Source: an optimization exercise on an open RTL-to-GDS flow (aim: small area). Production flows keep margins and buffers that such runs may drop.
At most, simulation tests tie the RTL to the original design; equivalence was not proved.
Some runs may be left out. An edit can pass the tests and still lose a function that they never use.
For runs 2 and 3, only the layout was checked, not whether the RTL still works.

## flow/run.sh

```bash
#!/bin/bash
# synth_recipe.tcl (not shown) runs the flow's synth.tcl, then flattens the netlist and writes it again
# the make line also repeats each setting of config.mk as NAME=value (left out here)
make -C /OpenROAD-flow-scripts/flow DESIGN_CONFIG=/design/flow/config.mk WORK_HOME=/design/flow/orfs CLKGATE_MAP_FILE= SYNTH_SCRIPT=/design/flow/synth_recipe.tcl finish
```

## flow/config.mk

```make
export PLATFORM = sky130hd
export DESIGN_NAME = filt_ppd
export DESIGN_NICKNAME = filt_ppd
export VERILOG_FILES = /design/flow/design.v
export SDC_FILE = /design/flow/constraint.sdc
export NUM_CORES = 4
export LEC_CHECK = 0
export CAP_MARGIN = 20
export CORE_MARGIN = 2
export CORE_UTILIZATION = 40
export SLEW_MARGIN = 20
```

## flow/constraint.sdc

```tcl
create_clock -name core_clock -period 25.0 [get_ports {i_clk}]
set_input_delay 5.0000 -clock core_clock [delete_from_list [all_inputs] [get_ports {i_clk}]]
set_output_delay 5.0000 -clock core_clock [all_outputs]
set_load 0.01 [all_outputs]
```

## flow/design.v

```verilog
module dff #(
  parameter gp_data_width = 8                   
) 
(
  input  wire                     i_rst_an,     
  input  wire                     i_ena,        
  input  wire                     i_clk,        
  input  wire [gp_data_width-1:0] i_data,       
  output wire [gp_data_width-1:0] o_data        
);
  reg [gp_data_width-1:0] r_data;
  always @(posedge i_clk or negedge i_rst_an)
    begin: p_dff
      if (!i_rst_an)
        r_data <= 'd0;
      else if (i_ena)
        r_data <= i_data;  
    end
  assign o_data = r_data;
endmodule
module commutator #(
  parameter gp_ccw               = 1,                                      
  parameter gp_idata_width       = 8,                                      
  parameter gp_decimation_factor = 4,                                      
  parameter gp_reg_oup           = 1,                                      
  parameter gp_phase             = 0                                       
  )                              
(
  input  wire                                                  i_rst_an,   
  input  wire                                                  i_ena,      
  input  wire                                                  i_clk,      
  input  wire signed [gp_idata_width-1:0]                      i_data,     
  output wire signed [gp_decimation_factor*gp_idata_width-1:0] o_data,     
  output wire                                                  o_clk       
);
  localparam c_cnt_width = gp_decimation_factor;
  reg  [c_cnt_width-1:0]                         r_ring_cnt;
  reg                                            r_done;    
  wire [c_cnt_width-1:0]                         w_phase_to_idx;  
  wire [gp_decimation_factor*gp_idata_width-1:0] w_data; 
  wire                                           w_ena; 
  wire                                           w_done;
  wire signed [gp_idata_width-1:0]               d_data;
  genvar x;
  generate
    if (!gp_ccw)
      begin: g_commutator_cw
        always @(posedge i_clk or negedge i_rst_an)
          begin: p_ring_counter_cw
            if (!i_rst_an)
              begin
                r_ring_cnt <= 'd0;
		r_done     <= 1'b0;
              end
            else if (i_ena)
              begin
                if (r_ring_cnt == 'd0)
                  begin
                    r_ring_cnt[c_cnt_width-1] <= 1'b1;
                  end
                else
                  begin
                    r_ring_cnt[c_cnt_width-1]   <= r_ring_cnt[0];
                    r_ring_cnt[c_cnt_width-2:0] <= r_ring_cnt[c_cnt_width-1:1];  
                  end
		r_done <= w_done;
              end
          end 
	if (gp_phase==0)
	  begin: SR_PHASE_EQ_0
	    assign d_data = i_data;
	  end
	else	  
	  begin: g_phase_alignment
            shift_register #(
	      .gp_data_width (gp_idata_width),
	      .gp_nr_stages  (gp_phase)
	    ) SR_PHASE_LT_0 (
	      .i_rst_an (i_rst_an),
	      .i_ena    (i_ena),  
	      .i_clk    (i_clk),  
	      .i_data   (i_data), 
	      .o_data   (d_data),
	      .o_shift_done (w_ena)  
	    );
	  end
        for (x=gp_decimation_factor; x>0; x=x-1)
          begin: g_reg_comm_inp
            dff #(
              .gp_data_width (gp_idata_width)
              ) REG_COMMUTATOR_INP_DATA  (
              .i_rst_an (i_rst_an),
              .i_ena    (i_ena & r_ring_cnt[x-1]),
              .i_clk    (i_clk),
              .i_data   (d_data),
              .o_data   (w_data[x*gp_idata_width-1 -: gp_idata_width])
            );
          end
	if (gp_reg_oup)
	  begin: g_reg_comm_oup
            for (x=gp_decimation_factor; x>0; x=x-1)
              begin: g_dff
                dff #(
                  .gp_data_width (gp_idata_width)
                  ) REG_COMMUTATOR_OUP_DATA  (
                  .i_rst_an (i_rst_an),
                  .i_ena    (i_ena & r_done),
                  .i_clk    (i_clk),
                  .i_data   (w_data[x*gp_idata_width-1 -: gp_idata_width]),
                  .o_data   (o_data[x*gp_idata_width-1 -: gp_idata_width])
                );
              end	  
	  end
	else
	  begin
	    assign o_data = w_data;
	  end
        assign w_done = (r_ring_cnt[0]) ? 1'b1 : 1'b0;
      end 
    else
      begin: g_commutator_ccw
        always @(posedge i_clk or negedge i_rst_an)
          begin: p_ring_counter_ccw
            if (!i_rst_an)
              begin
                r_ring_cnt <= 'd0;
		r_done     <= 1'b0;
              end
            else if (i_ena)
              begin
                if (r_ring_cnt == 'd0)
                  begin
                    r_ring_cnt[0] <= 1'b1;
                  end
                else
                  begin
                    r_ring_cnt[0]               <= r_ring_cnt[c_cnt_width-1];
                    r_ring_cnt[c_cnt_width-1:1] <= r_ring_cnt[c_cnt_width-2:0];
                  end
		r_done     <= w_done;
              end
          end 
	if (gp_phase==0)
	  begin: SR_PHASE_EQ_0
	    assign d_data = i_data;
	  end
	else	  
	  begin: g_phase_alignment
            shift_register #(
	      .gp_data_width (gp_idata_width),
	      .gp_nr_stages  (gp_phase)
	    ) SR_PHASE_LT_0 (
	      .i_rst_an (i_rst_an),
	      .i_ena    (i_ena),  
	      .i_clk    (i_clk),  
	      .i_data   (i_data), 
	      .o_data   (d_data),
	      .o_shift_done (w_ena)  
	    );
	  end
        for (x=0; x<gp_decimation_factor; x=x+1)
          begin: g_reg_comm_inp
            dff #(
              .gp_data_width (gp_idata_width)
              ) REG_COMMUTATOR_INP_DATA  (
              .i_rst_an (i_rst_an),
              .i_ena    (i_ena & r_ring_cnt[x]),
              .i_clk    (i_clk),
              .i_data   (d_data),
              .o_data   (w_data[(x+1)*gp_idata_width-1:x*gp_idata_width])
            );
          end
	if (gp_reg_oup)
	  begin: g_reg_comm_oup
            for (x=0; x<gp_decimation_factor; x=x+1)
              begin: g_dff
                dff #(
                  .gp_data_width (gp_idata_width)
                  ) REG_COMMUTATOR_OUP_DATA  (
                  .i_rst_an (i_rst_an),
                  .i_ena    (i_ena & r_done),
                  .i_clk    (i_clk),
                  .i_data   (w_data[(x+1)*gp_idata_width-1:x*gp_idata_width]),
                  .o_data   (o_data[(x+1)*gp_idata_width-1:x*gp_idata_width])
                );
              end	  
	  end
	else
	  begin
	    assign o_data = w_data;
	  end
        assign w_done = (r_ring_cnt[c_cnt_width-1]) ? 1'b1 : 1'b0;
      end 
  endgenerate
assign o_clk  = i_ena & r_done;                  
endmodule
module mul_add #(
  parameter gp_idata_width       = 6,                                     
  parameter gp_decimation_factor = 31,                                     
  parameter gp_coeff_length      = 53,                                    
  parameter gp_coeff_width       = 16,                                    
  parameter gp_tf_df             = 1,                                     
  parameter gp_ccw               = 1,                                     
  parameter gp_odata_width       = gp_idata_width+gp_coeff_width+$clog2(gp_decimation_factor)+$clog2((gp_coeff_length%gp_decimation_factor==0) ? (gp_coeff_length/gp_decimation_factor) : (gp_coeff_length/gp_decimation_factor+1))
) (
  input  wire                                                  i_rst_an,  
  input  wire                                                  i_ena,	  
  input  wire                                                  i_clk,	  
  input  wire signed [gp_decimation_factor*gp_idata_width-1:0] i_data,	  
  output wire signed [gp_odata_width-1:0]                      o_data	  
);
  localparam c_coeff_2          = (gp_coeff_length%2==0) ? (gp_coeff_length/2) : (gp_coeff_length/2+1);
  localparam c_col              = (gp_coeff_length%gp_decimation_factor==0) ? (gp_coeff_length/gp_decimation_factor) : (gp_coeff_length/gp_decimation_factor+1);
  localparam c_row_x_col        = gp_decimation_factor * c_col;
  localparam c_mul_out_width    = gp_idata_width       + gp_coeff_width;
  localparam c_add_out_width    = $clog2(gp_decimation_factor) + c_mul_out_width;
  localparam c_sum_out_width    = c_add_out_width      + $clog2(c_col);
  localparam c_commutator_width = gp_decimation_factor * gp_idata_width;
  localparam c_msb_filler_width = c_sum_out_width      - c_add_out_width;
  wire signed [gp_coeff_width-1:0]                      c_coeff [0:c_coeff_2-1]; 
  wire signed [c_mul_out_width*c_row_x_col-1:0]         w_mul;
  wire signed [c_add_out_width*(c_row_x_col-c_col)-1:0] w_add_tree;
  wire signed [c_row_x_col*gp_idata_width-1:0]          w_mul_inp_tf;
  wire signed [c_row_x_col*gp_idata_width-1:0]          w_mul_inp_df;
  wire signed [c_row_x_col*gp_idata_width-1:0]          w_mul_inp;
  wire signed [c_sum_out_width*c_col-1:0]               w_sum;
  wire signed [c_sum_out_width*(c_col-1)-1:0]           d_sum;
  wire signed [gp_decimation_factor*gp_idata_width-1:0] w_byte_reverse;
  genvar i, j, k, l, m, n, o;
  assign c_coeff[0] =  16'sd483;
  assign c_coeff[1] =  16'sd616;
  assign c_coeff[2] =  16'sd819;
  assign c_coeff[3] =  16'sd1120;
  assign c_coeff[4] =  16'sd1542;
  assign c_coeff[5] =  16'sd2109;
  assign c_coeff[6] =  16'sd2840;
  assign c_coeff[7] =  16'sd3750;
  assign c_coeff[8] =  16'sd4846;
  assign c_coeff[9] =  16'sd6133;
  assign c_coeff[10] =  16'sd7606;
  assign c_coeff[11] =  16'sd9255;
  assign c_coeff[12] =  16'sd11062;
  assign c_coeff[13] =  16'sd13002;
  assign c_coeff[14] =  16'sd15045;
  assign c_coeff[15] =  16'sd17156;
  assign c_coeff[16] =  16'sd19293;
  assign c_coeff[17] =  16'sd21414;
  assign c_coeff[18] =  16'sd23473;
  assign c_coeff[19] =  16'sd25425;
  assign c_coeff[20] =  16'sd27224;
  assign c_coeff[21] =  16'sd28827;
  assign c_coeff[22] =  16'sd30197;
  assign c_coeff[23] =  16'sd31300;
  assign c_coeff[24] =  16'sd32108;
  assign c_coeff[25] =  16'sd32601;
  assign c_coeff[26] =  16'sd32767;
  generate
    if (gp_tf_df)
      begin: g_mul_tf
	if (gp_ccw)
	  begin: g_mul_tf_ccw
	    for (i=0; i<c_row_x_col; i=i+1)
	      begin: g_mul_coeff
	        if (i<c_coeff_2)
                  assign w_mul[(i+1)*c_mul_out_width-1 -: c_mul_out_width] = $signed(w_mul_inp[(i+1)*gp_idata_width-1 -: gp_idata_width]) * c_coeff[i];
                else if (i<gp_coeff_length)
                  assign w_mul[(i+1)*c_mul_out_width-1 -: c_mul_out_width] = $signed(w_mul_inp[(i+1)*gp_idata_width-1 -: gp_idata_width]) * c_coeff[gp_coeff_length-i-1];
                else
                  assign w_mul[(i+1)*c_mul_out_width-1 -: c_mul_out_width] = 'd0;
	      end
	  end
	else
	  begin: g_mul_tf_cw
	    for (i=0; i<c_row_x_col; i=i+1)
	      begin: g_mul_coeff
	        if (i<c_coeff_2)
                  assign w_mul[(i+1)*c_mul_out_width-1 -: c_mul_out_width] = $signed(w_mul_inp[(c_row_x_col-i)*gp_idata_width-1 -: gp_idata_width]) * c_coeff[i];
                else if (i<gp_coeff_length)
                  assign w_mul[(i+1)*c_mul_out_width-1 -: c_mul_out_width] = $signed(w_mul_inp[(c_row_x_col-i)*gp_idata_width-1 -: gp_idata_width]) * c_coeff[gp_coeff_length-i-1];
                else
                  assign w_mul[(i+1)*c_mul_out_width-1 -: c_mul_out_width] = 'd0;
	      end	  
	  end
      end
    else
      begin: g_mul_df
	if (gp_ccw)
	  begin: g_mul_df_ccw
	    for (i=0; i<c_row_x_col; i=i+1)
	      begin: g_mul_coeff
	        if (i<c_coeff_2)
                  assign w_mul[(i+1)*c_mul_out_width-1 -: c_mul_out_width] = $signed(w_mul_inp[ (c_row_x_col-(gp_decimation_factor-1-i%gp_decimation_factor)-((i/gp_decimation_factor)*gp_decimation_factor))*gp_idata_width-1 -: gp_idata_width]) * c_coeff[i];
                else if (i<gp_coeff_length)
                  assign w_mul[(i+1)*c_mul_out_width-1 -: c_mul_out_width] = $signed(w_mul_inp[ (c_row_x_col-(gp_decimation_factor-1-i%gp_decimation_factor)-((i/gp_decimation_factor)*gp_decimation_factor))*gp_idata_width-1 -: gp_idata_width]) * c_coeff[gp_coeff_length-i-1];
                else
                  assign w_mul[(i+1)*c_mul_out_width-1 -: c_mul_out_width] = 'd0;	      
	      end
	  end
	else
	  begin: g_mul_df_cw
	    for (i=0; i<c_row_x_col; i=i+1)
	      begin: g_mul_coeff
	        if (i<c_coeff_2)
                  assign w_mul[(c_row_x_col-i)*c_mul_out_width-1 -: c_mul_out_width] = $signed(w_mul_inp[(c_row_x_col-i)*gp_idata_width-1 -: gp_idata_width]) * c_coeff[i];
                else if (i<gp_coeff_length)
                  assign w_mul[(c_row_x_col-i)*c_mul_out_width-1 -: c_mul_out_width] = $signed(w_mul_inp[(c_row_x_col-i)*gp_idata_width-1 -: gp_idata_width]) * c_coeff[gp_coeff_length-i-1];
                else
                  assign w_mul[(c_row_x_col-i)*c_mul_out_width-1 -: c_mul_out_width] = 'd0;
	      end	  
	  end
      end
  endgenerate
  generate
    for (j=0; j<(c_row_x_col-c_col); j=j+1)
      begin: g_add_tree
        if (j%(gp_decimation_factor-1)==0)
          assign w_add_tree[(j+1)*c_add_out_width-1:j*c_add_out_width] = $signed(w_mul[(j+1+j/(gp_decimation_factor-1))*c_mul_out_width-1:(j+j/(gp_decimation_factor-1))*c_mul_out_width]) + $signed(w_mul[(j+2+j/(gp_decimation_factor-1))*c_mul_out_width-1:(j+1+j/(gp_decimation_factor-1))*c_mul_out_width]);
        else
          assign w_add_tree[(j+1)*c_add_out_width-1:j*c_add_out_width] = $signed(w_add_tree[j*c_add_out_width-1:(j-1)*c_add_out_width])                                                  + $signed(w_mul[(j+2+j/(gp_decimation_factor-1))*c_mul_out_width-1:(j+1+j/(gp_decimation_factor-1))*c_mul_out_width]);
      end
  endgenerate
  generate
    if (gp_tf_df)
      begin: g_mul_inp_tf
        for (k=0; k<c_col; k=k+1)
          begin: g_mul_inp_tf_loop
            assign w_mul_inp_tf[(1+k)*gp_decimation_factor*gp_idata_width-1 -: gp_decimation_factor*gp_idata_width] = i_data;
          end 
      end
    else
      begin: g_mul_inp_df
        for (k=c_row_x_col-1; k>=0; k=k-1)
	  begin: g_mul_inp_df_loop
	    if (k/gp_decimation_factor==c_col-1)
	      begin: g_mul_inp_df_inp_col
	        assign w_mul_inp_df[(k+1)*gp_idata_width-1 -: gp_idata_width] = i_data[((k%gp_decimation_factor)+1)*gp_idata_width-1 -: gp_idata_width];
	      end
	    else
	      begin: g_mul_inp_df_remain_cols
	        dff #(
                  .gp_data_width (gp_idata_width)
                ) CCW_DF_DFF (
                  .i_rst_an (i_rst_an),
		  .i_ena    (i_ena),
		  .i_clk    (i_clk),
                  .i_data   (w_mul_inp_df[(k+gp_decimation_factor+1)*gp_idata_width-1 -: gp_idata_width]),
                  .o_data   (w_mul_inp_df[(k+1)*gp_idata_width-1 -: gp_idata_width])
                );
	      end
	  end
      end
  endgenerate
  generate
    if (gp_tf_df)
      begin: g_sel_inp_tf
        assign w_mul_inp = w_mul_inp_tf;
      end
    else
      begin: g_sel_inp_df
        assign w_mul_inp = w_mul_inp_df;
      end
  endgenerate
  generate
    if (gp_tf_df)
      begin: g_dly_line_tf
        for (n=c_col; n>0; n=n-1)
          begin: g_dly_line_tf_loop
            if (n==c_col)
              begin: g_sum_tf_col_n               
                assign w_sum[n*c_sum_out_width-1-:c_sum_out_width] = $signed(w_add_tree[(gp_decimation_factor-1)*(n)*c_add_out_width-1-:c_add_out_width]);
              end 
            else
              begin: g_sum_tf_col_n_0                
                dff #(
                  .gp_data_width (c_sum_out_width)
                ) SUM_TF_DFF (
                  .i_rst_an (i_rst_an),
		  .i_ena    (i_ena),
		  .i_clk    (i_clk),
                  .i_data   (w_sum[(n+1)*c_sum_out_width-1 -: c_sum_out_width]),
                  .o_data   (d_sum[(n)*c_sum_out_width-1 -: c_sum_out_width])
                );
		assign w_sum[n*c_sum_out_width-1-:c_sum_out_width] = $signed(w_add_tree[(gp_decimation_factor-1)*(n)*c_add_out_width-1-:c_add_out_width]) + $signed(d_sum[n*c_sum_out_width-1 -: c_sum_out_width]);
              end 
          end 
      end 
    else
      begin: g_dly_line_df
        for (n=0; n<c_col; n=n+1)
          begin: g_dly_line_df_loop
            if (n == 0)
              assign w_sum[(n+1)*c_sum_out_width-1-:c_sum_out_width] = $signed(w_add_tree[(gp_decimation_factor-1)*(n+1)*c_add_out_width-1-:c_add_out_width]);
	    else
	      assign w_sum[(n+1)*c_sum_out_width-1-:c_sum_out_width] = $signed(w_add_tree[(gp_decimation_factor-1)*(n+1)*c_add_out_width-1-:c_add_out_width]) + $signed(w_sum[n*c_sum_out_width-1-:c_sum_out_width]);
          end
      end
  endgenerate
  generate
    if (gp_tf_df)
      begin: g_oup_assignment_tf
        assign o_data = w_sum[c_sum_out_width-1:0]; 
      end
    else
      begin: g_oup_assignment_df
        assign o_data = w_sum[c_sum_out_width*c_col-1 -: c_sum_out_width]; 
      end
  endgenerate
endmodule
module filt_ppd #(  
  parameter gp_idata_width       = 6,                               
  parameter gp_decimation_factor = 31,                               
  parameter gp_coeff_length      = 53,                              
  parameter gp_coeff_width       = 16,                               
  parameter gp_tf_df             = 0,                               
  parameter gp_comm_reg_oup      = 1,                               
  parameter gp_comm_ccw          = 1,                               
  parameter gp_mul_ccw           = 0,                               
  parameter gp_comm_phase        = 0,                               
  parameter gp_odata_width       = gp_idata_width+gp_coeff_width+$clog2(gp_decimation_factor)+$clog2((gp_coeff_length%gp_decimation_factor==0) ? (gp_coeff_length/gp_decimation_factor) : (gp_coeff_length/gp_decimation_factor+1))
) (
  input  wire                             i_rst_an,                 
  input  wire                             i_ena,                    
  input  wire                             i_clk,                    
  input  wire signed [gp_idata_width-1:0] i_data,                   
  output wire signed [gp_odata_width-1:0] o_data,                   
  output wire                             o_sclk                    
);
  wire                                           s_clk;
  wire [gp_decimation_factor*gp_idata_width-1:0] comm_data;
  commutator #(
    .gp_ccw               (gp_comm_ccw         ),
    .gp_idata_width       (gp_idata_width      ),
    .gp_decimation_factor (gp_decimation_factor),
    .gp_reg_oup           (gp_comm_reg_oup     ),                     
    .gp_phase             (gp_comm_phase       )
  ) ppd_commutator                             
  (
    .i_rst_an (i_rst_an ),
    .i_ena    (i_ena    ),
    .i_clk    (i_clk    ),
    .i_data   (i_data   ),
    .o_data   (comm_data),     
    .o_clk    (s_clk    ) 
  );
  mul_add #(
    .gp_idata_width       (gp_idata_width      ),   
    .gp_decimation_factor (gp_decimation_factor),
    .gp_coeff_length      (gp_coeff_length     ),
    .gp_coeff_width       (gp_coeff_width      ),
    .gp_tf_df	          (gp_tf_df            ),
    .gp_ccw	          (gp_mul_ccw          ),
    .gp_odata_width       (gp_odata_width      )
  ) ppd_mul_add (
    .i_rst_an (i_rst_an ),
    .i_ena    (s_clk    ),
    .i_clk    (i_clk    ),
    .i_data   (comm_data),
    .o_data   (o_data   )
  );
  reg r_sclk;
  always @(posedge i_clk or negedge i_rst_an)
    begin: p_sclk
      if (!i_rst_an)
        r_sclk <= 1'b0;
      else
        r_sclk <= s_clk;
    end
  assign o_sclk = r_sclk;
endmodule
```

Figure 1. Clock tree branches (run 1).
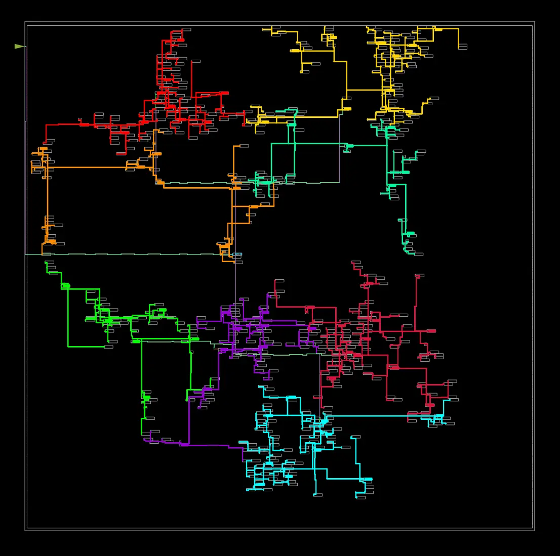
Root Driver: clkbuf_16
CTS sink count: 537
seq_cells: 537
H-tree levels: 3

Figure 2. The worst timing path (run 1).
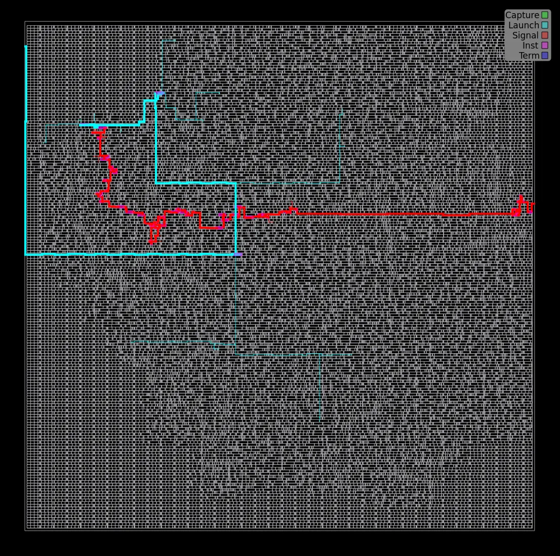
post-route insts no fill: 13900
final setup TNS: 0 ns
worst setup margin: 2.55 ns
minimum clock period: 22.45 ns
final core occ: 43.0%

Figure 3. Cell density map (run 1).
The die is cut into 26 by 26 equal tiles; black is low, pale yellow is high, 0 to 100% covered.
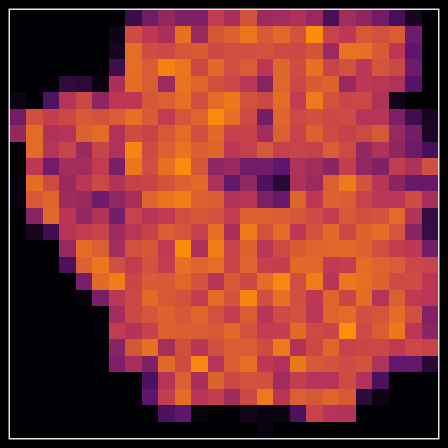
The emptiest ninth of the die: lower left. 0.30% of the tiles are over 75% full. 21% of the tiles are nearly empty. The fullest tile reaches 76%.
core area: 0.268 mm2
Initial Utilization: 40.3%

==> impl_metrics.ini, run 1 <==
[flow_run]
maxCapViolCount = 0

[status]
status = complete, no violations

[clocking]
cts_buffers = 73
max-clock-path-buffers = 3
tritoncts = yes

[synth]
synthesis.nets = 14400
yosys_warnings = 4
yosys.area.top_type_share_pct = 35.8
yosysTopAreaCell = fa_1
synthesis.area_mm2 = 0.108
ys_top_cells_by_area = fa_1 (36%), ha_1 (25%), dfrtp_1 (12%), inv_1 (9.8%), mux2_2 (2.8%)
yosysSeqAreaShare_pct = 12.4
syn_avg_cell_area_um2 = 10.5
async_flop_share_pct = 100

[layout]
mostFrequentLayoutCells = inv_1 (2809), ha_1 (2201), fa_1 (1932)
syn_to_final_growth_pct = 6.65
nNetsFinal = 14500
final_common_cell = inv_1
drive_above_1_share_pct = 4.76

[place]
placed_area_mm2 = 0.113
dpl.hpwl_um = 285000
portBuffers = 37
gp_routability_congestion = 0.983
place_ws_ns = 3.40

[setup_path]
cpMaxStageDelayCell = xor2_1
ff2ff_path_depth = 6
cp.buffers_inverters = 11
r2r-start = ppd_commutator.r_done
rrSetupSlack_ns = 20.90
critical_path.max_stage_delay_ns = 0.75
worst_path_most_repeated_cell = fa_1
worstSetupEndpoint = o_data[27]
worstPathRequired_ns = 20.00
arrival_ns = 17.45
crit_cells = 60

[die]
ioPinCount = 38
rows = 190

[timing]
tightest_slew_ns = 1.08
finClkSkew_ns = 0.0391
fin_crit_sh_pct = 89.8
setup_violations = 0

[global_routing]
overflow = 0
grt-busiest-layer = met2
grt_pass1_vias = 76800
use_met3_pct = 2.78

[route]
routed.top_layer = met5
antenna_left = 0
finalWirelength_um = 321000
-- run 1: synth_stat cells, drive strengths merged, types with 44 or more instances --
cell	n
xnor2	298
o21bai	51
nor3	67
or2	44
inv	2809
a21o	88
ha	2201
clkbuf	86
nor2	192
nor2b	48
a21oi	230
nand2	458
mux2	271
fa	1932
o21ai	346
xor2	128
nand3	86
dfrtp	537
-- run 1: kinds of logic after synthesis --
| group | count (synthesis) | share of synthesized area (%) |
|---|---|---|
| buf+inv | 2899 | 10.1 |
| simple gates | 1065 | 4.55 |
| compound gates | 943 | 5.40 |
| xor+xnor | 426 | 3.45 |
| flops | 537 | 12.4 |
| fa+ha+maj | 4133 | 61.3 |
| mux | 273 | 2.84 |
-- run 1: final cells by class --
cell class,instances,area (um2),area share [%]
clock inverter,37,467,0.405
sequential,537,13400,11.7
multi-input combinational,6840,83800,72.7
timing repair buffer,55,518,0.449
antenna,11,27.5,0.0239
inverter,2810,10600,9.16
tap,3552,4440,3.85
clock buffer,93,2050,1.77
Figure 4. Clock wires, drivers and flops (run 1).
Drawn at 1 px/um.
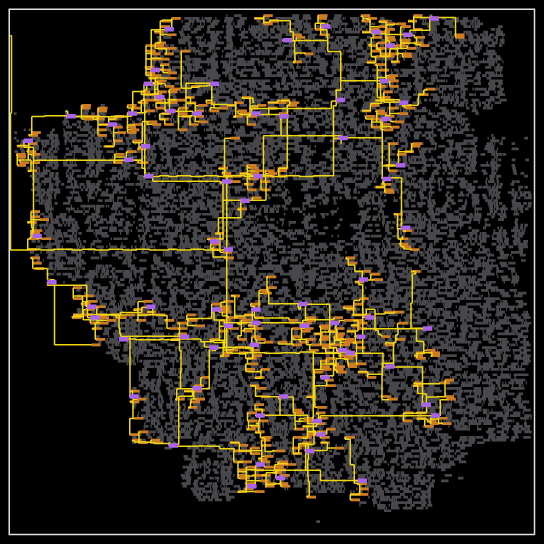

==> run 2: a larger rewrite; changed files in full <==
removed: flow/run.sh
==> flow/design.v <==
module add_fa (input wire i_a, input wire i_b, input wire i_c, output wire o_s, output wire o_c);
  assign o_s = i_a ^ i_b ^ i_c;
  assign o_c = (i_a & i_b) | (i_c & (i_a ^ i_b));
endmodule
module add_ha (input wire i_a, input wire i_b, output wire o_s, output wire o_c);
  assign o_s = i_a ^ i_b;
  assign o_c = i_a & i_b;
endmodule
module filt_ppd (
  input  wire               i_rst_an,    
  input  wire               i_ena,       
  input  wire               i_clk,       
  input  wire signed [5:0]  i_data,      
  output wire signed [27:0] o_data,      
  output wire               o_sclk       
);
  localparam [25:0] c_k30 = 26'h2ea0000;
  localparam [25:0] c_k31 = 26'h1600000;
  reg  [4:0]  r_k;       
  reg         r_sclk;
  reg         r_ph;      
  reg         r_phn;     
  reg  [5:0]  r_x;       
  reg         r_v;       
  reg         r_f31;     
  reg  [25:0] r_acc_a;
  reg  [25:0] r_acc_b;
  wire       w_ph = r_ph ^ r_phn;
  reg  [4:0] w_k_nxt;
  reg        w_first, w_last, w_s29, w_s30, w_s31;
  always @(*) begin
    w_k_nxt = 5'd0;
    w_first = 1'b0;    
    w_last  = 1'b0;    
    w_s29   = 1'b0;
    w_s30   = 1'b0;
    w_s31   = 1'b0;
    case (r_k)
      5'd0: begin w_k_nxt = 5'd30; w_last = 1'b1; end
      5'd1: begin w_k_nxt = 5'd0; end
      5'd2: begin w_k_nxt = 5'd1; end
      5'd3: begin w_k_nxt = 5'd2; end
      5'd4: begin w_k_nxt = 5'd3; end
      5'd5: begin w_k_nxt = 5'd4; end
      5'd6: begin w_k_nxt = 5'd5; end
      5'd7: begin w_k_nxt = 5'd6; end
      5'd8: begin w_k_nxt = 5'd7; end
      5'd9: begin w_k_nxt = 5'd8; end
      5'd10: begin w_k_nxt = 5'd9; end
      5'd11: begin w_k_nxt = 5'd10; end
      5'd12: begin w_k_nxt = 5'd11; end
      5'd13: begin w_k_nxt = 5'd12; end
      5'd14: begin w_k_nxt = 5'd13; end
      5'd15: begin w_k_nxt = 5'd14; end
      5'd16: begin w_k_nxt = 5'd15; end
      5'd17: begin w_k_nxt = 5'd16; end
      5'd18: begin w_k_nxt = 5'd17; end
      5'd19: begin w_k_nxt = 5'd18; end
      5'd20: begin w_k_nxt = 5'd19; end
      5'd21: begin w_k_nxt = 5'd20; end
      5'd22: begin w_k_nxt = 5'd21; end
      5'd23: begin w_k_nxt = 5'd22; end
      5'd24: begin w_k_nxt = 5'd23; end
      5'd25: begin w_k_nxt = 5'd24; end
      5'd26: begin w_k_nxt = 5'd25; end
      5'd27: begin w_k_nxt = 5'd26; end
      5'd28: begin w_k_nxt = 5'd27; end
      5'd29: begin w_k_nxt = 5'd28; w_s29 = 1'b1; end
      5'd30: begin w_k_nxt = 5'd29; w_first = 1'b1; w_s30 = 1'b1; end
      5'd31: begin w_k_nxt = 5'd30; w_first = 1'b1; w_s31 = 1'b1; end
      default: ;
    endcase
  end
  wire [5:0] w_x    = w_ph ? r_x : (i_data & {6{i_ena}});
  wire       w_en   = w_ph ? r_v : i_ena;
  wire       w_clr  = r_v & (w_s29 | (w_s30 & r_f31));
  wire       w_ld   = i_ena & w_first;
  wire [25:0] w_base = w_ph ? (w_clr ? ((w_s30 & r_f31) ? c_k31 : c_k30) : r_acc_b)
                            : (w_ld ? r_acc_b : r_acc_a);
  wire [25:0] w_acc;
  wire [6:0] w_xe = {w_x, 1'b0};
  wire [2:0] w_one, w_two, w_neg, w_nneg;
  genvar i;
  generate
    for (i = 0; i < 3; i = i + 1) begin: g_booth
      assign w_one[i]  = w_xe[2*i+1] ^ w_xe[2*i];
      assign w_two[i]  = (w_xe[2*i+2] & ~w_xe[2*i+1] & ~w_xe[2*i]) |
                         (~w_xe[2*i+2] & w_xe[2*i+1] & w_xe[2*i]);
      assign w_neg[i]  = w_xe[2*i+2];
      assign w_nneg[i] = w_en & ~w_xe[2*i+2];
    end
  endgenerate
  reg [14:0] w_h;
  always @(*)
    case ({w_ph, r_k})
      6'd0: w_h = 15'd483;
      6'd1: w_h = 15'd616;
      6'd2: w_h = 15'd819;
      6'd3: w_h = 15'd1120;
      6'd4: w_h = 15'd1542;
      6'd5: w_h = 15'd2109;
      6'd6: w_h = 15'd2840;
      6'd7: w_h = 15'd3750;
      6'd8: w_h = 15'd4846;
      6'd9: w_h = 15'd6133;
      6'd10: w_h = 15'd7606;
      6'd11: w_h = 15'd9255;
      6'd12: w_h = 15'd11062;
      6'd13: w_h = 15'd13002;
      6'd14: w_h = 15'd15045;
      6'd15: w_h = 15'd17156;
      6'd16: w_h = 15'd19293;
      6'd17: w_h = 15'd21414;
      6'd18: w_h = 15'd23473;
      6'd19: w_h = 15'd25425;
      6'd20: w_h = 15'd27224;
      6'd21: w_h = 15'd28827;
      6'd22: w_h = 15'd30197;
      6'd23: w_h = 15'd31300;
      6'd24: w_h = 15'd32108;
      6'd25: w_h = 15'd32601;
      6'd26: w_h = 15'd32767;
      6'd27: w_h = 15'd32601;
      6'd28: w_h = 15'd32108;
      6'd29: w_h = 15'd31300;
      6'd30: w_h = 15'd30197;
      6'd31: w_h = 15'd0;
      6'd32: w_h = 15'd27224;
      6'd33: w_h = 15'd25425;
      6'd34: w_h = 15'd23473;
      6'd35: w_h = 15'd21414;
      6'd36: w_h = 15'd19293;
      6'd37: w_h = 15'd17156;
      6'd38: w_h = 15'd15045;
      6'd39: w_h = 15'd13002;
      6'd40: w_h = 15'd11062;
      6'd41: w_h = 15'd9255;
      6'd42: w_h = 15'd7606;
      6'd43: w_h = 15'd6133;
      6'd44: w_h = 15'd4846;
      6'd45: w_h = 15'd3750;
      6'd46: w_h = 15'd2840;
      6'd47: w_h = 15'd2109;
      6'd48: w_h = 15'd1542;
      6'd49: w_h = 15'd1120;
      6'd50: w_h = 15'd819;
      6'd51: w_h = 15'd616;
      6'd52: w_h = 15'd483;
      6'd53: w_h = 15'd0;
      6'd54: w_h = 15'd0;
      6'd55: w_h = 15'd0;
      6'd56: w_h = 15'd0;
      6'd57: w_h = 15'd0;
      6'd58: w_h = 15'd0;
      6'd59: w_h = 15'd0;
      6'd60: w_h = 15'd0;
      6'd61: w_h = 15'd0;
      6'd62: w_h = r_f31 ? 15'd0 : 15'd28827;
      6'd63: w_h = 15'd0;
      default: w_h = 15'd0;
    endcase
  wire m_pp0_0 = ((w_one[0] & w_h[0])) ^ w_neg[0];
  wire m_pp0_1 = ((w_one[0] & w_h[1]) | (w_two[0] & w_h[0])) ^ w_neg[0];
  wire m_pp0_2 = ((w_one[0] & w_h[2]) | (w_two[0] & w_h[1])) ^ w_neg[0];
  wire m_pp0_3 = ((w_one[0] & w_h[3]) | (w_two[0] & w_h[2])) ^ w_neg[0];
  wire m_pp0_4 = ((w_one[0] & w_h[4]) | (w_two[0] & w_h[3])) ^ w_neg[0];
  wire m_pp0_5 = ((w_one[0] & w_h[5]) | (w_two[0] & w_h[4])) ^ w_neg[0];
  wire m_pp0_6 = ((w_one[0] & w_h[6]) | (w_two[0] & w_h[5])) ^ w_neg[0];
  wire m_pp0_7 = ((w_one[0] & w_h[7]) | (w_two[0] & w_h[6])) ^ w_neg[0];
  wire m_pp0_8 = ((w_one[0] & w_h[8]) | (w_two[0] & w_h[7])) ^ w_neg[0];
  wire m_pp0_9 = ((w_one[0] & w_h[9]) | (w_two[0] & w_h[8])) ^ w_neg[0];
  wire m_pp0_10 = ((w_one[0] & w_h[10]) | (w_two[0] & w_h[9])) ^ w_neg[0];
  wire m_pp0_11 = ((w_one[0] & w_h[11]) | (w_two[0] & w_h[10])) ^ w_neg[0];
  wire m_pp0_12 = ((w_one[0] & w_h[12]) | (w_two[0] & w_h[11])) ^ w_neg[0];
  wire m_pp0_13 = ((w_one[0] & w_h[13]) | (w_two[0] & w_h[12])) ^ w_neg[0];
  wire m_pp0_14 = ((w_one[0] & w_h[14]) | (w_two[0] & w_h[13])) ^ w_neg[0];
  wire m_pp0_15 = ((w_two[0] & w_h[14])) ^ w_neg[0];
  wire m_pp1_0 = ((w_one[1] & w_h[0])) ^ w_neg[1];
  wire m_pp1_1 = ((w_one[1] & w_h[1]) | (w_two[1] & w_h[0])) ^ w_neg[1];
  wire m_pp1_2 = ((w_one[1] & w_h[2]) | (w_two[1] & w_h[1])) ^ w_neg[1];
  wire m_pp1_3 = ((w_one[1] & w_h[3]) | (w_two[1] & w_h[2])) ^ w_neg[1];
  wire m_pp1_4 = ((w_one[1] & w_h[4]) | (w_two[1] & w_h[3])) ^ w_neg[1];
  wire m_pp1_5 = ((w_one[1] & w_h[5]) | (w_two[1] & w_h[4])) ^ w_neg[1];
  wire m_pp1_6 = ((w_one[1] & w_h[6]) | (w_two[1] & w_h[5])) ^ w_neg[1];
  wire m_pp1_7 = ((w_one[1] & w_h[7]) | (w_two[1] & w_h[6])) ^ w_neg[1];
  wire m_pp1_8 = ((w_one[1] & w_h[8]) | (w_two[1] & w_h[7])) ^ w_neg[1];
  wire m_pp1_9 = ((w_one[1] & w_h[9]) | (w_two[1] & w_h[8])) ^ w_neg[1];
  wire m_pp1_10 = ((w_one[1] & w_h[10]) | (w_two[1] & w_h[9])) ^ w_neg[1];
  wire m_pp1_11 = ((w_one[1] & w_h[11]) | (w_two[1] & w_h[10])) ^ w_neg[1];
  wire m_pp1_12 = ((w_one[1] & w_h[12]) | (w_two[1] & w_h[11])) ^ w_neg[1];
  wire m_pp1_13 = ((w_one[1] & w_h[13]) | (w_two[1] & w_h[12])) ^ w_neg[1];
  wire m_pp1_14 = ((w_one[1] & w_h[14]) | (w_two[1] & w_h[13])) ^ w_neg[1];
  wire m_pp1_15 = ((w_two[1] & w_h[14])) ^ w_neg[1];
  wire m_pp2_0 = ((w_one[2] & w_h[0])) ^ w_neg[2];
  wire m_pp2_1 = ((w_one[2] & w_h[1]) | (w_two[2] & w_h[0])) ^ w_neg[2];
  wire m_pp2_2 = ((w_one[2] & w_h[2]) | (w_two[2] & w_h[1])) ^ w_neg[2];
  wire m_pp2_3 = ((w_one[2] & w_h[3]) | (w_two[2] & w_h[2])) ^ w_neg[2];
  wire m_pp2_4 = ((w_one[2] & w_h[4]) | (w_two[2] & w_h[3])) ^ w_neg[2];
  wire m_pp2_5 = ((w_one[2] & w_h[5]) | (w_two[2] & w_h[4])) ^ w_neg[2];
  wire m_pp2_6 = ((w_one[2] & w_h[6]) | (w_two[2] & w_h[5])) ^ w_neg[2];
  wire m_pp2_7 = ((w_one[2] & w_h[7]) | (w_two[2] & w_h[6])) ^ w_neg[2];
  wire m_pp2_8 = ((w_one[2] & w_h[8]) | (w_two[2] & w_h[7])) ^ w_neg[2];
  wire m_pp2_9 = ((w_one[2] & w_h[9]) | (w_two[2] & w_h[8])) ^ w_neg[2];
  wire m_pp2_10 = ((w_one[2] & w_h[10]) | (w_two[2] & w_h[9])) ^ w_neg[2];
  wire m_pp2_11 = ((w_one[2] & w_h[11]) | (w_two[2] & w_h[10])) ^ w_neg[2];
  wire m_pp2_12 = ((w_one[2] & w_h[12]) | (w_two[2] & w_h[11])) ^ w_neg[2];
  wire m_pp2_13 = ((w_one[2] & w_h[13]) | (w_two[2] & w_h[12])) ^ w_neg[2];
  wire m_pp2_14 = ((w_one[2] & w_h[14]) | (w_two[2] & w_h[13])) ^ w_neg[2];
  wire m_pp2_15 = ((w_two[2] & w_h[14])) ^ w_neg[2];
  wire m_w1, m_w2;
  add_fa u_m_w1 (.i_a(w_base[0]), .i_b(w_neg[0]), .i_c(m_pp0_0), .o_s(m_w1), .o_c(m_w2));
  wire m_w3, m_w4;
  add_fa u_m_w3 (.i_a(w_base[1]), .i_b(m_pp0_1), .i_c(m_w2), .o_s(m_w3), .o_c(m_w4));
  wire m_w5, m_w6;
  add_fa u_m_w5 (.i_a(w_base[2]), .i_b(w_neg[1]), .i_c(m_pp0_2), .o_s(m_w5), .o_c(m_w6));
  wire m_w7, m_w8;
  add_fa u_m_w7 (.i_a(m_pp1_0), .i_b(m_w5), .i_c(m_w4), .o_s(m_w7), .o_c(m_w8));
  wire m_w9, m_w10;
  add_fa u_m_w9 (.i_a(w_base[3]), .i_b(m_pp0_3), .i_c(m_pp1_1), .o_s(m_w9), .o_c(m_w10));
  wire m_w11, m_w12;
  add_fa u_m_w11 (.i_a(m_w6), .i_b(m_w9), .i_c(m_w8), .o_s(m_w11), .o_c(m_w12));
  wire m_w13, m_w14;
  add_fa u_m_w13 (.i_a(w_base[4]), .i_b(w_neg[2]), .i_c(m_pp0_4), .o_s(m_w13), .o_c(m_w14));
  wire m_w15, m_w16;
  add_fa u_m_w15 (.i_a(m_pp1_2), .i_b(m_pp2_0), .i_c(m_w10), .o_s(m_w15), .o_c(m_w16));
  wire m_w17, m_w18;
  add_fa u_m_w17 (.i_a(m_w13), .i_b(m_w15), .i_c(m_w12), .o_s(m_w17), .o_c(m_w18));
  wire m_w19, m_w20;
  add_fa u_m_w19 (.i_a(w_base[5]), .i_b(m_pp0_5), .i_c(m_pp1_3), .o_s(m_w19), .o_c(m_w20));
  wire m_w21, m_w22;
  add_fa u_m_w21 (.i_a(m_pp2_1), .i_b(m_w14), .i_c(m_w19), .o_s(m_w21), .o_c(m_w22));
  wire m_w23, m_w24;
  add_fa u_m_w23 (.i_a(m_w16), .i_b(m_w21), .i_c(m_w18), .o_s(m_w23), .o_c(m_w24));
  wire m_w25, m_w26;
  add_fa u_m_w25 (.i_a(w_base[6]), .i_b(m_pp0_6), .i_c(m_pp1_4), .o_s(m_w25), .o_c(m_w26));
  wire m_w27, m_w28;
  add_fa u_m_w27 (.i_a(m_pp2_2), .i_b(m_w20), .i_c(m_w25), .o_s(m_w27), .o_c(m_w28));
  wire m_w29, m_w30;
  add_fa u_m_w29 (.i_a(m_w22), .i_b(m_w27), .i_c(m_w24), .o_s(m_w29), .o_c(m_w30));
  wire m_w31, m_w32;
  add_fa u_m_w31 (.i_a(w_base[7]), .i_b(m_pp0_7), .i_c(m_pp1_5), .o_s(m_w31), .o_c(m_w32));
  wire m_w33, m_w34;
  add_fa u_m_w33 (.i_a(m_pp2_3), .i_b(m_w26), .i_c(m_w31), .o_s(m_w33), .o_c(m_w34));
  wire m_w35, m_w36;
  add_fa u_m_w35 (.i_a(m_w28), .i_b(m_w33), .i_c(m_w30), .o_s(m_w35), .o_c(m_w36));
  wire m_w37, m_w38;
  add_fa u_m_w37 (.i_a(w_base[8]), .i_b(m_pp0_8), .i_c(m_pp1_6), .o_s(m_w37), .o_c(m_w38));
  wire m_w39, m_w40;
  add_fa u_m_w39 (.i_a(m_pp2_4), .i_b(m_w32), .i_c(m_w37), .o_s(m_w39), .o_c(m_w40));
  wire m_w41, m_w42;
  add_fa u_m_w41 (.i_a(m_w34), .i_b(m_w39), .i_c(m_w36), .o_s(m_w41), .o_c(m_w42));
  wire m_w43, m_w44;
  add_fa u_m_w43 (.i_a(w_base[9]), .i_b(m_pp0_9), .i_c(m_pp1_7), .o_s(m_w43), .o_c(m_w44));
  wire m_w45, m_w46;
  add_fa u_m_w45 (.i_a(m_pp2_5), .i_b(m_w38), .i_c(m_w43), .o_s(m_w45), .o_c(m_w46));
  wire m_w47, m_w48;
  add_fa u_m_w47 (.i_a(m_w40), .i_b(m_w45), .i_c(m_w42), .o_s(m_w47), .o_c(m_w48));
  wire m_w49, m_w50;
  add_fa u_m_w49 (.i_a(w_base[10]), .i_b(m_pp0_10), .i_c(m_pp1_8), .o_s(m_w49), .o_c(m_w50));
  wire m_w51, m_w52;
  add_fa u_m_w51 (.i_a(m_pp2_6), .i_b(m_w44), .i_c(m_w49), .o_s(m_w51), .o_c(m_w52));
  wire m_w53, m_w54;
  add_fa u_m_w53 (.i_a(m_w46), .i_b(m_w51), .i_c(m_w48), .o_s(m_w53), .o_c(m_w54));
  wire m_w55, m_w56;
  add_fa u_m_w55 (.i_a(w_base[11]), .i_b(m_pp0_11), .i_c(m_pp1_9), .o_s(m_w55), .o_c(m_w56));
  wire m_w57, m_w58;
  add_fa u_m_w57 (.i_a(m_pp2_7), .i_b(m_w50), .i_c(m_w55), .o_s(m_w57), .o_c(m_w58));
  wire m_w59, m_w60;
  add_fa u_m_w59 (.i_a(m_w52), .i_b(m_w57), .i_c(m_w54), .o_s(m_w59), .o_c(m_w60));
  wire m_w61, m_w62;
  add_fa u_m_w61 (.i_a(w_base[12]), .i_b(m_pp0_12), .i_c(m_pp1_10), .o_s(m_w61), .o_c(m_w62));
  wire m_w63, m_w64;
  add_fa u_m_w63 (.i_a(m_pp2_8), .i_b(m_w56), .i_c(m_w61), .o_s(m_w63), .o_c(m_w64));
  wire m_w65, m_w66;
  add_fa u_m_w65 (.i_a(m_w58), .i_b(m_w63), .i_c(m_w60), .o_s(m_w65), .o_c(m_w66));
  wire m_w67, m_w68;
  add_fa u_m_w67 (.i_a(w_base[13]), .i_b(m_pp0_13), .i_c(m_pp1_11), .o_s(m_w67), .o_c(m_w68));
  wire m_w69, m_w70;
  add_fa u_m_w69 (.i_a(m_pp2_9), .i_b(m_w62), .i_c(m_w67), .o_s(m_w69), .o_c(m_w70));
  wire m_w71, m_w72;
  add_fa u_m_w71 (.i_a(m_w64), .i_b(m_w69), .i_c(m_w66), .o_s(m_w71), .o_c(m_w72));
  wire m_w73, m_w74;
  add_fa u_m_w73 (.i_a(w_base[14]), .i_b(m_pp0_14), .i_c(m_pp1_12), .o_s(m_w73), .o_c(m_w74));
  wire m_w75, m_w76;
  add_fa u_m_w75 (.i_a(m_pp2_10), .i_b(m_w68), .i_c(m_w73), .o_s(m_w75), .o_c(m_w76));
  wire m_w77, m_w78;
  add_fa u_m_w77 (.i_a(m_w70), .i_b(m_w75), .i_c(m_w72), .o_s(m_w77), .o_c(m_w78));
  wire m_w79, m_w80;
  add_fa u_m_w79 (.i_a(w_base[15]), .i_b(m_pp0_15), .i_c(m_pp1_13), .o_s(m_w79), .o_c(m_w80));
  wire m_w81, m_w82;
  add_fa u_m_w81 (.i_a(m_pp2_11), .i_b(m_w74), .i_c(m_w79), .o_s(m_w81), .o_c(m_w82));
  wire m_w83, m_w84;
  add_fa u_m_w83 (.i_a(m_w76), .i_b(m_w81), .i_c(m_w78), .o_s(m_w83), .o_c(m_w84));
  wire m_w85, m_w86;
  add_fa u_m_w85 (.i_a(w_base[16]), .i_b(w_nneg[0]), .i_c(m_pp1_14), .o_s(m_w85), .o_c(m_w86));
  wire m_w87, m_w88;
  add_fa u_m_w87 (.i_a(m_pp2_12), .i_b(m_w80), .i_c(m_w85), .o_s(m_w87), .o_c(m_w88));
  wire m_w89, m_w90;
  add_fa u_m_w89 (.i_a(m_w82), .i_b(m_w87), .i_c(m_w84), .o_s(m_w89), .o_c(m_w90));
  wire m_w91, m_w92;
  add_fa u_m_w91 (.i_a(w_base[17]), .i_b(m_pp1_15), .i_c(m_pp2_13), .o_s(m_w91), .o_c(m_w92));
  wire m_w93, m_w94;
  add_fa u_m_w93 (.i_a(m_w86), .i_b(m_w91), .i_c(m_w88), .o_s(m_w93), .o_c(m_w94));
  wire m_w95, m_w96;
  add_ha u_m_w95 (.i_a(m_w93), .i_b(m_w90), .o_s(m_w95), .o_c(m_w96));
  wire m_w97, m_w98;
  add_fa u_m_w97 (.i_a(w_base[18]), .i_b(w_nneg[1]), .i_c(m_pp2_14), .o_s(m_w97), .o_c(m_w98));
  wire m_w99, m_w100;
  add_fa u_m_w99 (.i_a(m_w92), .i_b(m_w97), .i_c(m_w94), .o_s(m_w99), .o_c(m_w100));
  wire m_w101, m_w102;
  add_ha u_m_w101 (.i_a(m_w99), .i_b(m_w96), .o_s(m_w101), .o_c(m_w102));
  wire m_w103, m_w104;
  add_fa u_m_w103 (.i_a(w_base[19]), .i_b(m_pp2_15), .i_c(m_w98), .o_s(m_w103), .o_c(m_w104));
  wire m_w105, m_w106;
  add_fa u_m_w105 (.i_a(m_w103), .i_b(m_w100), .i_c(m_w102), .o_s(m_w105), .o_c(m_w106));
  wire m_w107, m_w108;
  add_fa u_m_w107 (.i_a(w_base[20]), .i_b(w_nneg[2]), .i_c(m_w104), .o_s(m_w107), .o_c(m_w108));
  wire m_w109, m_w110;
  add_ha u_m_w109 (.i_a(m_w107), .i_b(m_w106), .o_s(m_w109), .o_c(m_w110));
  wire m_w111, m_w112;
  add_fa u_m_w111 (.i_a(w_base[21]), .i_b(m_w108), .i_c(m_w110), .o_s(m_w111), .o_c(m_w112));
  wire m_w113, m_w114;
  add_ha u_m_w113 (.i_a(w_base[22]), .i_b(m_w112), .o_s(m_w113), .o_c(m_w114));
  wire m_w115, m_w116;
  add_ha u_m_w115 (.i_a(w_base[23]), .i_b(m_w114), .o_s(m_w115), .o_c(m_w116));
  wire m_w117, m_w118;
  add_ha u_m_w117 (.i_a(w_base[24]), .i_b(m_w116), .o_s(m_w117), .o_c(m_w118));
  wire m_w119 = w_base[25] ^ m_w118;
  assign w_acc = {m_w119, m_w117, m_w115, m_w113, m_w111, m_w109, m_w105, m_w101, m_w95, m_w89, m_w83, m_w77, m_w71, m_w65, m_w59, m_w53, m_w47, m_w41, m_w35, m_w29, m_w23, m_w17, m_w11, m_w7, m_w3, m_w1};
  always @(posedge i_clk or negedge i_rst_an)
    if (!i_rst_an) begin
      r_k    <= 5'd31;
      r_sclk <= 1'b0;
      r_ph   <= 1'b0;
    end else begin
      if (i_ena)
        r_k <= w_k_nxt;
      r_sclk <= i_ena & w_last;
      r_ph   <= ~r_ph;
    end
  always @(negedge i_clk or negedge i_rst_an)
    if (!i_rst_an)
      r_phn <= 1'b0;
    else
      r_phn <= r_ph;
  always @(posedge i_clk) begin
    r_x     <= i_data & {6{i_ena}};
    r_v     <= i_ena;
    r_f31   <= i_ena & w_s31;
    r_acc_a <= w_acc;
  end
  always @(negedge i_clk or negedge i_rst_an)
    if (!i_rst_an)
      r_acc_b <= 26'd0;
    else
      r_acc_b <= w_acc;
  assign o_data = {{2{r_acc_a[25]}}, r_acc_a};
  assign o_sclk = r_sclk;
endmodule
==> flow/flow/run.sh <==
#!/bin/bash
# Own layout flow: the standard synthesis, then an area re-mapping of the
# combinational logic between the registers and adder cells (registers, full
# and half adders are kept as they are, with their names), then the standard flow's
# standard layout with smaller port buffers and a clock tree without dummy loads.
# Each tool's full output goes to a log file of its own in this folder.
set -euo pipefail
W=$(pwd)
export PLATFORM_LIB=$FLOW_HOME/platforms/$FLOW_PLATFORM/lib/sky130_fd_sc_hd__tt_025C_1v80.lib
R=$W/orfs/results/$FLOW_PLATFORM/filt_ppd/base
L=$W/orfs/logs/$FLOW_PLATFORM/filt_ppd/base

# 1. standard synthesis
bash standard.sh synth > $W/log_1_synth.log 2>&1

# 2. re-map the combinational logic for area
cp $R/1_2_yosys.v $W/synth_standard.v
DONT_USE=$(grep -o -- '-dont_use [^ ]*' $L/1_2_yosys.log | sort -u | tr '\n' ' ')
export REOPT_IN=$W/synth_standard.v
export REOPT_OUT=$W/synth_reopt.v
export REOPT_DONT_USE="$DONT_USE"
export REOPT_SCRIPT=$W/flow/abc_area.script
yosys -c $W/flow/reopt.tcl > $W/log_2_reopt.log 2>&1
cp $W/synth_reopt.v $R/1_2_yosys.v
rm -f $R/1_synth.odb $R/1_synth.sdc

# 3. layout
bash standard.sh finish \
  "BUFFER_PORTS_ARGS=-buffer_cell sky130_fd_sc_hd__buf_1" \
  "CTS_ARGS=-sink_clustering_enable -repair_clock_nets -dont_use_dummy_load -buf_list sky130_fd_sc_hd__clkbuf_8 -sink_clustering_size 30 -sink_clustering_max_diameter 150" \
  > $W/log_3_layout.log 2>&1
==> flow/flow/abc_area.script <==
strash
dch -f
amap
topo
==> flow/flow/reopt.tcl <==
# Re-map the combinational logic of the standard synthesis netlist for area.
# Registers, full and half adders stay as they are (blackboxes, same instance names).
yosys -import
set lib $::env(PLATFORM_LIB)
read_liberty -ignore_miss_func $lib
read_verilog $::env(REOPT_IN)
hierarchy -top $::env(FLOW_TOP)
setattr -mod -set blackbox 1 sky130_fd_sc_hd__fa_* sky130_fd_sc_hd__ha_* sky130_fd_sc_hd__df*
tee -o $::env(REOPT_OUT).before.stat stat -liberty $lib
flatten
yosys rename -hide w:*.*
hierarchy -top $::env(FLOW_TOP)
opt_clean -purge
abc -liberty $lib {*}$::env(REOPT_DONT_USE) -script $::env(REOPT_SCRIPT)
read_liberty -lib -ignore_redef $lib
setundef -zero
splitnets
opt_clean -purge
hilomap -singleton -hicell sky130_fd_sc_hd__conb_1 HI -locell sky130_fd_sc_hd__conb_1 LO
insbuf -buf sky130_fd_sc_hd__buf_1 A X
opt_clean -purge
check -assert
tee -o $::env(REOPT_OUT).after.stat stat -liberty $lib
write_verilog -noattr -nohex -nodec $::env(REOPT_OUT)
==> flow/standard.sh <==
#!/bin/bash
# synth_recipe.tcl (not shown) runs the flow's synth.tcl, then flattens the netlist and writes it again
# the make line also repeats each setting of config.mk as NAME=value (left out here)
make -C /OpenROAD-flow-scripts/flow DESIGN_CONFIG=/design/flow/config.mk WORK_HOME=/design/flow/orfs CLKGATE_MAP_FILE= SYNTH_SCRIPT=/design/flow/synth_recipe.tcl "${@:-finish}"
==> flow/config.mk <==
export PLATFORM = sky130hd
export DESIGN_NAME = filt_ppd
export DESIGN_NICKNAME = filt_ppd
export VERILOG_FILES = /design/flow/design.v
export SDC_FILE = /design/flow/constraint.sdc
export NUM_CORES = 4
export LEC_CHECK = 0
export CAP_MARGIN = 20
export CORE_MARGIN = 2
export CORE_UTILIZATION = 40
export SLEW_MARGIN = 20
export SYNTH_HIERARCHICAL = 1
export SYNTH_MINIMUM_KEEP_SIZE = 0
Figure 5. Clock wires, drivers and flops (run 2).
Drawn at 6 px/um.
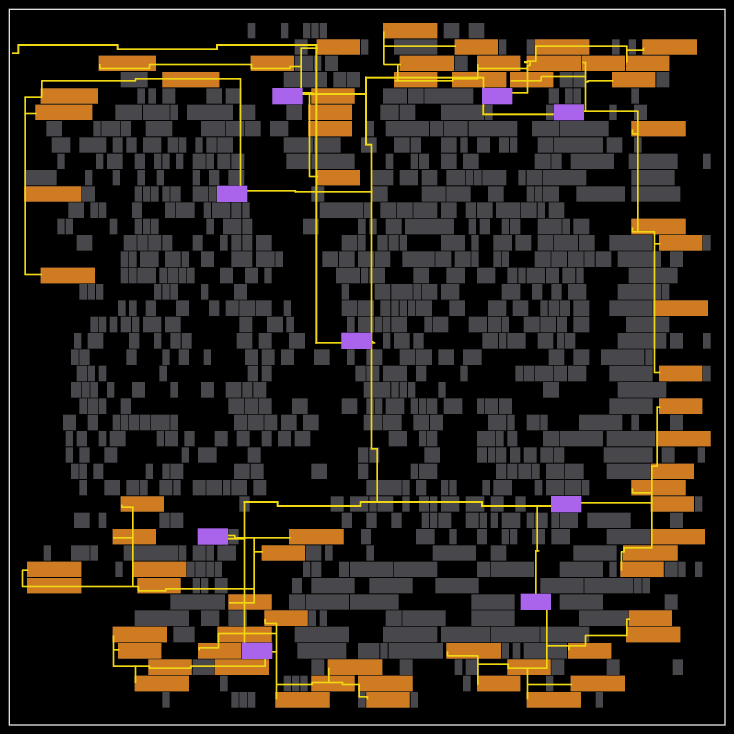
Orange is flip-flops, count 68. Yellow is clock wires, length 992 um. Purple is clock drivers, count 9.
Position of the flops: all over the die. There are 10 routed clock nets.
worst clock skew: 0.0325 ns
clock latency on the worst-skew pair: 0.37 ns

==> run 2 against run 1 <==
First-iteration DRC count down 91%; final area down 94%; area after synthesis down 95%; the layout now fails its checks (setup timing); utilization up 9.1 points; sequential share of layout area up 11 points; via count down 92%; critical path type is now input pin to register; worst setup slack worse by 3.5 ns; highest routed layer is now met4.
==> impl_metrics.ini, run 2 <==
[status]
status = finished with violations
so_faults = setup timing

[timing]
setup_violations = 5
tightest_slew_ns = 0.965
setup_ws_ns = -0.907

[global_routing]
use_met3_pct = 5.27
grt_pass1_vias = 5697
overflow = 0
grt-busiest-layer = met2

[setup_path]
arrival_ns = 13.60
rrSetupSlack_ns = 0.76
worstPathRequired_ns = 12.70
cp.buffers_inverters = 5
r2r-start = r_k[0]
ff2ff_path_depth = 41
cpMaxStageDelayCell = fa_2
worst_path_most_repeated_cell = fa_2
worstSetupEndpoint = r_acc_b[25]

[layout]
final_cells = 926
syn_to_final_growth_pct = 28.7
mostFrequentLayoutCells = nor2_1 (117), buf_4 (84), clkinv_1 (50)
diodes = 0
drive_above_1_share_pct = 21.7

[die]
ioPinCount = 38
core_area_mm2 = 0.0131
start_util_pct = 40.5

[place]
dpl.hpwl_um = 14300
gp_routability_congestion = 0.996

[flow_run]
maxCapViolCount = 0

[clocking]
cts_sinks = 68
cts_buffers = 9
root_buffer = clkbuf_8
htreeDepth = 3

[route]
finalWirelength_um = 18300
antenna_left = 0

[synth]
synthesis.nets = 688
yosys_warnings = 7
synthesis.area_mm2 = 0.00530
Figure 6. Cell classes on the final placement (run 2).
Drawn at 4 px/um. Fill, decap, tap and diode cells in gray.
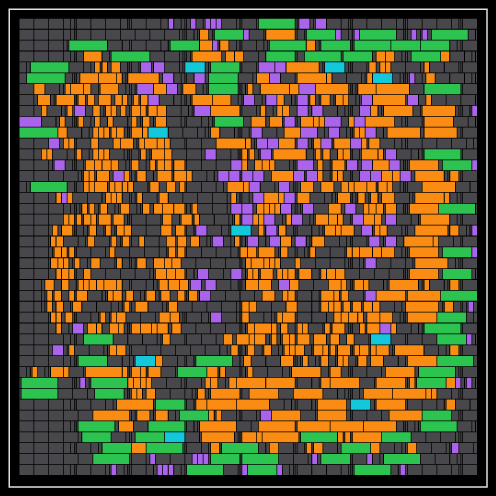
Orange is combinational and other logic, cells 545, share of their area 62%. Purple is other buffers and delay cells, cells 128, share of their area 13%. Green is flops, cells 68, share of their area 23%. Cyan is clock drivers, cells 9, share of their area 1.9%.
# rows: 42
Finished Cell Area: 0.00681 mm2
final core occ: 52.1%

run 2: final cells by class:
type	count	area, um2	share of cell area [%]
clock buffers	9	124	1.82
inverters	57	233	3.42
multi-input cells	488	3840	56.3
flip-flops and latches	68	1540	22.6
well taps	176	220	3.23
repair buffers	128	861	12.6
run 2: repair_timing:
action / in CTS / in global routing
buffers inserted: 4 / 4
setup endpoints to repair: 7 / 7
hold buffers: 0 / 0
pin swaps: 6 / 6
resized for setup: 14 / 20
gates cloned: 0 / 0
run 2: layer usage:
| metal | wire [um] | part of all wire, % |
|---|---|---|
| met1 | 7520 | 41 |
| met2 | 8850 | 48 |
| met3 | 1090 | 6.0 |
| met4 | 841 | 4.6 |
| met5 | 0 | 0 |
run 2: metrics by stage:
| stage | setup WS [ns] | setup TNS, ns | instance area (um2) |
|---|---|---|---|
| 6_report | -0.907 | -3.29 | 6810 |
| 3_3_place_gp | -1.49 | -7.18 | 6500 |
| 2_1_floorplan | -1.33 | -6.20 | 5520 |
| 3_5_place_dp | -1.61 | -8.01 | 6500 |
| 5_1_grt | -1.08 | -4.18 | 6810 |
| 4_1_cts | -0.937 | -3.48 | 6700 |
==> run 3: changes to the inputs <==
--- a/flow/design.v
+++ b/flow/design.v
@@ -14,8 +14,8 @@
   output wire signed [27:0] o_data,      
   output wire               o_sclk       
 );
-  localparam [25:0] c_k30 = 26'h2ea0000;
-  localparam [25:0] c_k31 = 26'h1600000;
+  localparam [25:0] c_k29 = 26'h2ea0000;
+  localparam [25:0] c_k31 = 26'h14b0000;
   reg  [4:0]  r_k;       
   reg         r_sclk;
   reg         r_ph;      
@@ -27,16 +27,15 @@
   reg  [25:0] r_acc_b;
   wire       w_ph = r_ph ^ r_phn;
   reg  [4:0] w_k_nxt;
-  reg        w_first, w_last, w_s29, w_s30, w_s31;
+  reg        w_p0or31, w_p29, w_p30, w_s31;
   always @(*) begin
-    w_k_nxt = 5'd0;
-    w_first = 1'b0;    
-    w_last  = 1'b0;    
-    w_s29   = 1'b0;
-    w_s30   = 1'b0;
-    w_s31   = 1'b0;
+    w_k_nxt  = 5'd0;
+    w_p0or31 = 1'b0;
+    w_p29    = 1'b0;
+    w_p30    = 1'b0;
+    w_s31    = 1'b0;
     case (r_k)
-      5'd0: begin w_k_nxt = 5'd30; w_last = 1'b1; end
+      5'd0: begin w_k_nxt = 5'd30; end
       5'd1: begin w_k_nxt = 5'd0; end
       5'd2: begin w_k_nxt = 5'd1; end
       5'd3: begin w_k_nxt = 5'd2; end
@@ -64,21 +63,21 @@
       5'd25: begin w_k_nxt = 5'd24; end
       5'd26: begin w_k_nxt = 5'd25; end
       5'd27: begin w_k_nxt = 5'd26; end
-      5'd28: begin w_k_nxt = 5'd27; end
-      5'd29: begin w_k_nxt = 5'd28; w_s29 = 1'b1; end
-      5'd30: begin w_k_nxt = 5'd29; w_first = 1'b1; w_s30 = 1'b1; end
-      5'd31: begin w_k_nxt = 5'd30; w_first = 1'b1; w_s31 = 1'b1; end
+      5'd28: begin w_k_nxt = 5'd27; w_p29 = 1'b1; end
+      5'd29: begin w_k_nxt = 5'd28; w_p30 = 1'b1; end
+      5'd30: begin w_k_nxt = 5'd29; w_p0or31 = 1'b1; end
+      5'd31: begin w_k_nxt = 5'd30; w_s31 = 1'b1; end
       default: ;
     endcase
   end
-  wire [5:0] w_x    = w_ph ? r_x : (i_data & {6{i_ena}});
-  wire       w_en   = w_ph ? r_v : i_ena;
-  wire       w_clr  = r_v & (w_s29 | (w_s30 & r_f31));
-  wire       w_ld   = i_ena & w_first;
-  wire [25:0] w_base = w_ph ? (w_clr ? ((w_s30 & r_f31) ? c_k31 : c_k30) : r_acc_b)
+  wire        w_p31  = w_p0or31 & r_f31;
+  wire        w_p0   = w_p0or31 & ~r_f31;
+  wire        w_clr  = r_v & (w_p29 | w_p31);
+  wire        w_ld   = r_v & w_p30;
+  wire [25:0] w_base = w_ph ? (w_clr ? (w_p31 ? c_k31 : c_k29) : r_acc_b)
                             : (w_ld ? r_acc_b : r_acc_a);
   wire [25:0] w_acc;
-  wire [6:0] w_xe = {w_x, 1'b0};
+  wire [6:0] w_xe = {r_x, 1'b0};
   wire [2:0] w_one, w_two, w_neg, w_nneg;
   genvar i;
   generate
@@ -87,43 +86,43 @@
       assign w_two[i]  = (w_xe[2*i+2] & ~w_xe[2*i+1] & ~w_xe[2*i]) |
                          (~w_xe[2*i+2] & w_xe[2*i+1] & w_xe[2*i]);
       assign w_neg[i]  = w_xe[2*i+2];
-      assign w_nneg[i] = w_en & ~w_xe[2*i+2];
+      assign w_nneg[i] = r_v & ~w_xe[2*i+2];
     end
   endgenerate
   reg [14:0] w_h;
   always @(*)
     case ({w_ph, r_k})
-      6'd0: w_h = 15'd483;
-      6'd1: w_h = 15'd616;
-      6'd2: w_h = 15'd819;
-      6'd3: w_h = 15'd1120;
-      6'd4: w_h = 15'd1542;
-      6'd5: w_h = 15'd2109;
-      6'd6: w_h = 15'd2840;
-      6'd7: w_h = 15'd3750;
-      6'd8: w_h = 15'd4846;
-      6'd9: w_h = 15'd6133;
-      6'd10: w_h = 15'd7606;
-      6'd11: w_h = 15'd9255;
-      6'd12: w_h = 15'd11062;
-      6'd13: w_h = 15'd13002;
-      6'd14: w_h = 15'd15045;
-      6'd15: w_h = 15'd17156;
-      6'd16: w_h = 15'd19293;
-      6'd17: w_h = 15'd21414;
-      6'd18: w_h = 15'd23473;
-      6'd19: w_h = 15'd25425;
-      6'd20: w_h = 15'd27224;
-      6'd21: w_h = 15'd28827;
-      6'd22: w_h = 15'd30197;
-      6'd23: w_h = 15'd31300;
-      6'd24: w_h = 15'd32108;
-      6'd25: w_h = 15'd32601;
-      6'd26: w_h = 15'd32767;
-      6'd27: w_h = 15'd32601;
-      6'd28: w_h = 15'd32108;
-      6'd29: w_h = 15'd31300;
-      6'd30: w_h = 15'd30197;
+      6'd0: w_h = 15'd616;
+      6'd1: w_h = 15'd819;
+      6'd2: w_h = 15'd1120;
+      6'd3: w_h = 15'd1542;
+      6'd4: w_h = 15'd2109;
+      6'd5: w_h = 15'd2840;
+      6'd6: w_h = 15'd3750;
+      6'd7: w_h = 15'd4846;
+      6'd8: w_h = 15'd6133;
+      6'd9: w_h = 15'd7606;
+      6'd10: w_h = 15'd9255;
+      6'd11: w_h = 15'd11062;
+      6'd12: w_h = 15'd13002;
+      6'd13: w_h = 15'd15045;
+      6'd14: w_h = 15'd17156;
+      6'd15: w_h = 15'd19293;
+      6'd16: w_h = 15'd21414;
+      6'd17: w_h = 15'd23473;
+      6'd18: w_h = 15'd25425;
+      6'd19: w_h = 15'd27224;
+      6'd20: w_h = 15'd28827;
+      6'd21: w_h = 15'd30197;
+      6'd22: w_h = 15'd31300;
+      6'd23: w_h = 15'd32108;
+      6'd24: w_h = 15'd32601;
+      6'd25: w_h = 15'd32767;
+      6'd26: w_h = 15'd32601;
+      6'd27: w_h = 15'd32108;
+      6'd28: w_h = 15'd31300;
+      6'd29: w_h = 15'd30197;
+      6'd30: w_h = 15'd483;
       6'd31: w_h = 15'd0;
       6'd32: w_h = 15'd27224;
       6'd33: w_h = 15'd25425;
@@ -335,7 +334,7 @@
     end else begin
       if (i_ena)
         r_k <= w_k_nxt;
-      r_sclk <= i_ena & w_last;
+      r_sclk <= r_v & w_p0;
       r_ph   <= ~r_ph;
     end
   always @(negedge i_clk or negedge i_rst_an)
Figure 7. The worst timing path (run 3).
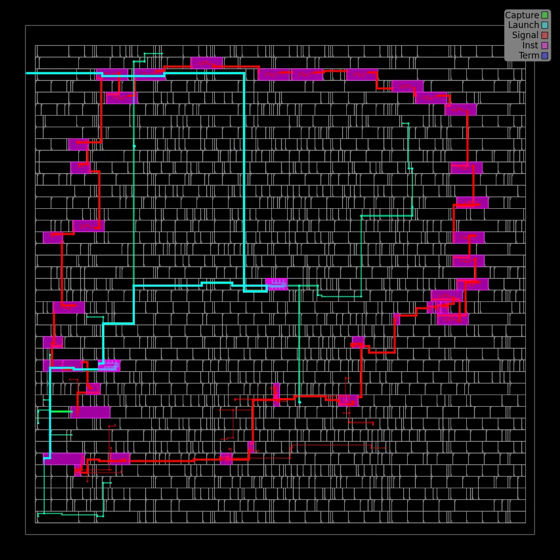
post-route insts no fill: 874
final core occ: 48.6%

==> run 3 against run 2 <==
The run now finishes clean; final area shrank 8.9%; flip-flop and latch count is the same.
==> impl_metrics.ini, run 3 <==
[status]
status = complete, no violations

[layout]
syn_to_final_growth_pct = 17.5
mostFrequentLayoutCells = nor2_1 (128), clkinv_1 (63), buf_4 (57)
nNetsFinal = 777

[setup_path]
cpMaxStageDelayCell = dfstp_2
crit_cells = 39
arrival_ns = 12.18
ff2ff_path_depth = 39
critical_path.max_stage_delay_ns = 0.56
worstPathRequired_ns = 12.67
rrSetupSlack_ns = 0.49

[route]
wl_met2_um = 8170
antenna_left = 0
finalWirelength_um = 18800
route.met3.wl_um = 1760
routed.top_layer = met4
wl_met1_um = 8500

[synth]
syn_avg_cell_area_um2 = 8.79
synthesis.nets = 674

[place]
place_ws_ns = 0.437
dpl.hpwl_um = 14600
gp_routability_congestion = 1.05

[clocking]
cts_buffers = 9
htreeDepth = 3
postCtsSetupRepairBufs = 0
max-clock-path-buffers = 2
clk_latency_ns = 0.37
tritoncts = yes

[die]
rows = 41
core_area_mm2 = 0.0128
ioPinCount = 38
start_util_pct = 41.4

[global_routing]
grt_pass1_vias = 5343

[timing]
setup_violations = 0
setup_tns_ns = 0
setup_ws_ns = 0.494
Figure 8. Clock tree branches (run 3).
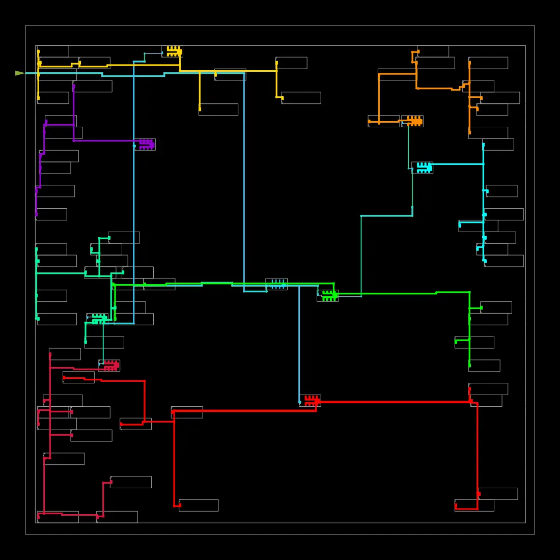
Root Driver: clkbuf_8
CTS sink count: 68
seq_cells: 68

==> run 3: cell type report <==
type | instances | area (um2) | area share, %
Clock buffer | 9 | 124 | 2.00
Inverter | 63 | 236 | 3.81
Tap cell | 172 | 215 | 3.47
Multi-Input combinational cell | 468 | 3520 | 56.8
Timing Repair Buffer | 94 | 568 | 9.15
Sequential cell | 68 | 1540 | 24.8
==> run 3: how the worst max path moves through the flow <==
stage	start	endpoint	slack (ns)
final	r_k[0]	r_acc_b[25]	0.49
after global routing	r_ph	r_acc_b[25]	0.03
after CTS	r_k[0]	r_acc_b[25]	0.44
after detailed placement	r_k[0]	r_acc_b[25]	0.44
after global placement	r_ph	r_acc_b[25]	0.42
after floorplan	r_ph	r_acc_b[25]	0.46
==> run 3: repair_timing <==
item | in CTS | in global routing
resized for setup | 0 | 6
hold endpoints to repair | 0 | 0
endpoints found under the setup margin | 0 | 3
hold buffers | 0 | 0
==> run 3: per-layer routing <==
layer  track usage (%)  vias to the layer above
met5                 0                        -
met4              9.60                        0
met3              6.56                       28
met2              39.8                      338
met1              40.2                     2571
li1                  -                     2428
## Run 4: large edit since run 3, in outline
flow/design.v: 358 -> 479 lines; modules unchanged: 0
  mac_a: new, 214 lines
  mac_b: new, 214 lines
  filt_ppd: edited, 350 -> 51 lines
  removed: add_fa, add_ha
==> module filt_ppd as of run 4 <==
module filt_ppd (
  input  wire               i_rst_an,    
  input  wire               i_ena,       
  input  wire               i_clk,       
  input  wire signed [5:0]  i_data,      
  output wire signed [27:0] o_data,      
  output wire               o_sclk       
);
  localparam [25:0] c_k30 = 26'h2ea0000;
  localparam [25:0] c_k31 = 26'h1600000;
  reg  [4:0]  r_k;
  reg         r_sclk;
  reg  [25:0] r_acc_a;
  reg  [25:0] r_acc_b;
  wire [5:0] w_x = i_data & {6{i_ena}};
  wire [6:0] w_xe = {w_x, 1'b0};
  wire [2:0] w_one, w_two, w_neg, w_nneg;
  genvar i;
  generate
    for (i = 0; i < 3; i = i + 1) begin: g_booth
      assign w_one[i]  = w_xe[2*i+1] ^ w_xe[2*i];
      assign w_two[i]  = (w_xe[2*i+2] & ~w_xe[2*i+1] & ~w_xe[2*i]) |
                         (~w_xe[2*i+2] & w_xe[2*i+1] & w_xe[2*i]);
      assign w_neg[i]  = w_xe[2*i+2];
      assign w_nneg[i] = i_ena & ~w_xe[2*i+2];
    end
  endgenerate
  wire        w_sel    = i_ena & (&r_k[4:1]);
  wire [25:0] w_base_a = w_sel ? r_acc_b : r_acc_a;
  wire [25:0] w_base_b = w_sel ? (r_k[0] ? c_k31 : c_k30) : r_acc_b;
  wire [25:0] w_acc_a, w_acc_b;
  mac_a u_mac_a (.i_k(r_k), .i_one(w_one), .i_two(w_two), .i_neg(w_neg), .i_nneg(w_nneg),
                 .i_base(w_base_a), .o_acc(w_acc_a));
  mac_b u_mac_b (.i_k(r_k), .i_one(w_one), .i_two(w_two), .i_neg(w_neg), .i_nneg(w_nneg),
                 .i_base(w_base_b), .o_acc(w_acc_b));
  always @(posedge i_clk or negedge i_rst_an)
    if (!i_rst_an) begin
      r_k    <= 5'd31;
      r_sclk <= 1'b0;
    end else begin
      if (i_ena)
        r_k <= (r_k == 5'd0) ? 5'd30 : r_k - 5'd1;
      r_sclk <= i_ena & (r_k == 5'd0);
    end
  always @(posedge i_clk) begin
    r_acc_a <= w_acc_a;
    r_acc_b <= w_acc_b;
  end
  assign o_data = {{2{r_acc_a[25]}}, r_acc_a};
  assign o_sclk = r_sclk;
endmodule
==> flow/run.sh (new file) <==
#!/bin/bash
# synth_recipe.tcl (not shown) runs the flow's synth.tcl, then flattens the netlist and writes it again
# the make line also repeats each setting of config.mk as NAME=value (left out here)
make -C /OpenROAD-flow-scripts/flow DESIGN_CONFIG=/design/flow/config.mk WORK_HOME=/design/flow/orfs CLKGATE_MAP_FILE= SYNTH_SCRIPT=/design/flow/synth_recipe.tcl finish
--- a/flow/config.mk
+++ b/flow/config.mk
@@ -10,4 +10,2 @@
 export CORE_UTILIZATION = 40
 export SLEW_MARGIN = 20
-export SYNTH_HIERARCHICAL = 1
-export SYNTH_MINIMUM_KEEP_SIZE = 0
removed: flow/flow/run.sh
removed: flow/flow/abc_area.script
removed: flow/flow/reopt.tcl
removed: flow/standard.sh
Figure 9. Routed metal, one color a layer (run 4).
Drawn at 3 px/um.
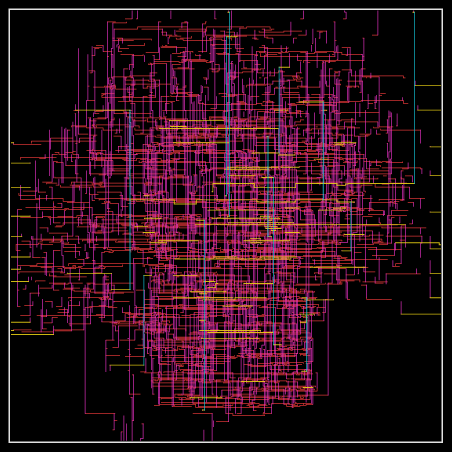
Red is metal 1, wire length 9190 um. Yellow is metal 3, wire length 1030 um. Cyan is metal 4, wire length 522 um. Magenta is metal 2, wire length 9720 um.
GRT Total Usage: 21.0%
via count: 5993
routed wire length: 20500 um

==> run 4 against run 3 <==
Synthesized cell count up 36%; critical endpoint is now r_acc_b[25]; clock skew down 0.030 ns; worst setup slack better by 9.1 ns; area after synthesis increased by 48%; clock-buffer cell count is the same; global-route usage shrank 6.5 points; via count rose by 12%; register-to-register slack gained 13 ns.
==> impl_metrics.ini, run 4 <==
[place]
gp_routability_congestion = 0.909
portBuffers = 37
dpl.hpwl_um = 15200

[layout]
final_common_cell = fa_1
drive_above_1_share_pct = 9.67
nNetsFinal = 953

[setup_path]
critical_path.max_stage_delay_ns = 0.74
cpMaxStageDelayCell = nor2_1
rrSetupSlack_ns = 13.14
worstSetupEndpoint = r_acc_b[25]
worstPathRequired_ns = 25.23
crit_cells = 32

[status]
status = complete, no violations

[synth]
yosys.area.top_type_share_pct = 26.6
synthSimpleGateAreaFrac_pct = 10.3
synthesis.area_mm2 = 0.00783
yosys_warnings = 3
synth-xor-area-share_pct = 7.61
yosysTopAreaCell = fa_1
synthAdderAreaFrac_pct = 31.1

[clocking]
cts_buffers = 9
root_buffer = clkbuf_16
ctsHoldBuffers = 0
htreeDepth = 3

[global_routing]
grt_pass1_vias = 5826
overflow = 0

[die]
rows = 51
start_util_pct = 40.5
Figure 10. The worst timing path (run 4).
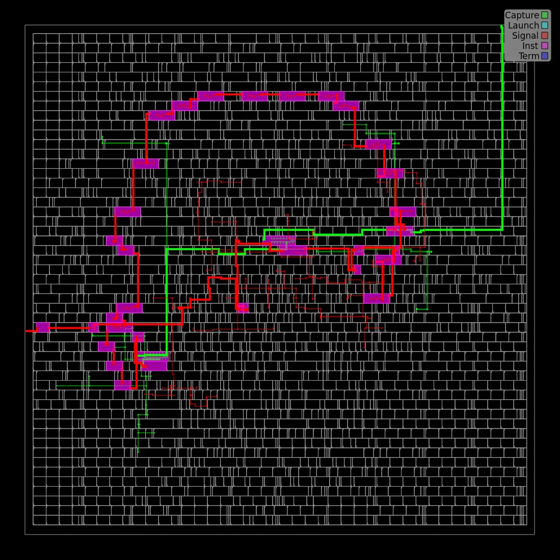
post-route insts no fill: 1083
worst setup margin: 9.60 ns

==> run 4: cell type report <==
type | count | area [um2] | share of cell area [%]
Antenna cell | 1 | 2.50 | 0.0291
Clock buffer | 9 | 225 | 2.62
Clock inverter | 7 | 101 | 1.18
Inverter | 82 | 308 | 3.58
Multi-Input combinational cell | 614 | 5980 | 69.6
Sequential cell | 58 | 1200 | 13.9
Tap cell | 265 | 332 | 3.86
Timing Repair Buffer | 47 | 445 | 5.19
==> run 4: layer usage <==
metal | share of wire, % | up-vias | global-route usage [%] | wire [um]
li1 | - | 2808 | - | -
met4 | 2.6 | 0 | 6.35 | 522
met5 | 0 | - | 0 | 0
met2 | 47 | 181 | 33.9 | 9720
met3 | 5.0 | 26 | 3.57 | 1030
met1 | 45 | 2978 | 28.9 | 9190
==> run 4: tightest hold or removal path, stage by stage (launching register included) <==
cell     delay, ns
dfxtp_1       0.33
nand2_1       0.07
xnor2_1       0.06
Figure 11. Cell classes on the final placement (run 4).
Drawn at 4 px/um. Fill, decap, tap and diode cells in gray.
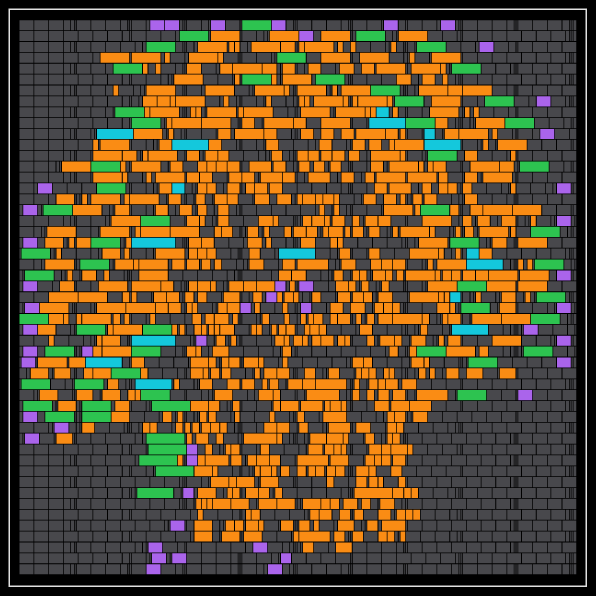

--- run 5: outline of the changes from run 4 ---
flow/design.v: 479 -> 508 lines; modules unchanged: 0
  add_fa: new, 4 lines
  add_ha: new, 4 lines
  filt_ppd: edited, 51 -> 500 lines
  removed: mac_a, mac_b
==> module add_ha as of run 5 <==
module add_ha (input wire i_a, input wire i_b, output wire o_s, output wire o_c);
  assign o_s = i_a ^ i_b;
  assign o_c = i_a & i_b;
endmodule
==> module add_fa as of run 5 <==
module add_fa (input wire i_a, input wire i_b, input wire i_c, output wire o_s, output wire o_c);
  assign o_s = i_a ^ i_b ^ i_c;
  assign o_c = (i_a & i_b) | (i_c & (i_a ^ i_b));
endmodule
--- a/flow/config.mk
+++ b/flow/config.mk
@@ -9,3 +9,8 @@
 export CORE_MARGIN = 2
 export CORE_UTILIZATION = 40
+export CTS_BUF_LIST = sky130_fd_sc_hd__clkbuf_4
+export CTS_CLUSTER_DIAMETER = 100
+export CTS_CLUSTER_SIZE = 30
 export SLEW_MARGIN = 20
+export SYNTH_HIERARCHICAL = 1
+export SYNTH_MINIMUM_KEEP_SIZE = 0
Figure 12. Cell classes on the final placement (run 5).
Drawn at 4 px/um. Fill, decap, tap and diode cells in gray.
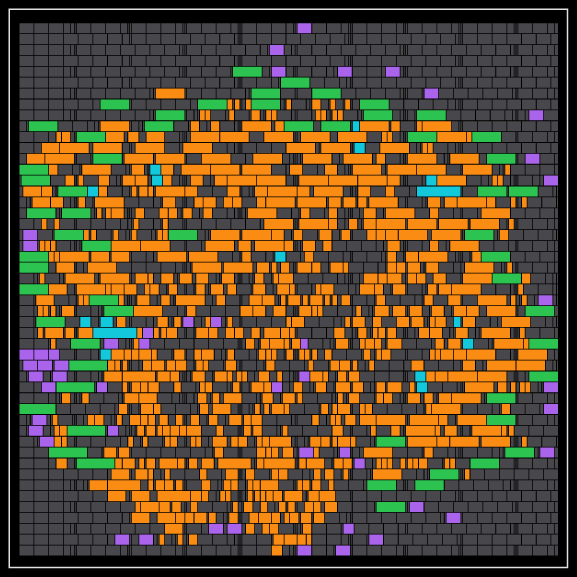
Green is flops, cells 58, share of their area 16%. Cyan is clock drivers and dummy loads, cells 16, share of their area 2.1%. Purple is other buffers and delay cells, cells 50, share of their area 6.1%. Orange is combinational and other logic, cells 676, share of their area 76%.
# rows: 49
core area: 0.0180 mm2
final core occ: 44.1%
Finished Cell Area: 0.00792 mm2

==> run 5 against run 4 <==
Synthesized cell count is 2.9% lower; register-to-register slack better by 0.15 ns; critical endpoint unchanged; area after synthesis is 6.6% lower.
==> impl_metrics.ini, run 5 <==
[synth]
yosys_warnings = 7
yosys.area.top_type_share_pct = 29.0
synthesis.nets = 931
synthesis.area_mm2 = 0.00731
yosysTopAreaCell = fa_1
async_flop_share_pct = 10.3

[setup_path]
arrival_ns = 15.63
rrSetupSlack_ns = 13.29
worstSetupEndpoint = r_acc_b[25]
crit_cells = 31
worst_path_most_repeated_cell = fa_1
cpMaxStageDelayCell = fa_1
r2r-start = r_k[0]

[global_routing]
grt_pass1_vias = 5962
use_met3_pct = 3.87
grtUsageTotal_pct = 21.9

[layout]
drive_above_1_share_pct = 7.50
signal_buffers = 50
final_common_cell = nand2_1
nNetsFinal = 934
nonClkBufAreaFrac_pct = 5.87

[die]
start_util_pct = 40.7

[route]
wl_met1_um = 8770
antenna_left = 0
route.met3.wl_um = 1100

[clocking]
tritoncts = yes
root_buffer = clkbuf_4
cts_buffers = 9

[place]
dpl.hpwl_um = 15400
placed_area_mm2 = 0.00776

[status]
status = complete, no violations

[timing]
setup_tns_ns = 0
tightest_slew_ns = 0.839
Figure 13. The worst timing path (run 5).
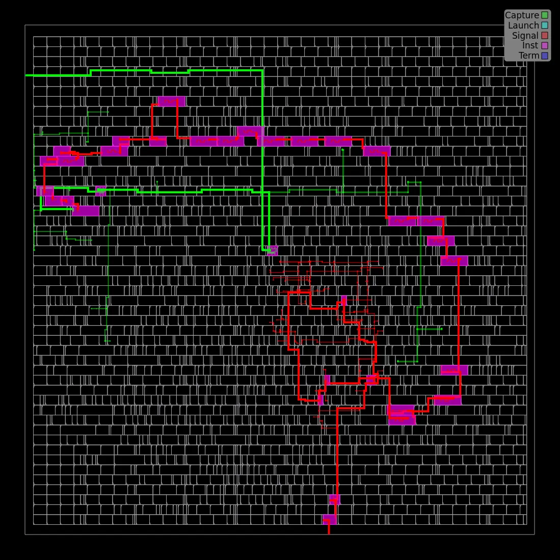
worst setup margin: 9.72 ns
minimum clock period: 15.28 ns
post-route insts no fill: 1029

==> run 5: cell types whose count changed after synthesis, sizes merged, moves of 10 or more <==
cell	delta
nor2	+14
o21ai	-10
clkbuf	+11
xor2	-16
inv	-68
and2	+16
a22oi	-24
xnor2	+17
o22ai	+32
nand2	+60
mux2i	-24
o21a	+10
buf	-15
==> run 5: cell families after synthesis <==
group	share of synthesized area [%]
simple gates	16.7
xor+xnor	8.26
fa+ha+maj	33.1
mux	3.18
flops	16.4
compound gates	17.4
buf+inv	4.93
==> run 5: worst register-to-register path: cells and delay by family, from the launching register on <==
family,cells,cell delay [ns]
flops,1,0.74
mux,2,0.85
buf+inv,1,0.21
simple gates,1,0.09
compound gates,1,0.57
xor+xnor,1,0.12
fa+ha+maj,26,9.01
==> run 6: changes to the inputs <==
--- a/flow/config.mk
+++ b/flow/config.mk
@@ -8,9 +8,6 @@
 export CAP_MARGIN = 20
 export CORE_MARGIN = 2
 export CORE_UTILIZATION = 40
-export CTS_BUF_LIST = sky130_fd_sc_hd__clkbuf_4
-export CTS_CLUSTER_DIAMETER = 100
-export CTS_CLUSTER_SIZE = 30
 export SLEW_MARGIN = 20
 export SYNTH_HIERARCHICAL = 1
 export SYNTH_MINIMUM_KEEP_SIZE = 0
Figure 14. Cell classes on the final placement (run 6).
Drawn at 4 px/um. Fill, decap, tap and diode cells in gray.
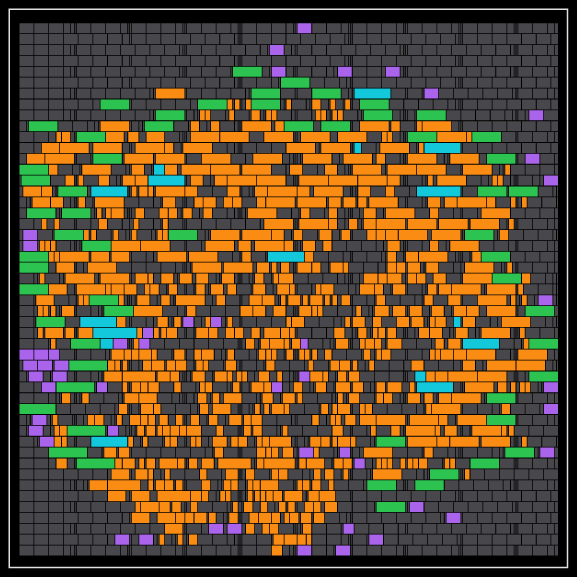
Purple is other buffers and delay cells, cells 50, share of their area 6.0%. Green is flops, cells 58, share of their area 15%. Orange is combinational and other logic, cells 676, share of their area 75%. Cyan is clock drivers and dummy loads, cells 16, share of their area 4.1%.
Finished Cell Area: 0.00808 mm2
final core occ: 45.0%
sequential cell area share: 14.8%

Figure 15. Cell density map (run 6).
Drawn at 3 px/um. The die is cut into 14 by 14 equal tiles; black is low, pale yellow is high, 0 to 100% covered.
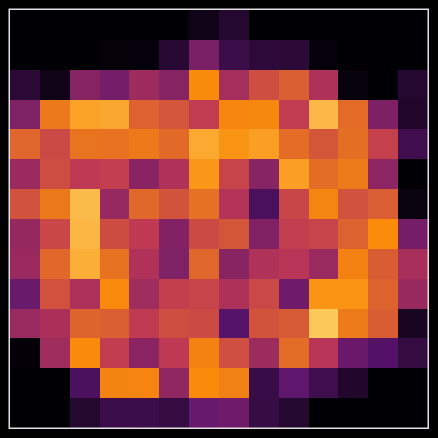
The fullest tile reaches 88%. The mean over all tiles is 40%. 17% of the tiles are nearly empty. The emptiest ninth of the die: upper right.
Initial Utilization: 40.7%

==> run 6 against run 5 <==
Still clean; global-route usage is 0.22 points higher; register-to-register slack hardly changed; sequential share of layout area is 0.29 points lower; clock skew is 0.013 ns lower; final area is 2.0% higher; flip-flop and latch count stayed put; maximum frequency is 0.58% lower; utilization is 0.88 points higher; via count is 0.68% lower; highest routed layer unchanged.
==> impl_metrics.ini, run 6 <==
[setup_path]
r2r-start = r_k[0]
worstPathRequired_ns = 25.24
ff2ff_path_depth = 32
crit_cells = 31
crit_path_start = i_data[0]
critical_path.max_stage_delay_ns = 0.49

[global_routing]
grtUsageTotal_pct = 22.1

[route]
antenna_left = 0
vias = 5855
finalWirelength_um = 20500

[synth]
muxShareOfSynthArea_pct = 3.18
synthSimpleGateAreaFrac_pct = 16.7
synthAdderAreaFrac_pct = 33.1
yosysTopAreaCell = fa_1
ys_top_cells_by_area = fa_1 (29%), dfxtp_1 (14%), xnor2_1 (7.9%), nand2_1 (5.7%), o22ai_1 (5.4%)
synth_compound_area_share_pct = 17.4
async_flop_share_pct = 10.3

[clocking]
htreeDepth = 3
clk_latency_ns = 0.35
postCtsSetupRepairBufs = 0
cts_buffers = 9
cts_sinks = 58
ctsHoldBuffers = 0
root_buffer = clkbuf_16

[timing]
timing.final.crit_period_ns = 15.37
tightest_slew_ns = 0.847
setup_tns_ns = 0

[die]
rows = 49
core_area_mm2 = 0.0180
ioPinCount = 38

[place]
gp_routability_congestion = 0.926

[status]
status = complete, no violations

[layout]
drive_above_1_share_pct = 7.50
final_common_cell = nand2_1
diodes = 0
syn_to_final_growth_pct = 10.5

[flow_run]
maxCapViolCount = 0
==> run 6: cell counts after synthesis <==
Identical to the previous run, type by type.
==> run 6: how the worst min path moves through the flow <==
stage	to	cells after the start	startpoint	slack [ns]
floorplan	r_acc_a[25]	2	r_acc_b[25]	0.51
global placement	r_acc_b[24]	3	r_acc_b[24]	0.57
detailed placement	r_acc_b[24]	3	r_acc_b[24]	0.58
CTS	r_acc_b[24]	3	r_acc_b[24]	0.59
global route	r_acc_b[22]	2	r_acc_b[22]	0.60
finish	r_acc_b[22]	2	r_acc_b[22]	0.59
==> run 6: layer usage <==
| metal | track usage (%) | wire (um) | part of all wire (%) |
|---|---|---|---|
| met5 | 0 | 0 | 0 |
| met4 | 8.45 | 643 | 3.1 |
| met3 | 4.14 | 1070 | 5.2 |
| met2 | 36.1 | 9980 | 49 |
| met1 | 29.4 | 8790 | 43 |
==> run 6: final cells by class <==
class / count / area (um2)
fill: 1756 / 9880
multi-input combinational: 661 / 5760
sequential: 58 / 1200
timing repair buffer: 50 / 465
tap: 229 / 287
clock buffer: 9 / 225
clock inverter: 7 / 93.8
inverter: 15 / 56.3
==> run 7: changes to the inputs <==
--- a/flow/config.mk
+++ b/flow/config.mk
@@ -8,6 +8,9 @@
 export CAP_MARGIN = 20
 export CORE_MARGIN = 2
 export CORE_UTILIZATION = 40
+export CTS_BUF_LIST = sky130_fd_sc_hd__clkbuf_8
+export CTS_CLUSTER_DIAMETER = 200
+export CTS_CLUSTER_SIZE = 60
 export SLEW_MARGIN = 20
 export SYNTH_HIERARCHICAL = 1
 export SYNTH_MINIMUM_KEEP_SIZE = 0
==> run 7 against run 6 <==
Via count increased by 0.82%; critical endpoint unchanged; area after synthesis stayed put; first-iteration DRC count rose by 6.1%; still clean; utilization decreased by 0.56 points; final area is 1.3% lower; worst setup slack improved by 0.0065 ns.
==> impl_metrics.ini, run 7 <==
[status]
status = complete, no violations

[synth]
yosysSeqAreaShare_pct = 16.4
synthesis.nets = 931
synthesis.area_mm2 = 0.00731
yosys_warnings = 7
yosysTopAreaCell = fa_1
ys_top_cells_by_area = fa_1 (29%), dfxtp_1 (14%), xnor2_1 (7.9%), nand2_1 (5.7%), o22ai_1 (5.4%)
synth_most_common_cell = nand2_1
netlist_top_cells_count = nand2_1 (112), fa_1 (106), xnor2_1 (66)
yosys.area.top_type_share_pct = 29.0
syn_avg_cell_area_um2 = 9.23

[timing]
setup_violations = 0
timing.final.crit_period_ns = 15.36
fin_crit_sh_pct = 61.5
tightest_slew_ns = 0.862

[global_routing]
grtUsageTotal_pct = 22.0

[clocking]
cts_sinks = 58
root_buffer = clkbuf_8
cts_buffers = 9
htreeDepth = 3
tritoncts = yes
postCtsResizedCells = 0

[layout]
fill_cells = 1766
mostFrequentLayoutCells = nand2_1 (112), fa_1 (106), xnor2_1 (66)
final_cells = 1029

[setup_path]
worstSetupEndpoint = r_acc_b[25]
crit_path_start = i_data[0]
cp.buffers_inverters = 3
cpMaxStageDelayCell = fa_1
rrSetupSlack_ns = 13.26
ff2ff_path_depth = 33
arrival_ns = 15.62

[route]
finalWirelength_um = 20500

[place]
gp_routability_congestion = 0.926
placed_area_mm2 = 0.00776
dpl.hpwl_um = 15400
place_ws_ns = 9.20

[hold_path]
holdPathEnd = r_acc_b[22]
hp-start = r_acc_b[22]

[die]
rows = 49
core_area_mm2 = 0.0180
[run 7: cell counts after synthesis]
Identical to the previous run, type by type.
[run 7: metal layers]
layer	track usage, %	vias up	routed length (um)
met1	29.4	2934	8830
met5	0	-	0
met4	7.87	0	591
li1	-	2747	-
met2	35.9	182	10000
met3	4.32	40	1010
[run 7: area by class of cell]
cell class	count	area, um2	share of cell area, %
clock buffers	9	124	1.55
clock inverters	7	93.8	1.18
inverters	15	56.3	0.706
multi-input cells	661	5760	72.1
flip-flops and latches	58	1200	15.0
well taps	229	287	3.59
repair buffers	50	465	5.83
[run 7: cells by family after synthesis]
| kind of cell | Yosys count | share of synthesized area [%] |
|---|---|---|
| muxes | 18 | 3.18 |
| buffers and inverters | 73 | 4.93 |
| AOI/OAI and AO/OA | 190 | 17.4 |
| and+or+nand+nor | 254 | 16.7 |
| xor gates and xnor gates | 69 | 8.26 |
| DFF | 58 | 16.4 |
| adders and majority gates | 130 | 33.1 |
Figure 16. Cell classes on the final placement (run 7).
Drawn at 4 px/um. Fill, decap, tap and diode cells in gray.
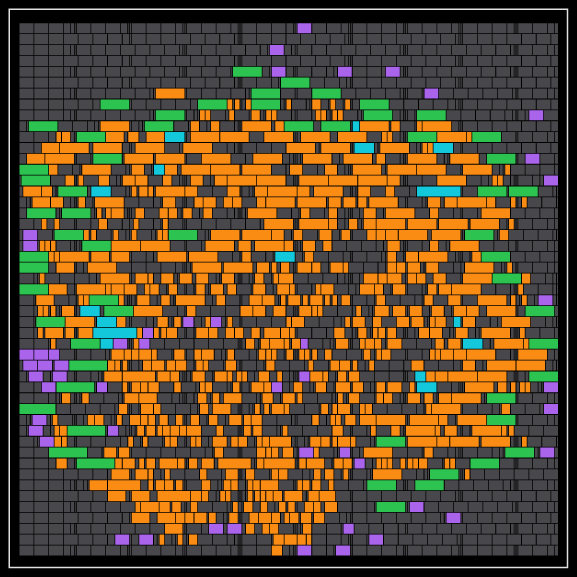
Cyan is clock drivers and dummy loads, cells 16, share of their area 2.8%. Green is flops, cells 58, share of their area 16%. Orange is combinational and other logic, cells 676, share of their area 76%. Purple is other buffers and delay cells, cells 50, share of their area 6.0%.
final core occ: 44.4%
Finished Cell Area: 0.00798 mm2

Figure 17. Clock wires, drivers and flops (run 7).
Drawn at 4 px/um.
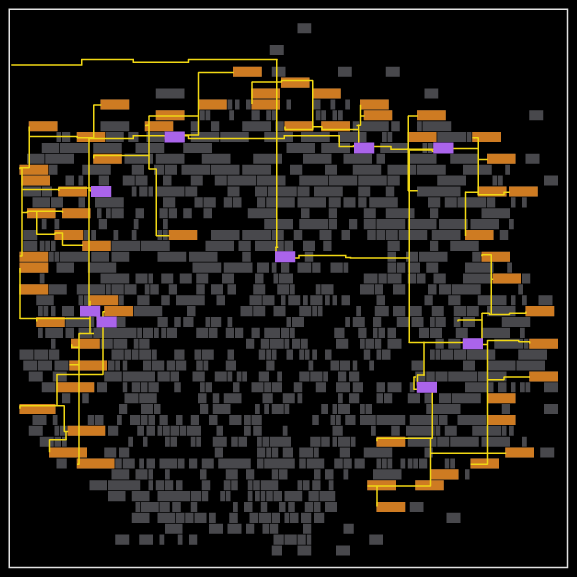
Purple is clock drivers, count 9. Orange is flip-flops, count 58. Yellow is clock wires, length 1070 um.
There are 10 routed clock nets. Position of the flops: all over the die.
worst clock skew: 0.00820 ns

==> run 8: changes to the inputs <==
==> flow/flow/run.sh (new file) <==
#!/bin/bash
# Own layout flow: the standard synthesis, then an area re-mapping of the
# combinational logic between the registers and adder cells (registers, full
# and half adders are kept as they are, with their names), then the standard flow's
# standard layout with smaller port buffers and a clock tree without dummy loads.
# Each tool's full output goes to a log file of its own in this folder.
set -euo pipefail
W=$(pwd)
export PLATFORM_LIB=$FLOW_HOME/platforms/$FLOW_PLATFORM/lib/sky130_fd_sc_hd__tt_025C_1v80.lib
R=$W/orfs/results/$FLOW_PLATFORM/filt_ppd/base
L=$W/orfs/logs/$FLOW_PLATFORM/filt_ppd/base

# 1. standard synthesis
bash standard.sh synth > $W/log_1_synth.log 2>&1

# 2. re-map the combinational logic for area
cp $R/1_2_yosys.v $W/synth_standard.v
DONT_USE=$(grep -o -- '-dont_use [^ ]*' $L/1_2_yosys.log | sort -u | tr '\n' ' ')
export REOPT_IN=$W/synth_standard.v
export REOPT_OUT=$W/synth_reopt.v
export REOPT_DONT_USE="$DONT_USE"
export REOPT_SCRIPT=$W/flow/abc_area.script
yosys -c $W/flow/reopt.tcl > $W/log_2_reopt.log 2>&1
cp $W/synth_reopt.v $R/1_2_yosys.v
rm -f $R/1_synth.odb $R/1_synth.sdc

# 3. layout
bash standard.sh finish \
  "BUFFER_PORTS_ARGS=-buffer_cell sky130_fd_sc_hd__buf_1" \
  "CTS_ARGS=-sink_clustering_enable -repair_clock_nets -dont_use_dummy_load -buf_list sky130_fd_sc_hd__clkbuf_8 -sink_clustering_size 64 -sink_clustering_max_diameter 400" \
  > $W/log_3_layout.log 2>&1
==> flow/flow/abc_area.script (new file) <==
strash
dch -f
amap
topo
==> flow/flow/reopt.tcl (new file) <==
# Re-map the combinational logic of the standard synthesis netlist for area.
# Registers, full and half adders stay as they are (blackboxes, same instance names).
yosys -import
set lib $::env(PLATFORM_LIB)
read_liberty -ignore_miss_func $lib
read_verilog $::env(REOPT_IN)
hierarchy -top $::env(FLOW_TOP)
setattr -mod -set blackbox 1 sky130_fd_sc_hd__fa_* sky130_fd_sc_hd__ha_* sky130_fd_sc_hd__df*
tee -o $::env(REOPT_OUT).before.stat stat -liberty $lib
flatten
yosys rename -hide w:*.*
hierarchy -top $::env(FLOW_TOP)
opt_clean -purge
abc -liberty $lib {*}$::env(REOPT_DONT_USE) -script $::env(REOPT_SCRIPT)
read_liberty -lib -ignore_redef $lib
setundef -zero
splitnets
opt_clean -purge
hilomap -singleton -hicell sky130_fd_sc_hd__conb_1 HI -locell sky130_fd_sc_hd__conb_1 LO
insbuf -buf sky130_fd_sc_hd__buf_1 A X
opt_clean -purge
check -assert
tee -o $::env(REOPT_OUT).after.stat stat -liberty $lib
write_verilog -noattr -nohex -nodec $::env(REOPT_OUT)
==> flow/standard.sh (new file) <==
#!/bin/bash
# synth_recipe.tcl (not shown) runs the flow's synth.tcl, then flattens the netlist and writes it again
# the make line also repeats each setting of config.mk as NAME=value (left out here)
make -C /OpenROAD-flow-scripts/flow DESIGN_CONFIG=/design/flow/config.mk WORK_HOME=/design/flow/orfs CLKGATE_MAP_FILE= SYNTH_SCRIPT=/design/flow/synth_recipe.tcl "${@:-finish}"
--- a/flow/config.mk
+++ b/flow/config.mk
@@ -8,9 +8,6 @@
 export CAP_MARGIN = 20
 export CORE_MARGIN = 2
 export CORE_UTILIZATION = 40
-export CTS_BUF_LIST = sky130_fd_sc_hd__clkbuf_8
-export CTS_CLUSTER_DIAMETER = 200
-export CTS_CLUSTER_SIZE = 60
 export SLEW_MARGIN = 20
 export SYNTH_HIERARCHICAL = 1
 export SYNTH_MINIMUM_KEEP_SIZE = 0
removed: flow/run.sh
==> run 8 against run 7 <==
Cell count grew 4.3%; synthesized cell count grew 1.3%; sequential share of layout area grew 1.6 points; maximum frequency shrank 5.9%; critical endpoint unchanged; highest routed layer unchanged.
==> impl_metrics.ini, run 8 <==
[route]
finalWirelength_um = 19500
vias = 6181

[place]
place_ws_ns = 8.32
gp_routability_congestion = 0.953
dpl.hpwl_um = 14700
portBuffers = 37

[synth]
syn_avg_cell_area_um2 = 8.23
synthesis.area_mm2 = 0.00660
synthesis.nets = 941
yosys_warnings = 7

[timing]
tightest_slew_ns = 1.14
setup_tns_ns = 0
setup_ws_ns = 8.68
fin_crit_sh_pct = 65.3
setup_violations = 0

[layout]
register_area_mm2 = 0.00120
multi_input_area_mm2 = 0.00513
fill_cells = 1644
post-route-util_pct = 45.2
final_area_mm2 = 0.00723
nNetsFinal = 998
mostFrequentLayoutCells = nor2_1 (199), fa_1 (106), a21oi_1 (99)
diodes = 0
final_common_cell = nor2_1
drive_above_1_share_pct = 3.50

[die]
start_util_pct = 41.2
core_area_mm2 = 0.0160
ioPinCount = 38

[flow_run]
maxCapViolCount = 0

[setup_path]
worstPathRequired_ns = 25.25
critical_path.max_stage_delay_ns = 0.62
cp.buffers_inverters = 4

[global_routing]
use_met3_pct = 4.37
grtUsageTotal_pct = 23.6
use_met2_pct = 35.1
grt_pass1_vias = 5988
use_met1_pct = 33.7

[status]
status = complete, no violations

[clocking]
max-clock-path-buffers = 2
postCtsResizedCells = 0
tritoncts = yes
root_buffer = clkbuf_8
htreeDepth = 3
postCtsSetupRepairBufs = 0
==> run 8: tightest hold or removal path, delay by kind of cell (launching register included) <==
kind,cells,cell delay (ns)
DFF,1,0.33
adders and majority gates,1,0.13
and+or+nand+nor,1,0.12
==> run 8: cell type report <==
class	count	area share, %
flip-flops and latches	58	16.6
clock buffers	9	1.71
multi-input cells	666	71.0
repair buffers	48	3.03
well taps	216	3.74
inverters	76	3.95
==> run 8: path summary, 6_finish.rpt <==
| check | startpoint | endpoint | slack, ns | depth (start not counted) |
|---|---|---|---|---|
| max reg2reg | r_k[4] | r_acc_a[25] | 12.70 | 33 |
| max in group asynchronous | i_rst_an | r_k[1] | 20.22 | 1 |
| max | i_ena | r_acc_b[25] | 8.68 | 33 |
| min reg2reg | r_acc_b[22] | r_acc_b[22] | 0.61 | 2 |
| min | r_acc_b[22] | r_acc_b[22] | 0.61 | 2 |
| min in group asynchronous | i_rst_an | r_sclk | 4.50 | 1 |
==> run 8: routing by layer <==
layer / share of wire (%) / up-vias / wire [um]
met1: 45 / 2865 / 8690
met5: 0 / - / 0
met3: 7.5 / 43 / 1470
met4: 3.9 / 0 / 754
met2: 44 / 309 / 8610
li1: - / 2964 / -
Figure 18. Clock wires, drivers and flops (run 8).
Drawn at 4 px/um.
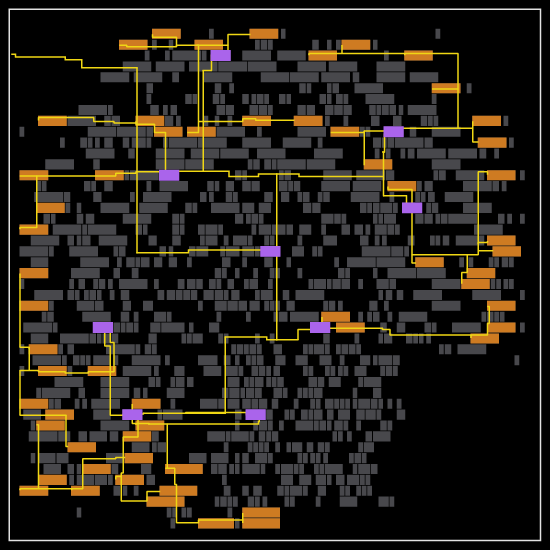
Yellow is clock wires, length 1110 um. Purple is clock drivers, count 9. Orange is flip-flops, count 58.
There are 10 routed clock nets. Position of the flops: all over the die.
worst clock skew: 0.0170 ns
clock latency on the worst-skew pair: 0.36 ns

Figure 19. Clock tree branches (run 8).
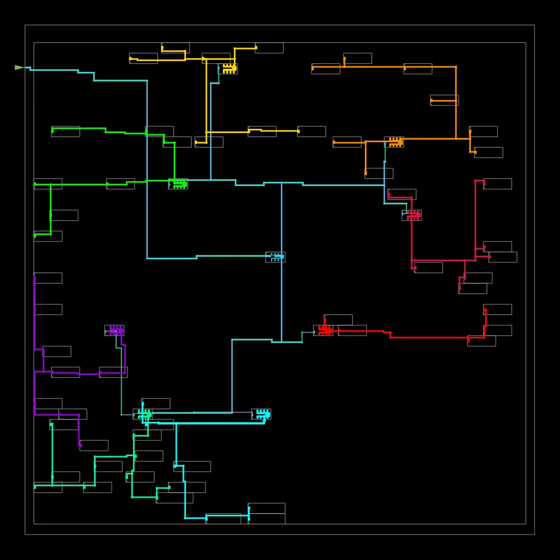
TritonCTS Buffers: 9
CTS sink count: 58
seq_cells: 58

Figure 20. Cell classes on the final placement (run 8).
Drawn at 4 px/um. Fill, decap, tap and diode cells in gray.
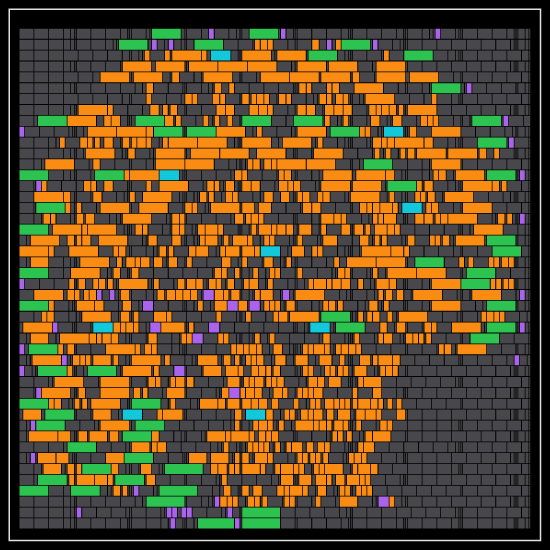

==> run 9: changes to the inputs <==
--- a/flow/flow/run.sh
+++ b/flow/flow/run.sh
@@ -27,5 +27,5 @@
 # 3. layout
 bash standard.sh finish \
   "BUFFER_PORTS_ARGS=-buffer_cell sky130_fd_sc_hd__buf_1" \
-  "CTS_ARGS=-sink_clustering_enable -repair_clock_nets -dont_use_dummy_load -buf_list sky130_fd_sc_hd__clkbuf_8 -sink_clustering_size 64 -sink_clustering_max_diameter 400" \
+  "CTS_ARGS=-repair_clock_nets -dont_use_dummy_load -buf_list sky130_fd_sc_hd__clkbuf_16 -root_buf sky130_fd_sc_hd__clkbuf_16" \
   > $W/log_3_layout.log 2>&1
Figure 21. Cell classes on the final placement (run 9).
Drawn at 4 px/um. Fill, decap, tap and diode cells in gray.
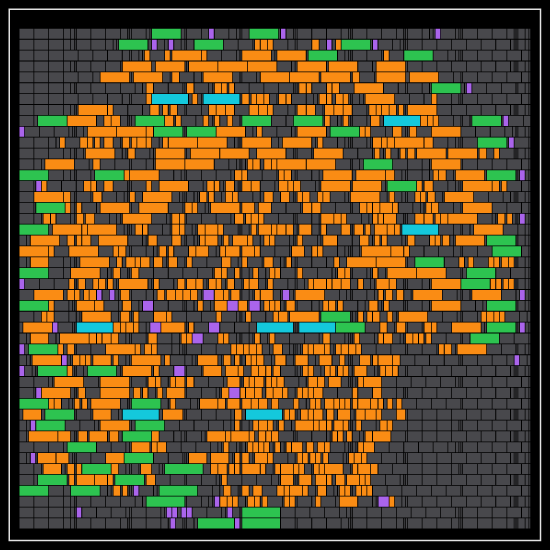
Green is flops, cells 58, share of their area 17%. Orange is combinational and other logic, cells 742, share of their area 77%. Purple is other buffers and delay cells, cells 48, share of their area 3.1%. Cyan is clock drivers, cells 9, share of their area 3.2%.
# rows: 46
sequential cell area share: 16.3%
final core occ: 45.8%

Figure 22. Clock tree branches (run 9).
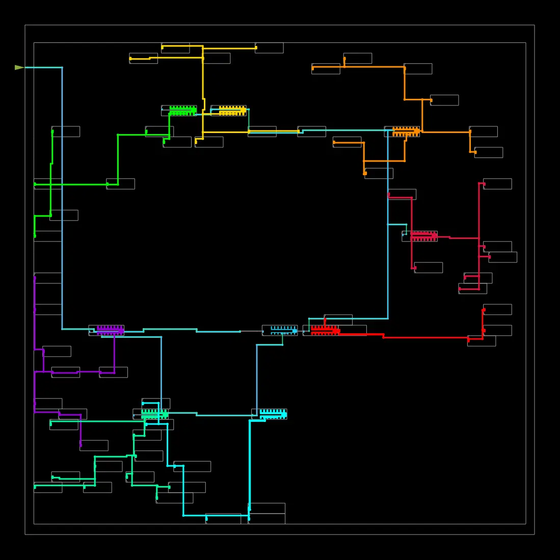
Root Driver: clkbuf_16

==> run 9 against run 8 <==
Area after synthesis did not move; non-clock buffer count did not move; maximum frequency barely moved.
==> impl_metrics.ini, run 9 <==
[layout]
signal_buffers = 48
nNetsFinal = 998
fill_cells = 1629
largestClassByArea = multi-input gates
multi_input_cells = 666
nonClkBufAreaFrac_pct = 2.99
drive_above_1_share_pct = 3.50
multi_input_area_share_pct = 70.0
n_all_inverters = 76
seq_cells = 58
final_common_cell = nor2_1
register_area_mm2 = 0.00120
syn_to_final_growth_pct = 11.1
multi_input_area_mm2 = 0.00513
diodes = 0

[die]
core_area_mm2 = 0.0160
ioPinCount = 38
start_util_pct = 41.2

[route]
finalWirelength_um = 19500
antenna_left = 0
wl_met2_um = 8680
route.met3.wl_um = 1550

[synth]
synthesis.nets = 941
syn_avg_cell_area_um2 = 8.23
synthesis.area_mm2 = 0.00660
yosys_warnings = 7

[setup_path]
cpMaxStageDelayCell = clkinv_1
r2r_end = r_acc_a[25]
crit_cells = 33
r2r-start = r_k[4]
worst_path_most_repeated_cell = fa_1
rrSetupSlack_ns = 12.71
arrival_ns = 16.55
worstSetupEndpoint = r_acc_b[25]

[timing]
timing.final.crit_period_ns = 16.32
finClkSkew_ns = 0.0156
fin_crit_sh_pct = 65.3
setup_violations = 0

[global_routing]
overflow = 0
use_met2_pct = 36.0
use_met3_pct = 4.67

[clocking]
cts_sinks = 58
tritoncts = yes
cts_buffers = 9
htreeDepth = 3
postCtsSetupRepairBufs = 0

[place]
gp_routability_congestion = 0.953
portBuffers = 37

[flow_run]
maxCapViolCount = 0

[status]
status = complete, no violations
run 9: cell types whose count changed in the layout (fill, tap and decap cells not counted):
cell,delta
clkbuf_16,+9
clkbuf_8,-9
run 9: stage by stage:
step	hold WS (ns)	cell area, um2
after floorplan	0.531	6600
after global placement	0.578	7100
after detailed placement	0.581	7110
after CTS	0.604	7330
after global routing	0.635	7330
final	0.604	7330
run 9: how the worst min path moves through the flow:
stage	startpoint	end	slack (ns)	depth (start not counted)
detailed placement	r_acc_b[22]	r_acc_b[22]	0.58	2
floorplan	r_acc_b[25]	r_acc_b[25]	0.53	2
CTS	r_acc_b[25]	r_acc_b[25]	0.60	2
global placement	r_acc_b[25]	r_acc_b[25]	0.58	2
global route	r_acc_b[25]	r_acc_b[25]	0.64	2
finish	r_acc_b[25]	r_acc_b[25]	0.60	2
Figure 23. The worst timing path (run 9).
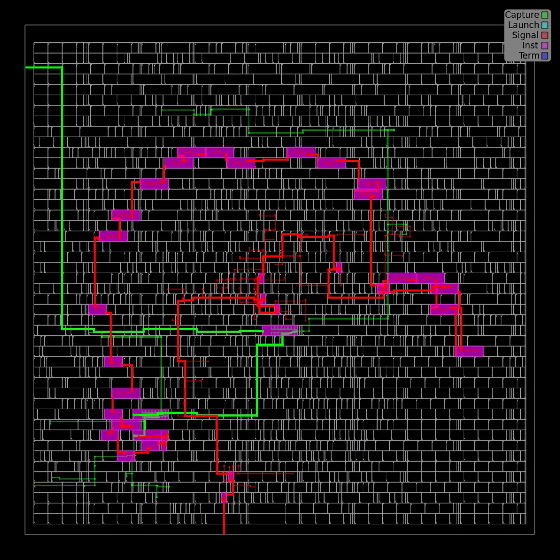

==> run 10: changes to the inputs <==
--- a/flow/flow/run.sh
+++ b/flow/flow/run.sh
@@ -27,5 +27,5 @@
 # 3. layout
 bash standard.sh finish \
   "BUFFER_PORTS_ARGS=-buffer_cell sky130_fd_sc_hd__buf_1" \
-  "CTS_ARGS=-repair_clock_nets -dont_use_dummy_load -buf_list sky130_fd_sc_hd__clkbuf_16 -root_buf sky130_fd_sc_hd__clkbuf_16" \
+  "CTS_ARGS=-sink_clustering_enable -repair_clock_nets -dont_use_dummy_load -root_buf sky130_fd_sc_hd__clkbuf_8 -buf_list sky130_fd_sc_hd__clkbuf_4" \
   > $W/log_3_layout.log 2>&1
Figure 24. The worst timing path (run 10).
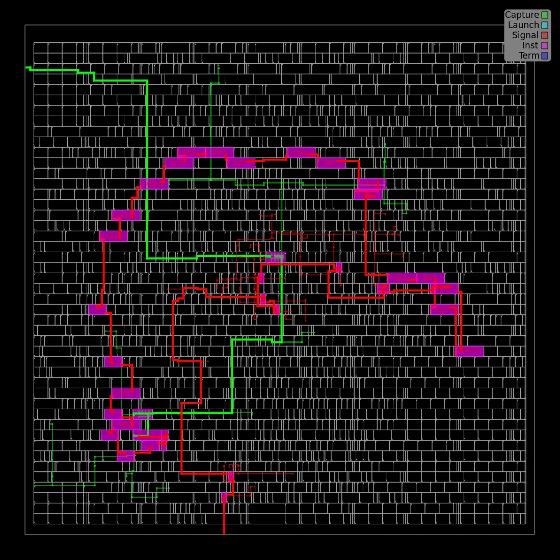
worst setup margin: 8.68 ns
post-route insts no fill: 1073
final core occ: 45.2%

==> run 10 against run 9 <==
Flip-flop and latch count stayed put; hold slack better by 0.0045 ns; maximum frequency hardly changed; area after synthesis stayed put; critical path depth stayed put; cell count stayed put; synthesized cell count stayed put; via count is 1.0% lower; critical path type unchanged; highest routed layer unchanged.
==> impl_metrics.ini, run 10 <==
[layout]
syn_to_final_growth_pct = 9.60
register_area_mm2 = 0.00120
signal_buffers = 48
drive_above_1_share_pct = 3.50
sh_seq_area_pct = 16.6
n_clock_buffer = 9
seq_cells = 58
multi_input_area_mm2 = 0.00513

[timing]
setup_violations = 0
setup_tns_ns = 0
tightest_slew_ns = 1.14

[place]
gp_routability_congestion = 0.953
place_ws_ns = 8.32
dpl.hpwl_um = 14700

[clocking]
htreeDepth = 3
postCtsSetupRepairBufs = 0
max-clock-path-buffers = 2
cts_buffers = 9
cts_sinks = 58
ctsHoldBuffers = 0

[route]
route.met3.wl_um = 1470
wl_met1_um = 8690
wl_met2_um = 8610
routed.top_layer = met4

[global_routing]
use_met1_pct = 33.7
use_met3_pct = 4.37
grt_pass1_vias = 5988
grt-busiest-layer = met2
overflow = 0

[setup_path]
worstPathRequired_ns = 25.25
worst_path_most_repeated_cell = fa_1
cpMaxStageDelayCell = clkinv_1

[status]
status = complete, no violations

[synth]
syn_avg_cell_area_um2 = 8.23
synthesis.area_mm2 = 0.00660
yosys_warnings = 7

[die]
well_tap_count = 216
Figure 25. Routed metal, one color a layer (run 10).
Drawn at 4 px/um.
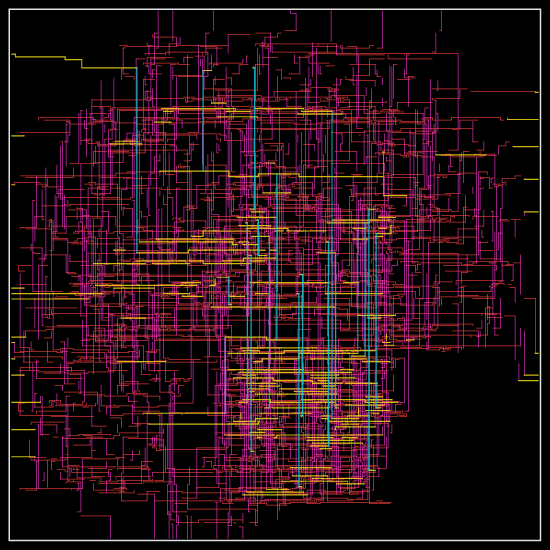
Yellow is metal 3, wire length 1470 um. Magenta is metal 2, wire length 8610 um. Red is metal 1, wire length 8690 um. Cyan is metal 4, wire length 754 um.
via count: 6181
GRT Total Usage: 23.6%
routed wire length: 19500 um
wire length per cell: 18.2 um

==> run 10: per-stage QoR <==
| stage | hold slack (ns) | util (%) |
|---|---|---|
| after floorplan | 0.531 | - |
| final | 0.608 | 45.2 |
| after global placement | 0.578 | 44.4 |
| after global routing | 0.640 | 45.2 |
| after CTS | 0.608 | 45.2 |
| after detailed placement | 0.581 | 44.4 |
==> run 10: worst max-delay path, delay by kind of cell <==
family | cells | cell delay [ns]
adders and majority gates | 24 | 8.28
buffers and inverters | 4 | 1.59
and+or+nand+nor | 3 | 1.18
AOI/OAI and AO/OA | 2 | 0.50
==> run 10: final timing paths <==
kind,from,endpoint,slack (ns),depth (start not counted)
max,i_ena,r_acc_b[25],8.68,33
min,r_acc_b[22],r_acc_b[22],0.61,2
max reg2reg,r_k[4],r_acc_a[25],12.70,33
min reg2reg,r_acc_b[22],r_acc_b[22],0.61,2
max in group asynchronous,i_rst_an,r_k[1],20.22,1
min in group asynchronous,i_rst_an,r_sclk,4.50,1
==> run 11: changes to the inputs <==
--- a/flow/flow/run.sh
+++ b/flow/flow/run.sh
@@ -27,5 +27,5 @@
 # 3. layout
 bash standard.sh finish \
   "BUFFER_PORTS_ARGS=-buffer_cell sky130_fd_sc_hd__buf_1" \
-  "CTS_ARGS=-sink_clustering_enable -repair_clock_nets -dont_use_dummy_load -root_buf sky130_fd_sc_hd__clkbuf_8 -buf_list sky130_fd_sc_hd__clkbuf_4" \
+  "CTS_ARGS=-sink_clustering_enable -repair_clock_nets -dont_use_dummy_load -buf_list sky130_fd_sc_hd__clkbuf_8 -sink_clustering_size 30 -sink_clustering_max_diameter 150" \
   > $W/log_3_layout.log 2>&1
==> flow/flow/abc_area.script (replaced) <==
strash
&get -n
&deepsyn -T 30
&put
dch -f
amap
topo
Figure 26. Clock wires, drivers and flops (run 11).
Drawn at 4 px/um.
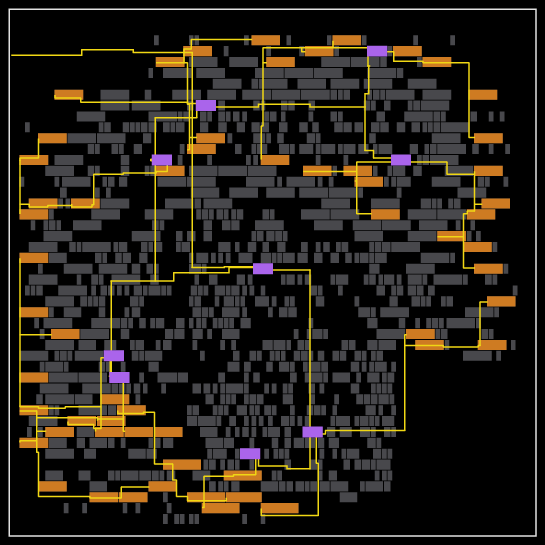
Purple is clock drivers, count 9. Yellow is clock wires, length 1180 um. Orange is flip-flops, count 58.
There are 10 routed clock nets.
clock latency on the worst-skew pair: 0.38 ns
worst clock skew: 0.0178 ns

==> run 11 against run 10 <==
Critical path depth shrank 1; highest routed layer unchanged; final area shrank 1.4%; clock-buffer cell count is the same; first-iteration DRC count grew 4.4%; largest cell class unchanged; via count shrank 3.0%; still clean; synthesized cell count shrank 3.0%.
==> impl_metrics.ini, run 11 <==
[layout]
mostFrequentLayoutCells = nor2_1 (179), fa_1 (106), a21oi_1 (74)
post-route-util_pct = 44.9
diodes = 0
nNetsFinal = 975

[global_routing]
overflow = 0
grt_pass1_vias = 5844
grtUsageTotal_pct = 23.1

[die]
start_util_pct = 40.8
core_area_mm2 = 0.0159
rows = 46

[timing]
setup_ws_ns = 9.12
setup_violations = 0
tightest_slew_ns = 1.08
setup_tns_ns = 0

[place]
portBuffers = 37
place_ws_ns = 8.64
gp_routability_congestion = 0.965

[clocking]
ctsHoldBuffers = 0
htreeDepth = 3
max-clock-path-buffers = 2
postCtsSetupRepairBufs = 0
tritoncts = yes
cts_buffers = 9

[route]
wire_per_inst_um = 18.0
antenna_left = 0
finalWirelength_um = 18900

[setup_path]
rrSetupSlack_ns = 12.51
ff2ff_path_depth = 32
r2r_end = r_acc_a[25]
worst_path_most_repeated_cell = fa_1
crit_path_start = i_ena
critical_path.max_stage_delay_ns = 0.76
cpMaxStageDelayCell = nor2_1
arrival_ns = 16.13

[synth]
synthesis.area_mm2 = 0.00648
synthesis.nets = 917
yosys_warnings = 7

[status]
status = complete, no violations
Figure 27. Clock tree branches (run 11).
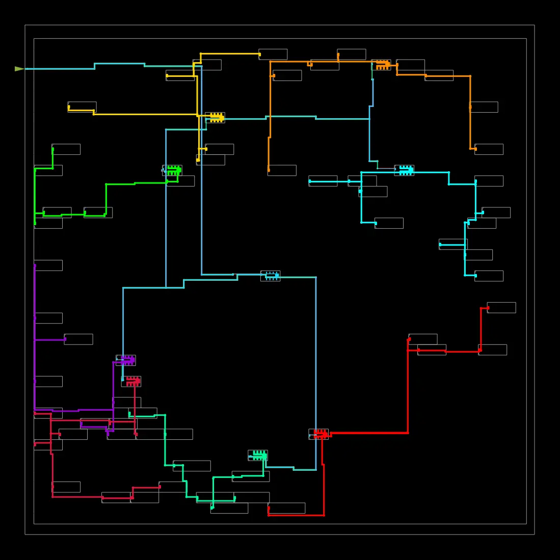
Root Driver: clkbuf_8

run 11: cell type report:
class | count | area, um2
clock buffer | 9 | 124
sequential | 58 | 1200
fill | 1620 | 8750
tap | 216 | 270
timing repair buffer | 49 | 229
multi-input combinational | 654 | 5070
inverter | 64 | 240
run 11: routing by layer:
metal	GRT usage (%)	routed length, um	vias to the layer above
met5	0	0	-
met4	11.0	801	0
met3	4.28	1360	51
met2	34.7	8470	245
met1	32.4	8300	2830
li1	-	-	2869
run 11: worst min path at each step:
stage	to	slack, ns	cells after the start
after floorplan	r_acc_b[25]	0.53	2
after global routing	r_acc_b[25]	0.62	2
after CTS	r_acc_a[25]	0.58	2
final	r_acc_b[25]	0.58	2
after detailed placement	r_acc_b[25]	0.57	2
after global placement	r_acc_b[25]	0.58	2
run 11: worst max-delay path, delay by kind of cell:
family                   cells  cell delay [ns]
AND/OR/NAND/NOR              3             1.43
adder cells (fa/ha/maj)     24             8.21
buffers and inverters        3             1.09
AO/OA/AOI/OAI                2             0.37
run 11: metrics by stage:
step                cells  area (um2)  hold slack, ns
floorplan             778        6480           0.531
global placement     1041        7010           0.575
detailed placement   1041        7010           0.574
CTS                  1050        7130           0.580
global route         1050        7130           0.617
finish               1050        7130           0.580
Figure 28. Cell density map (run 11).
Drawn at 3 px/um. The die is cut into 13 by 13 equal tiles; black is low, pale yellow is high, 0 to 100% covered.
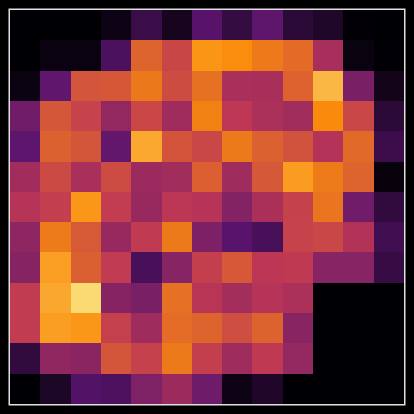

==> run 12: changes to the inputs <==
==> flow/flow/abc_area.script (replaced) <==
strash
dch -f
amap
topo
Figure 29. Cell density map (run 12).
Drawn at 3 px/um. The die is cut into 13 by 13 equal tiles; black is low, pale yellow is high, 0 to 100% covered.
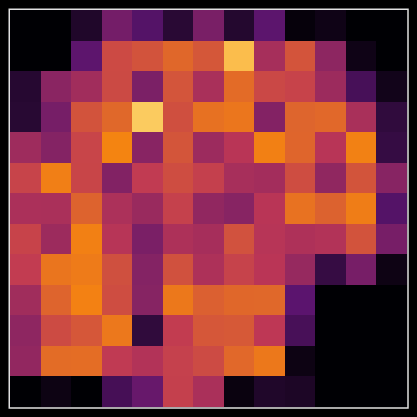
The emptiest ninth of the die: lower right. The mean over all tiles is 40%. 1.2% of the tiles are over 75% full. 13% of the tiles are nearly empty. The fullest tile reaches 89%.
core area: 0.0160 mm2
Initial Utilization: 41.2%

==> run 12 against run 11 <==
Still clean; via count up 3.1%; wire length grew 3.2%; cell count up 2.2%; clock-buffer cell count is the same; sequential share of layout area is 0.23 points lower; maximum frequency down 2.7%; critical path depth is 1 higher; non-clock buffer count is 1 lower; critical endpoint unchanged; highest routed layer unchanged.
==> impl_metrics.ini, run 12 <==
[setup_path]
arrival_ns = 16.57
rrSetupSlack_ns = 12.70
worstPathRequired_ns = 25.25
cpMaxStageDelayCell = clkinv_1

[layout]
diodes = 0
final_common_cell = nor2_1
multi_input_area_share_pct = 71.0
drive_above_1_share_pct = 3.50
syn_to_final_growth_pct = 9.60
n_all_inverters = 76
signal_buffers = 48
multi_input_cells = 666
n_clock_buffer = 9
multi_input_area_mm2 = 0.00513
seq_cells = 58
clkCellAreaFrac_pct = 1.71
sh_seq_area_pct = 16.6
post-route-util_pct = 45.2
nNetsFinal = 998
largestClassByArea = multi-input gates

[place]
portBuffers = 37
dpl.hpwl_um = 14700
gp_routability_congestion = 0.953

[clocking]
ctsHoldBuffers = 0
cts_buffers = 9
clk_latency_ns = 0.36
root_buffer = clkbuf_8
max-clock-path-buffers = 2
tritoncts = yes
postCtsSetupRepairBufs = 0
cts_sinks = 58

[timing]
fin_crit_sh_pct = 65.3
tightest_slew_ns = 1.14
setup_tns_ns = 0

[die]
rows = 46
well_tap_count = 216

[global_routing]
grt_pass1_vias = 5988
overflow = 0

[status]
status = complete, no violations

[flow_run]
maxCapViolCount = 0

[synth]
syn_avg_cell_area_um2 = 8.23
synthesis.nets = 941

[hold_path]
hp-start = r_acc_b[22]
holdPathEnd = r_acc_b[22]

[route]
wire_per_inst_um = 18.2
antenna_left = 0
run 12: routing by layer:
metal	up-vias	global-route usage [%]	share of wire (%)
li1	2964	-	-
met5	-	0	0
met3	43	4.37	7.5
met4	0	9.92	3.9
met2	309	35.1	44
met1	2865	33.7	45
run 12: through the flow:
stage	hold slack [ns]	instances	cell area [um2]	setup slack, ns
after floorplan	0.531	802	6600	7.60
after global placement	0.578	1063	7100	8.62
after detailed placement	0.581	1064	7110	8.32
after CTS	0.608	1073	7230	8.76
after global routing	0.640	1073	7230	8.04
final	0.608	1073	7230	8.68
run 12: worst max path at each step:
stage,slack (ns),cells after the start,to,start
6_report,8.68,33,r_acc_b[25],i_ena
5_1_grt,8.04,34,r_acc_a[25],i_ena
4_1_cts,8.76,35,r_acc_a[25],i_ena
3_5_place_dp,8.32,33,r_acc_b[25],i_ena
3_3_place_gp,8.62,35,r_acc_a[25],i_ena
2_1_floorplan,7.60,31,r_acc_a[25],i_ena
run 12: worst max-delay path: cells and delay by family:
family                     cells  cell delay (ns)
and+or+nand+nor                3             1.18
buffers and inverters          4             1.59
adders and majority gates     24             8.28
AOI/OAI and AO/OA              2             0.50

[port drivers added, routing unchanged]
Ports are ideal in the flow. The routed layouts listed here were re-timed in OpenROAD. Step 1: set_driving_cell puts a clkbuf_16 on i_clk and a buf_2 on each other input, an assumption about the parent block. Step 2 moves the port delays by t, midway between the first and last clock arrival at a register: inputs arrive t later, outputs are due t later. That takes back most of the time a late clock gives input paths. Slacks: no drivers / after step 1 / after step 2; pairs: no drivers / after step 1.
| run | t (ns) | setup WS [ns] | worst hold slack (ns) | worst setup path after step 2 |
|---|---|---|---|---|
| run 1 | 0.778 | 2.547 / 2.466 / 3.245 | 0.453 / 0.453 / 0.453 | register to output |
| run 4 | 0.389 | 9.597 / 9.620 / 9.231 | 0.508 / 0.508 / 0.508 | input to register |
| run 5 | 0.468 | 9.719 / 9.730 / 9.263 | 0.604 / 0.604 / 0.604 | input to register |
| run 6 | 0.385 | 9.630 / 9.648 / 9.263 | 0.586 / 0.586 / 0.586 | input to register |
| run 7 | 0.399 | 9.637 / 9.650 / 9.252 | 0.591 / 0.591 / 0.591 | input to register |
| run 8 | 0.395 | 8.678 / 8.691 / 8.297 | 0.608 / 0.608 / 0.608 | input to register |
| run 9 | 0.380 | 8.676 / 8.696 / 8.317 | 0.604 / 0.604 / 0.604 | input to register |
| run 10 | 0.395 | 8.678 / 8.691 / 8.297 | 0.608 / 0.608 / 0.608 | input to register |
| run 11 | 0.408 | 9.123 / 9.139 / 8.731 | 0.580 / 0.580 / 0.580 | input to register |
| run 12 | 0.395 | 8.678 / 8.691 / 8.297 | 0.608 / 0.608 / 0.608 | input to register |
After both steps every run listed still meets setup and hold. The setup slack of run 5, which loses most, moves by +0.011 ns with the drivers and by -0.456 ns with both steps.
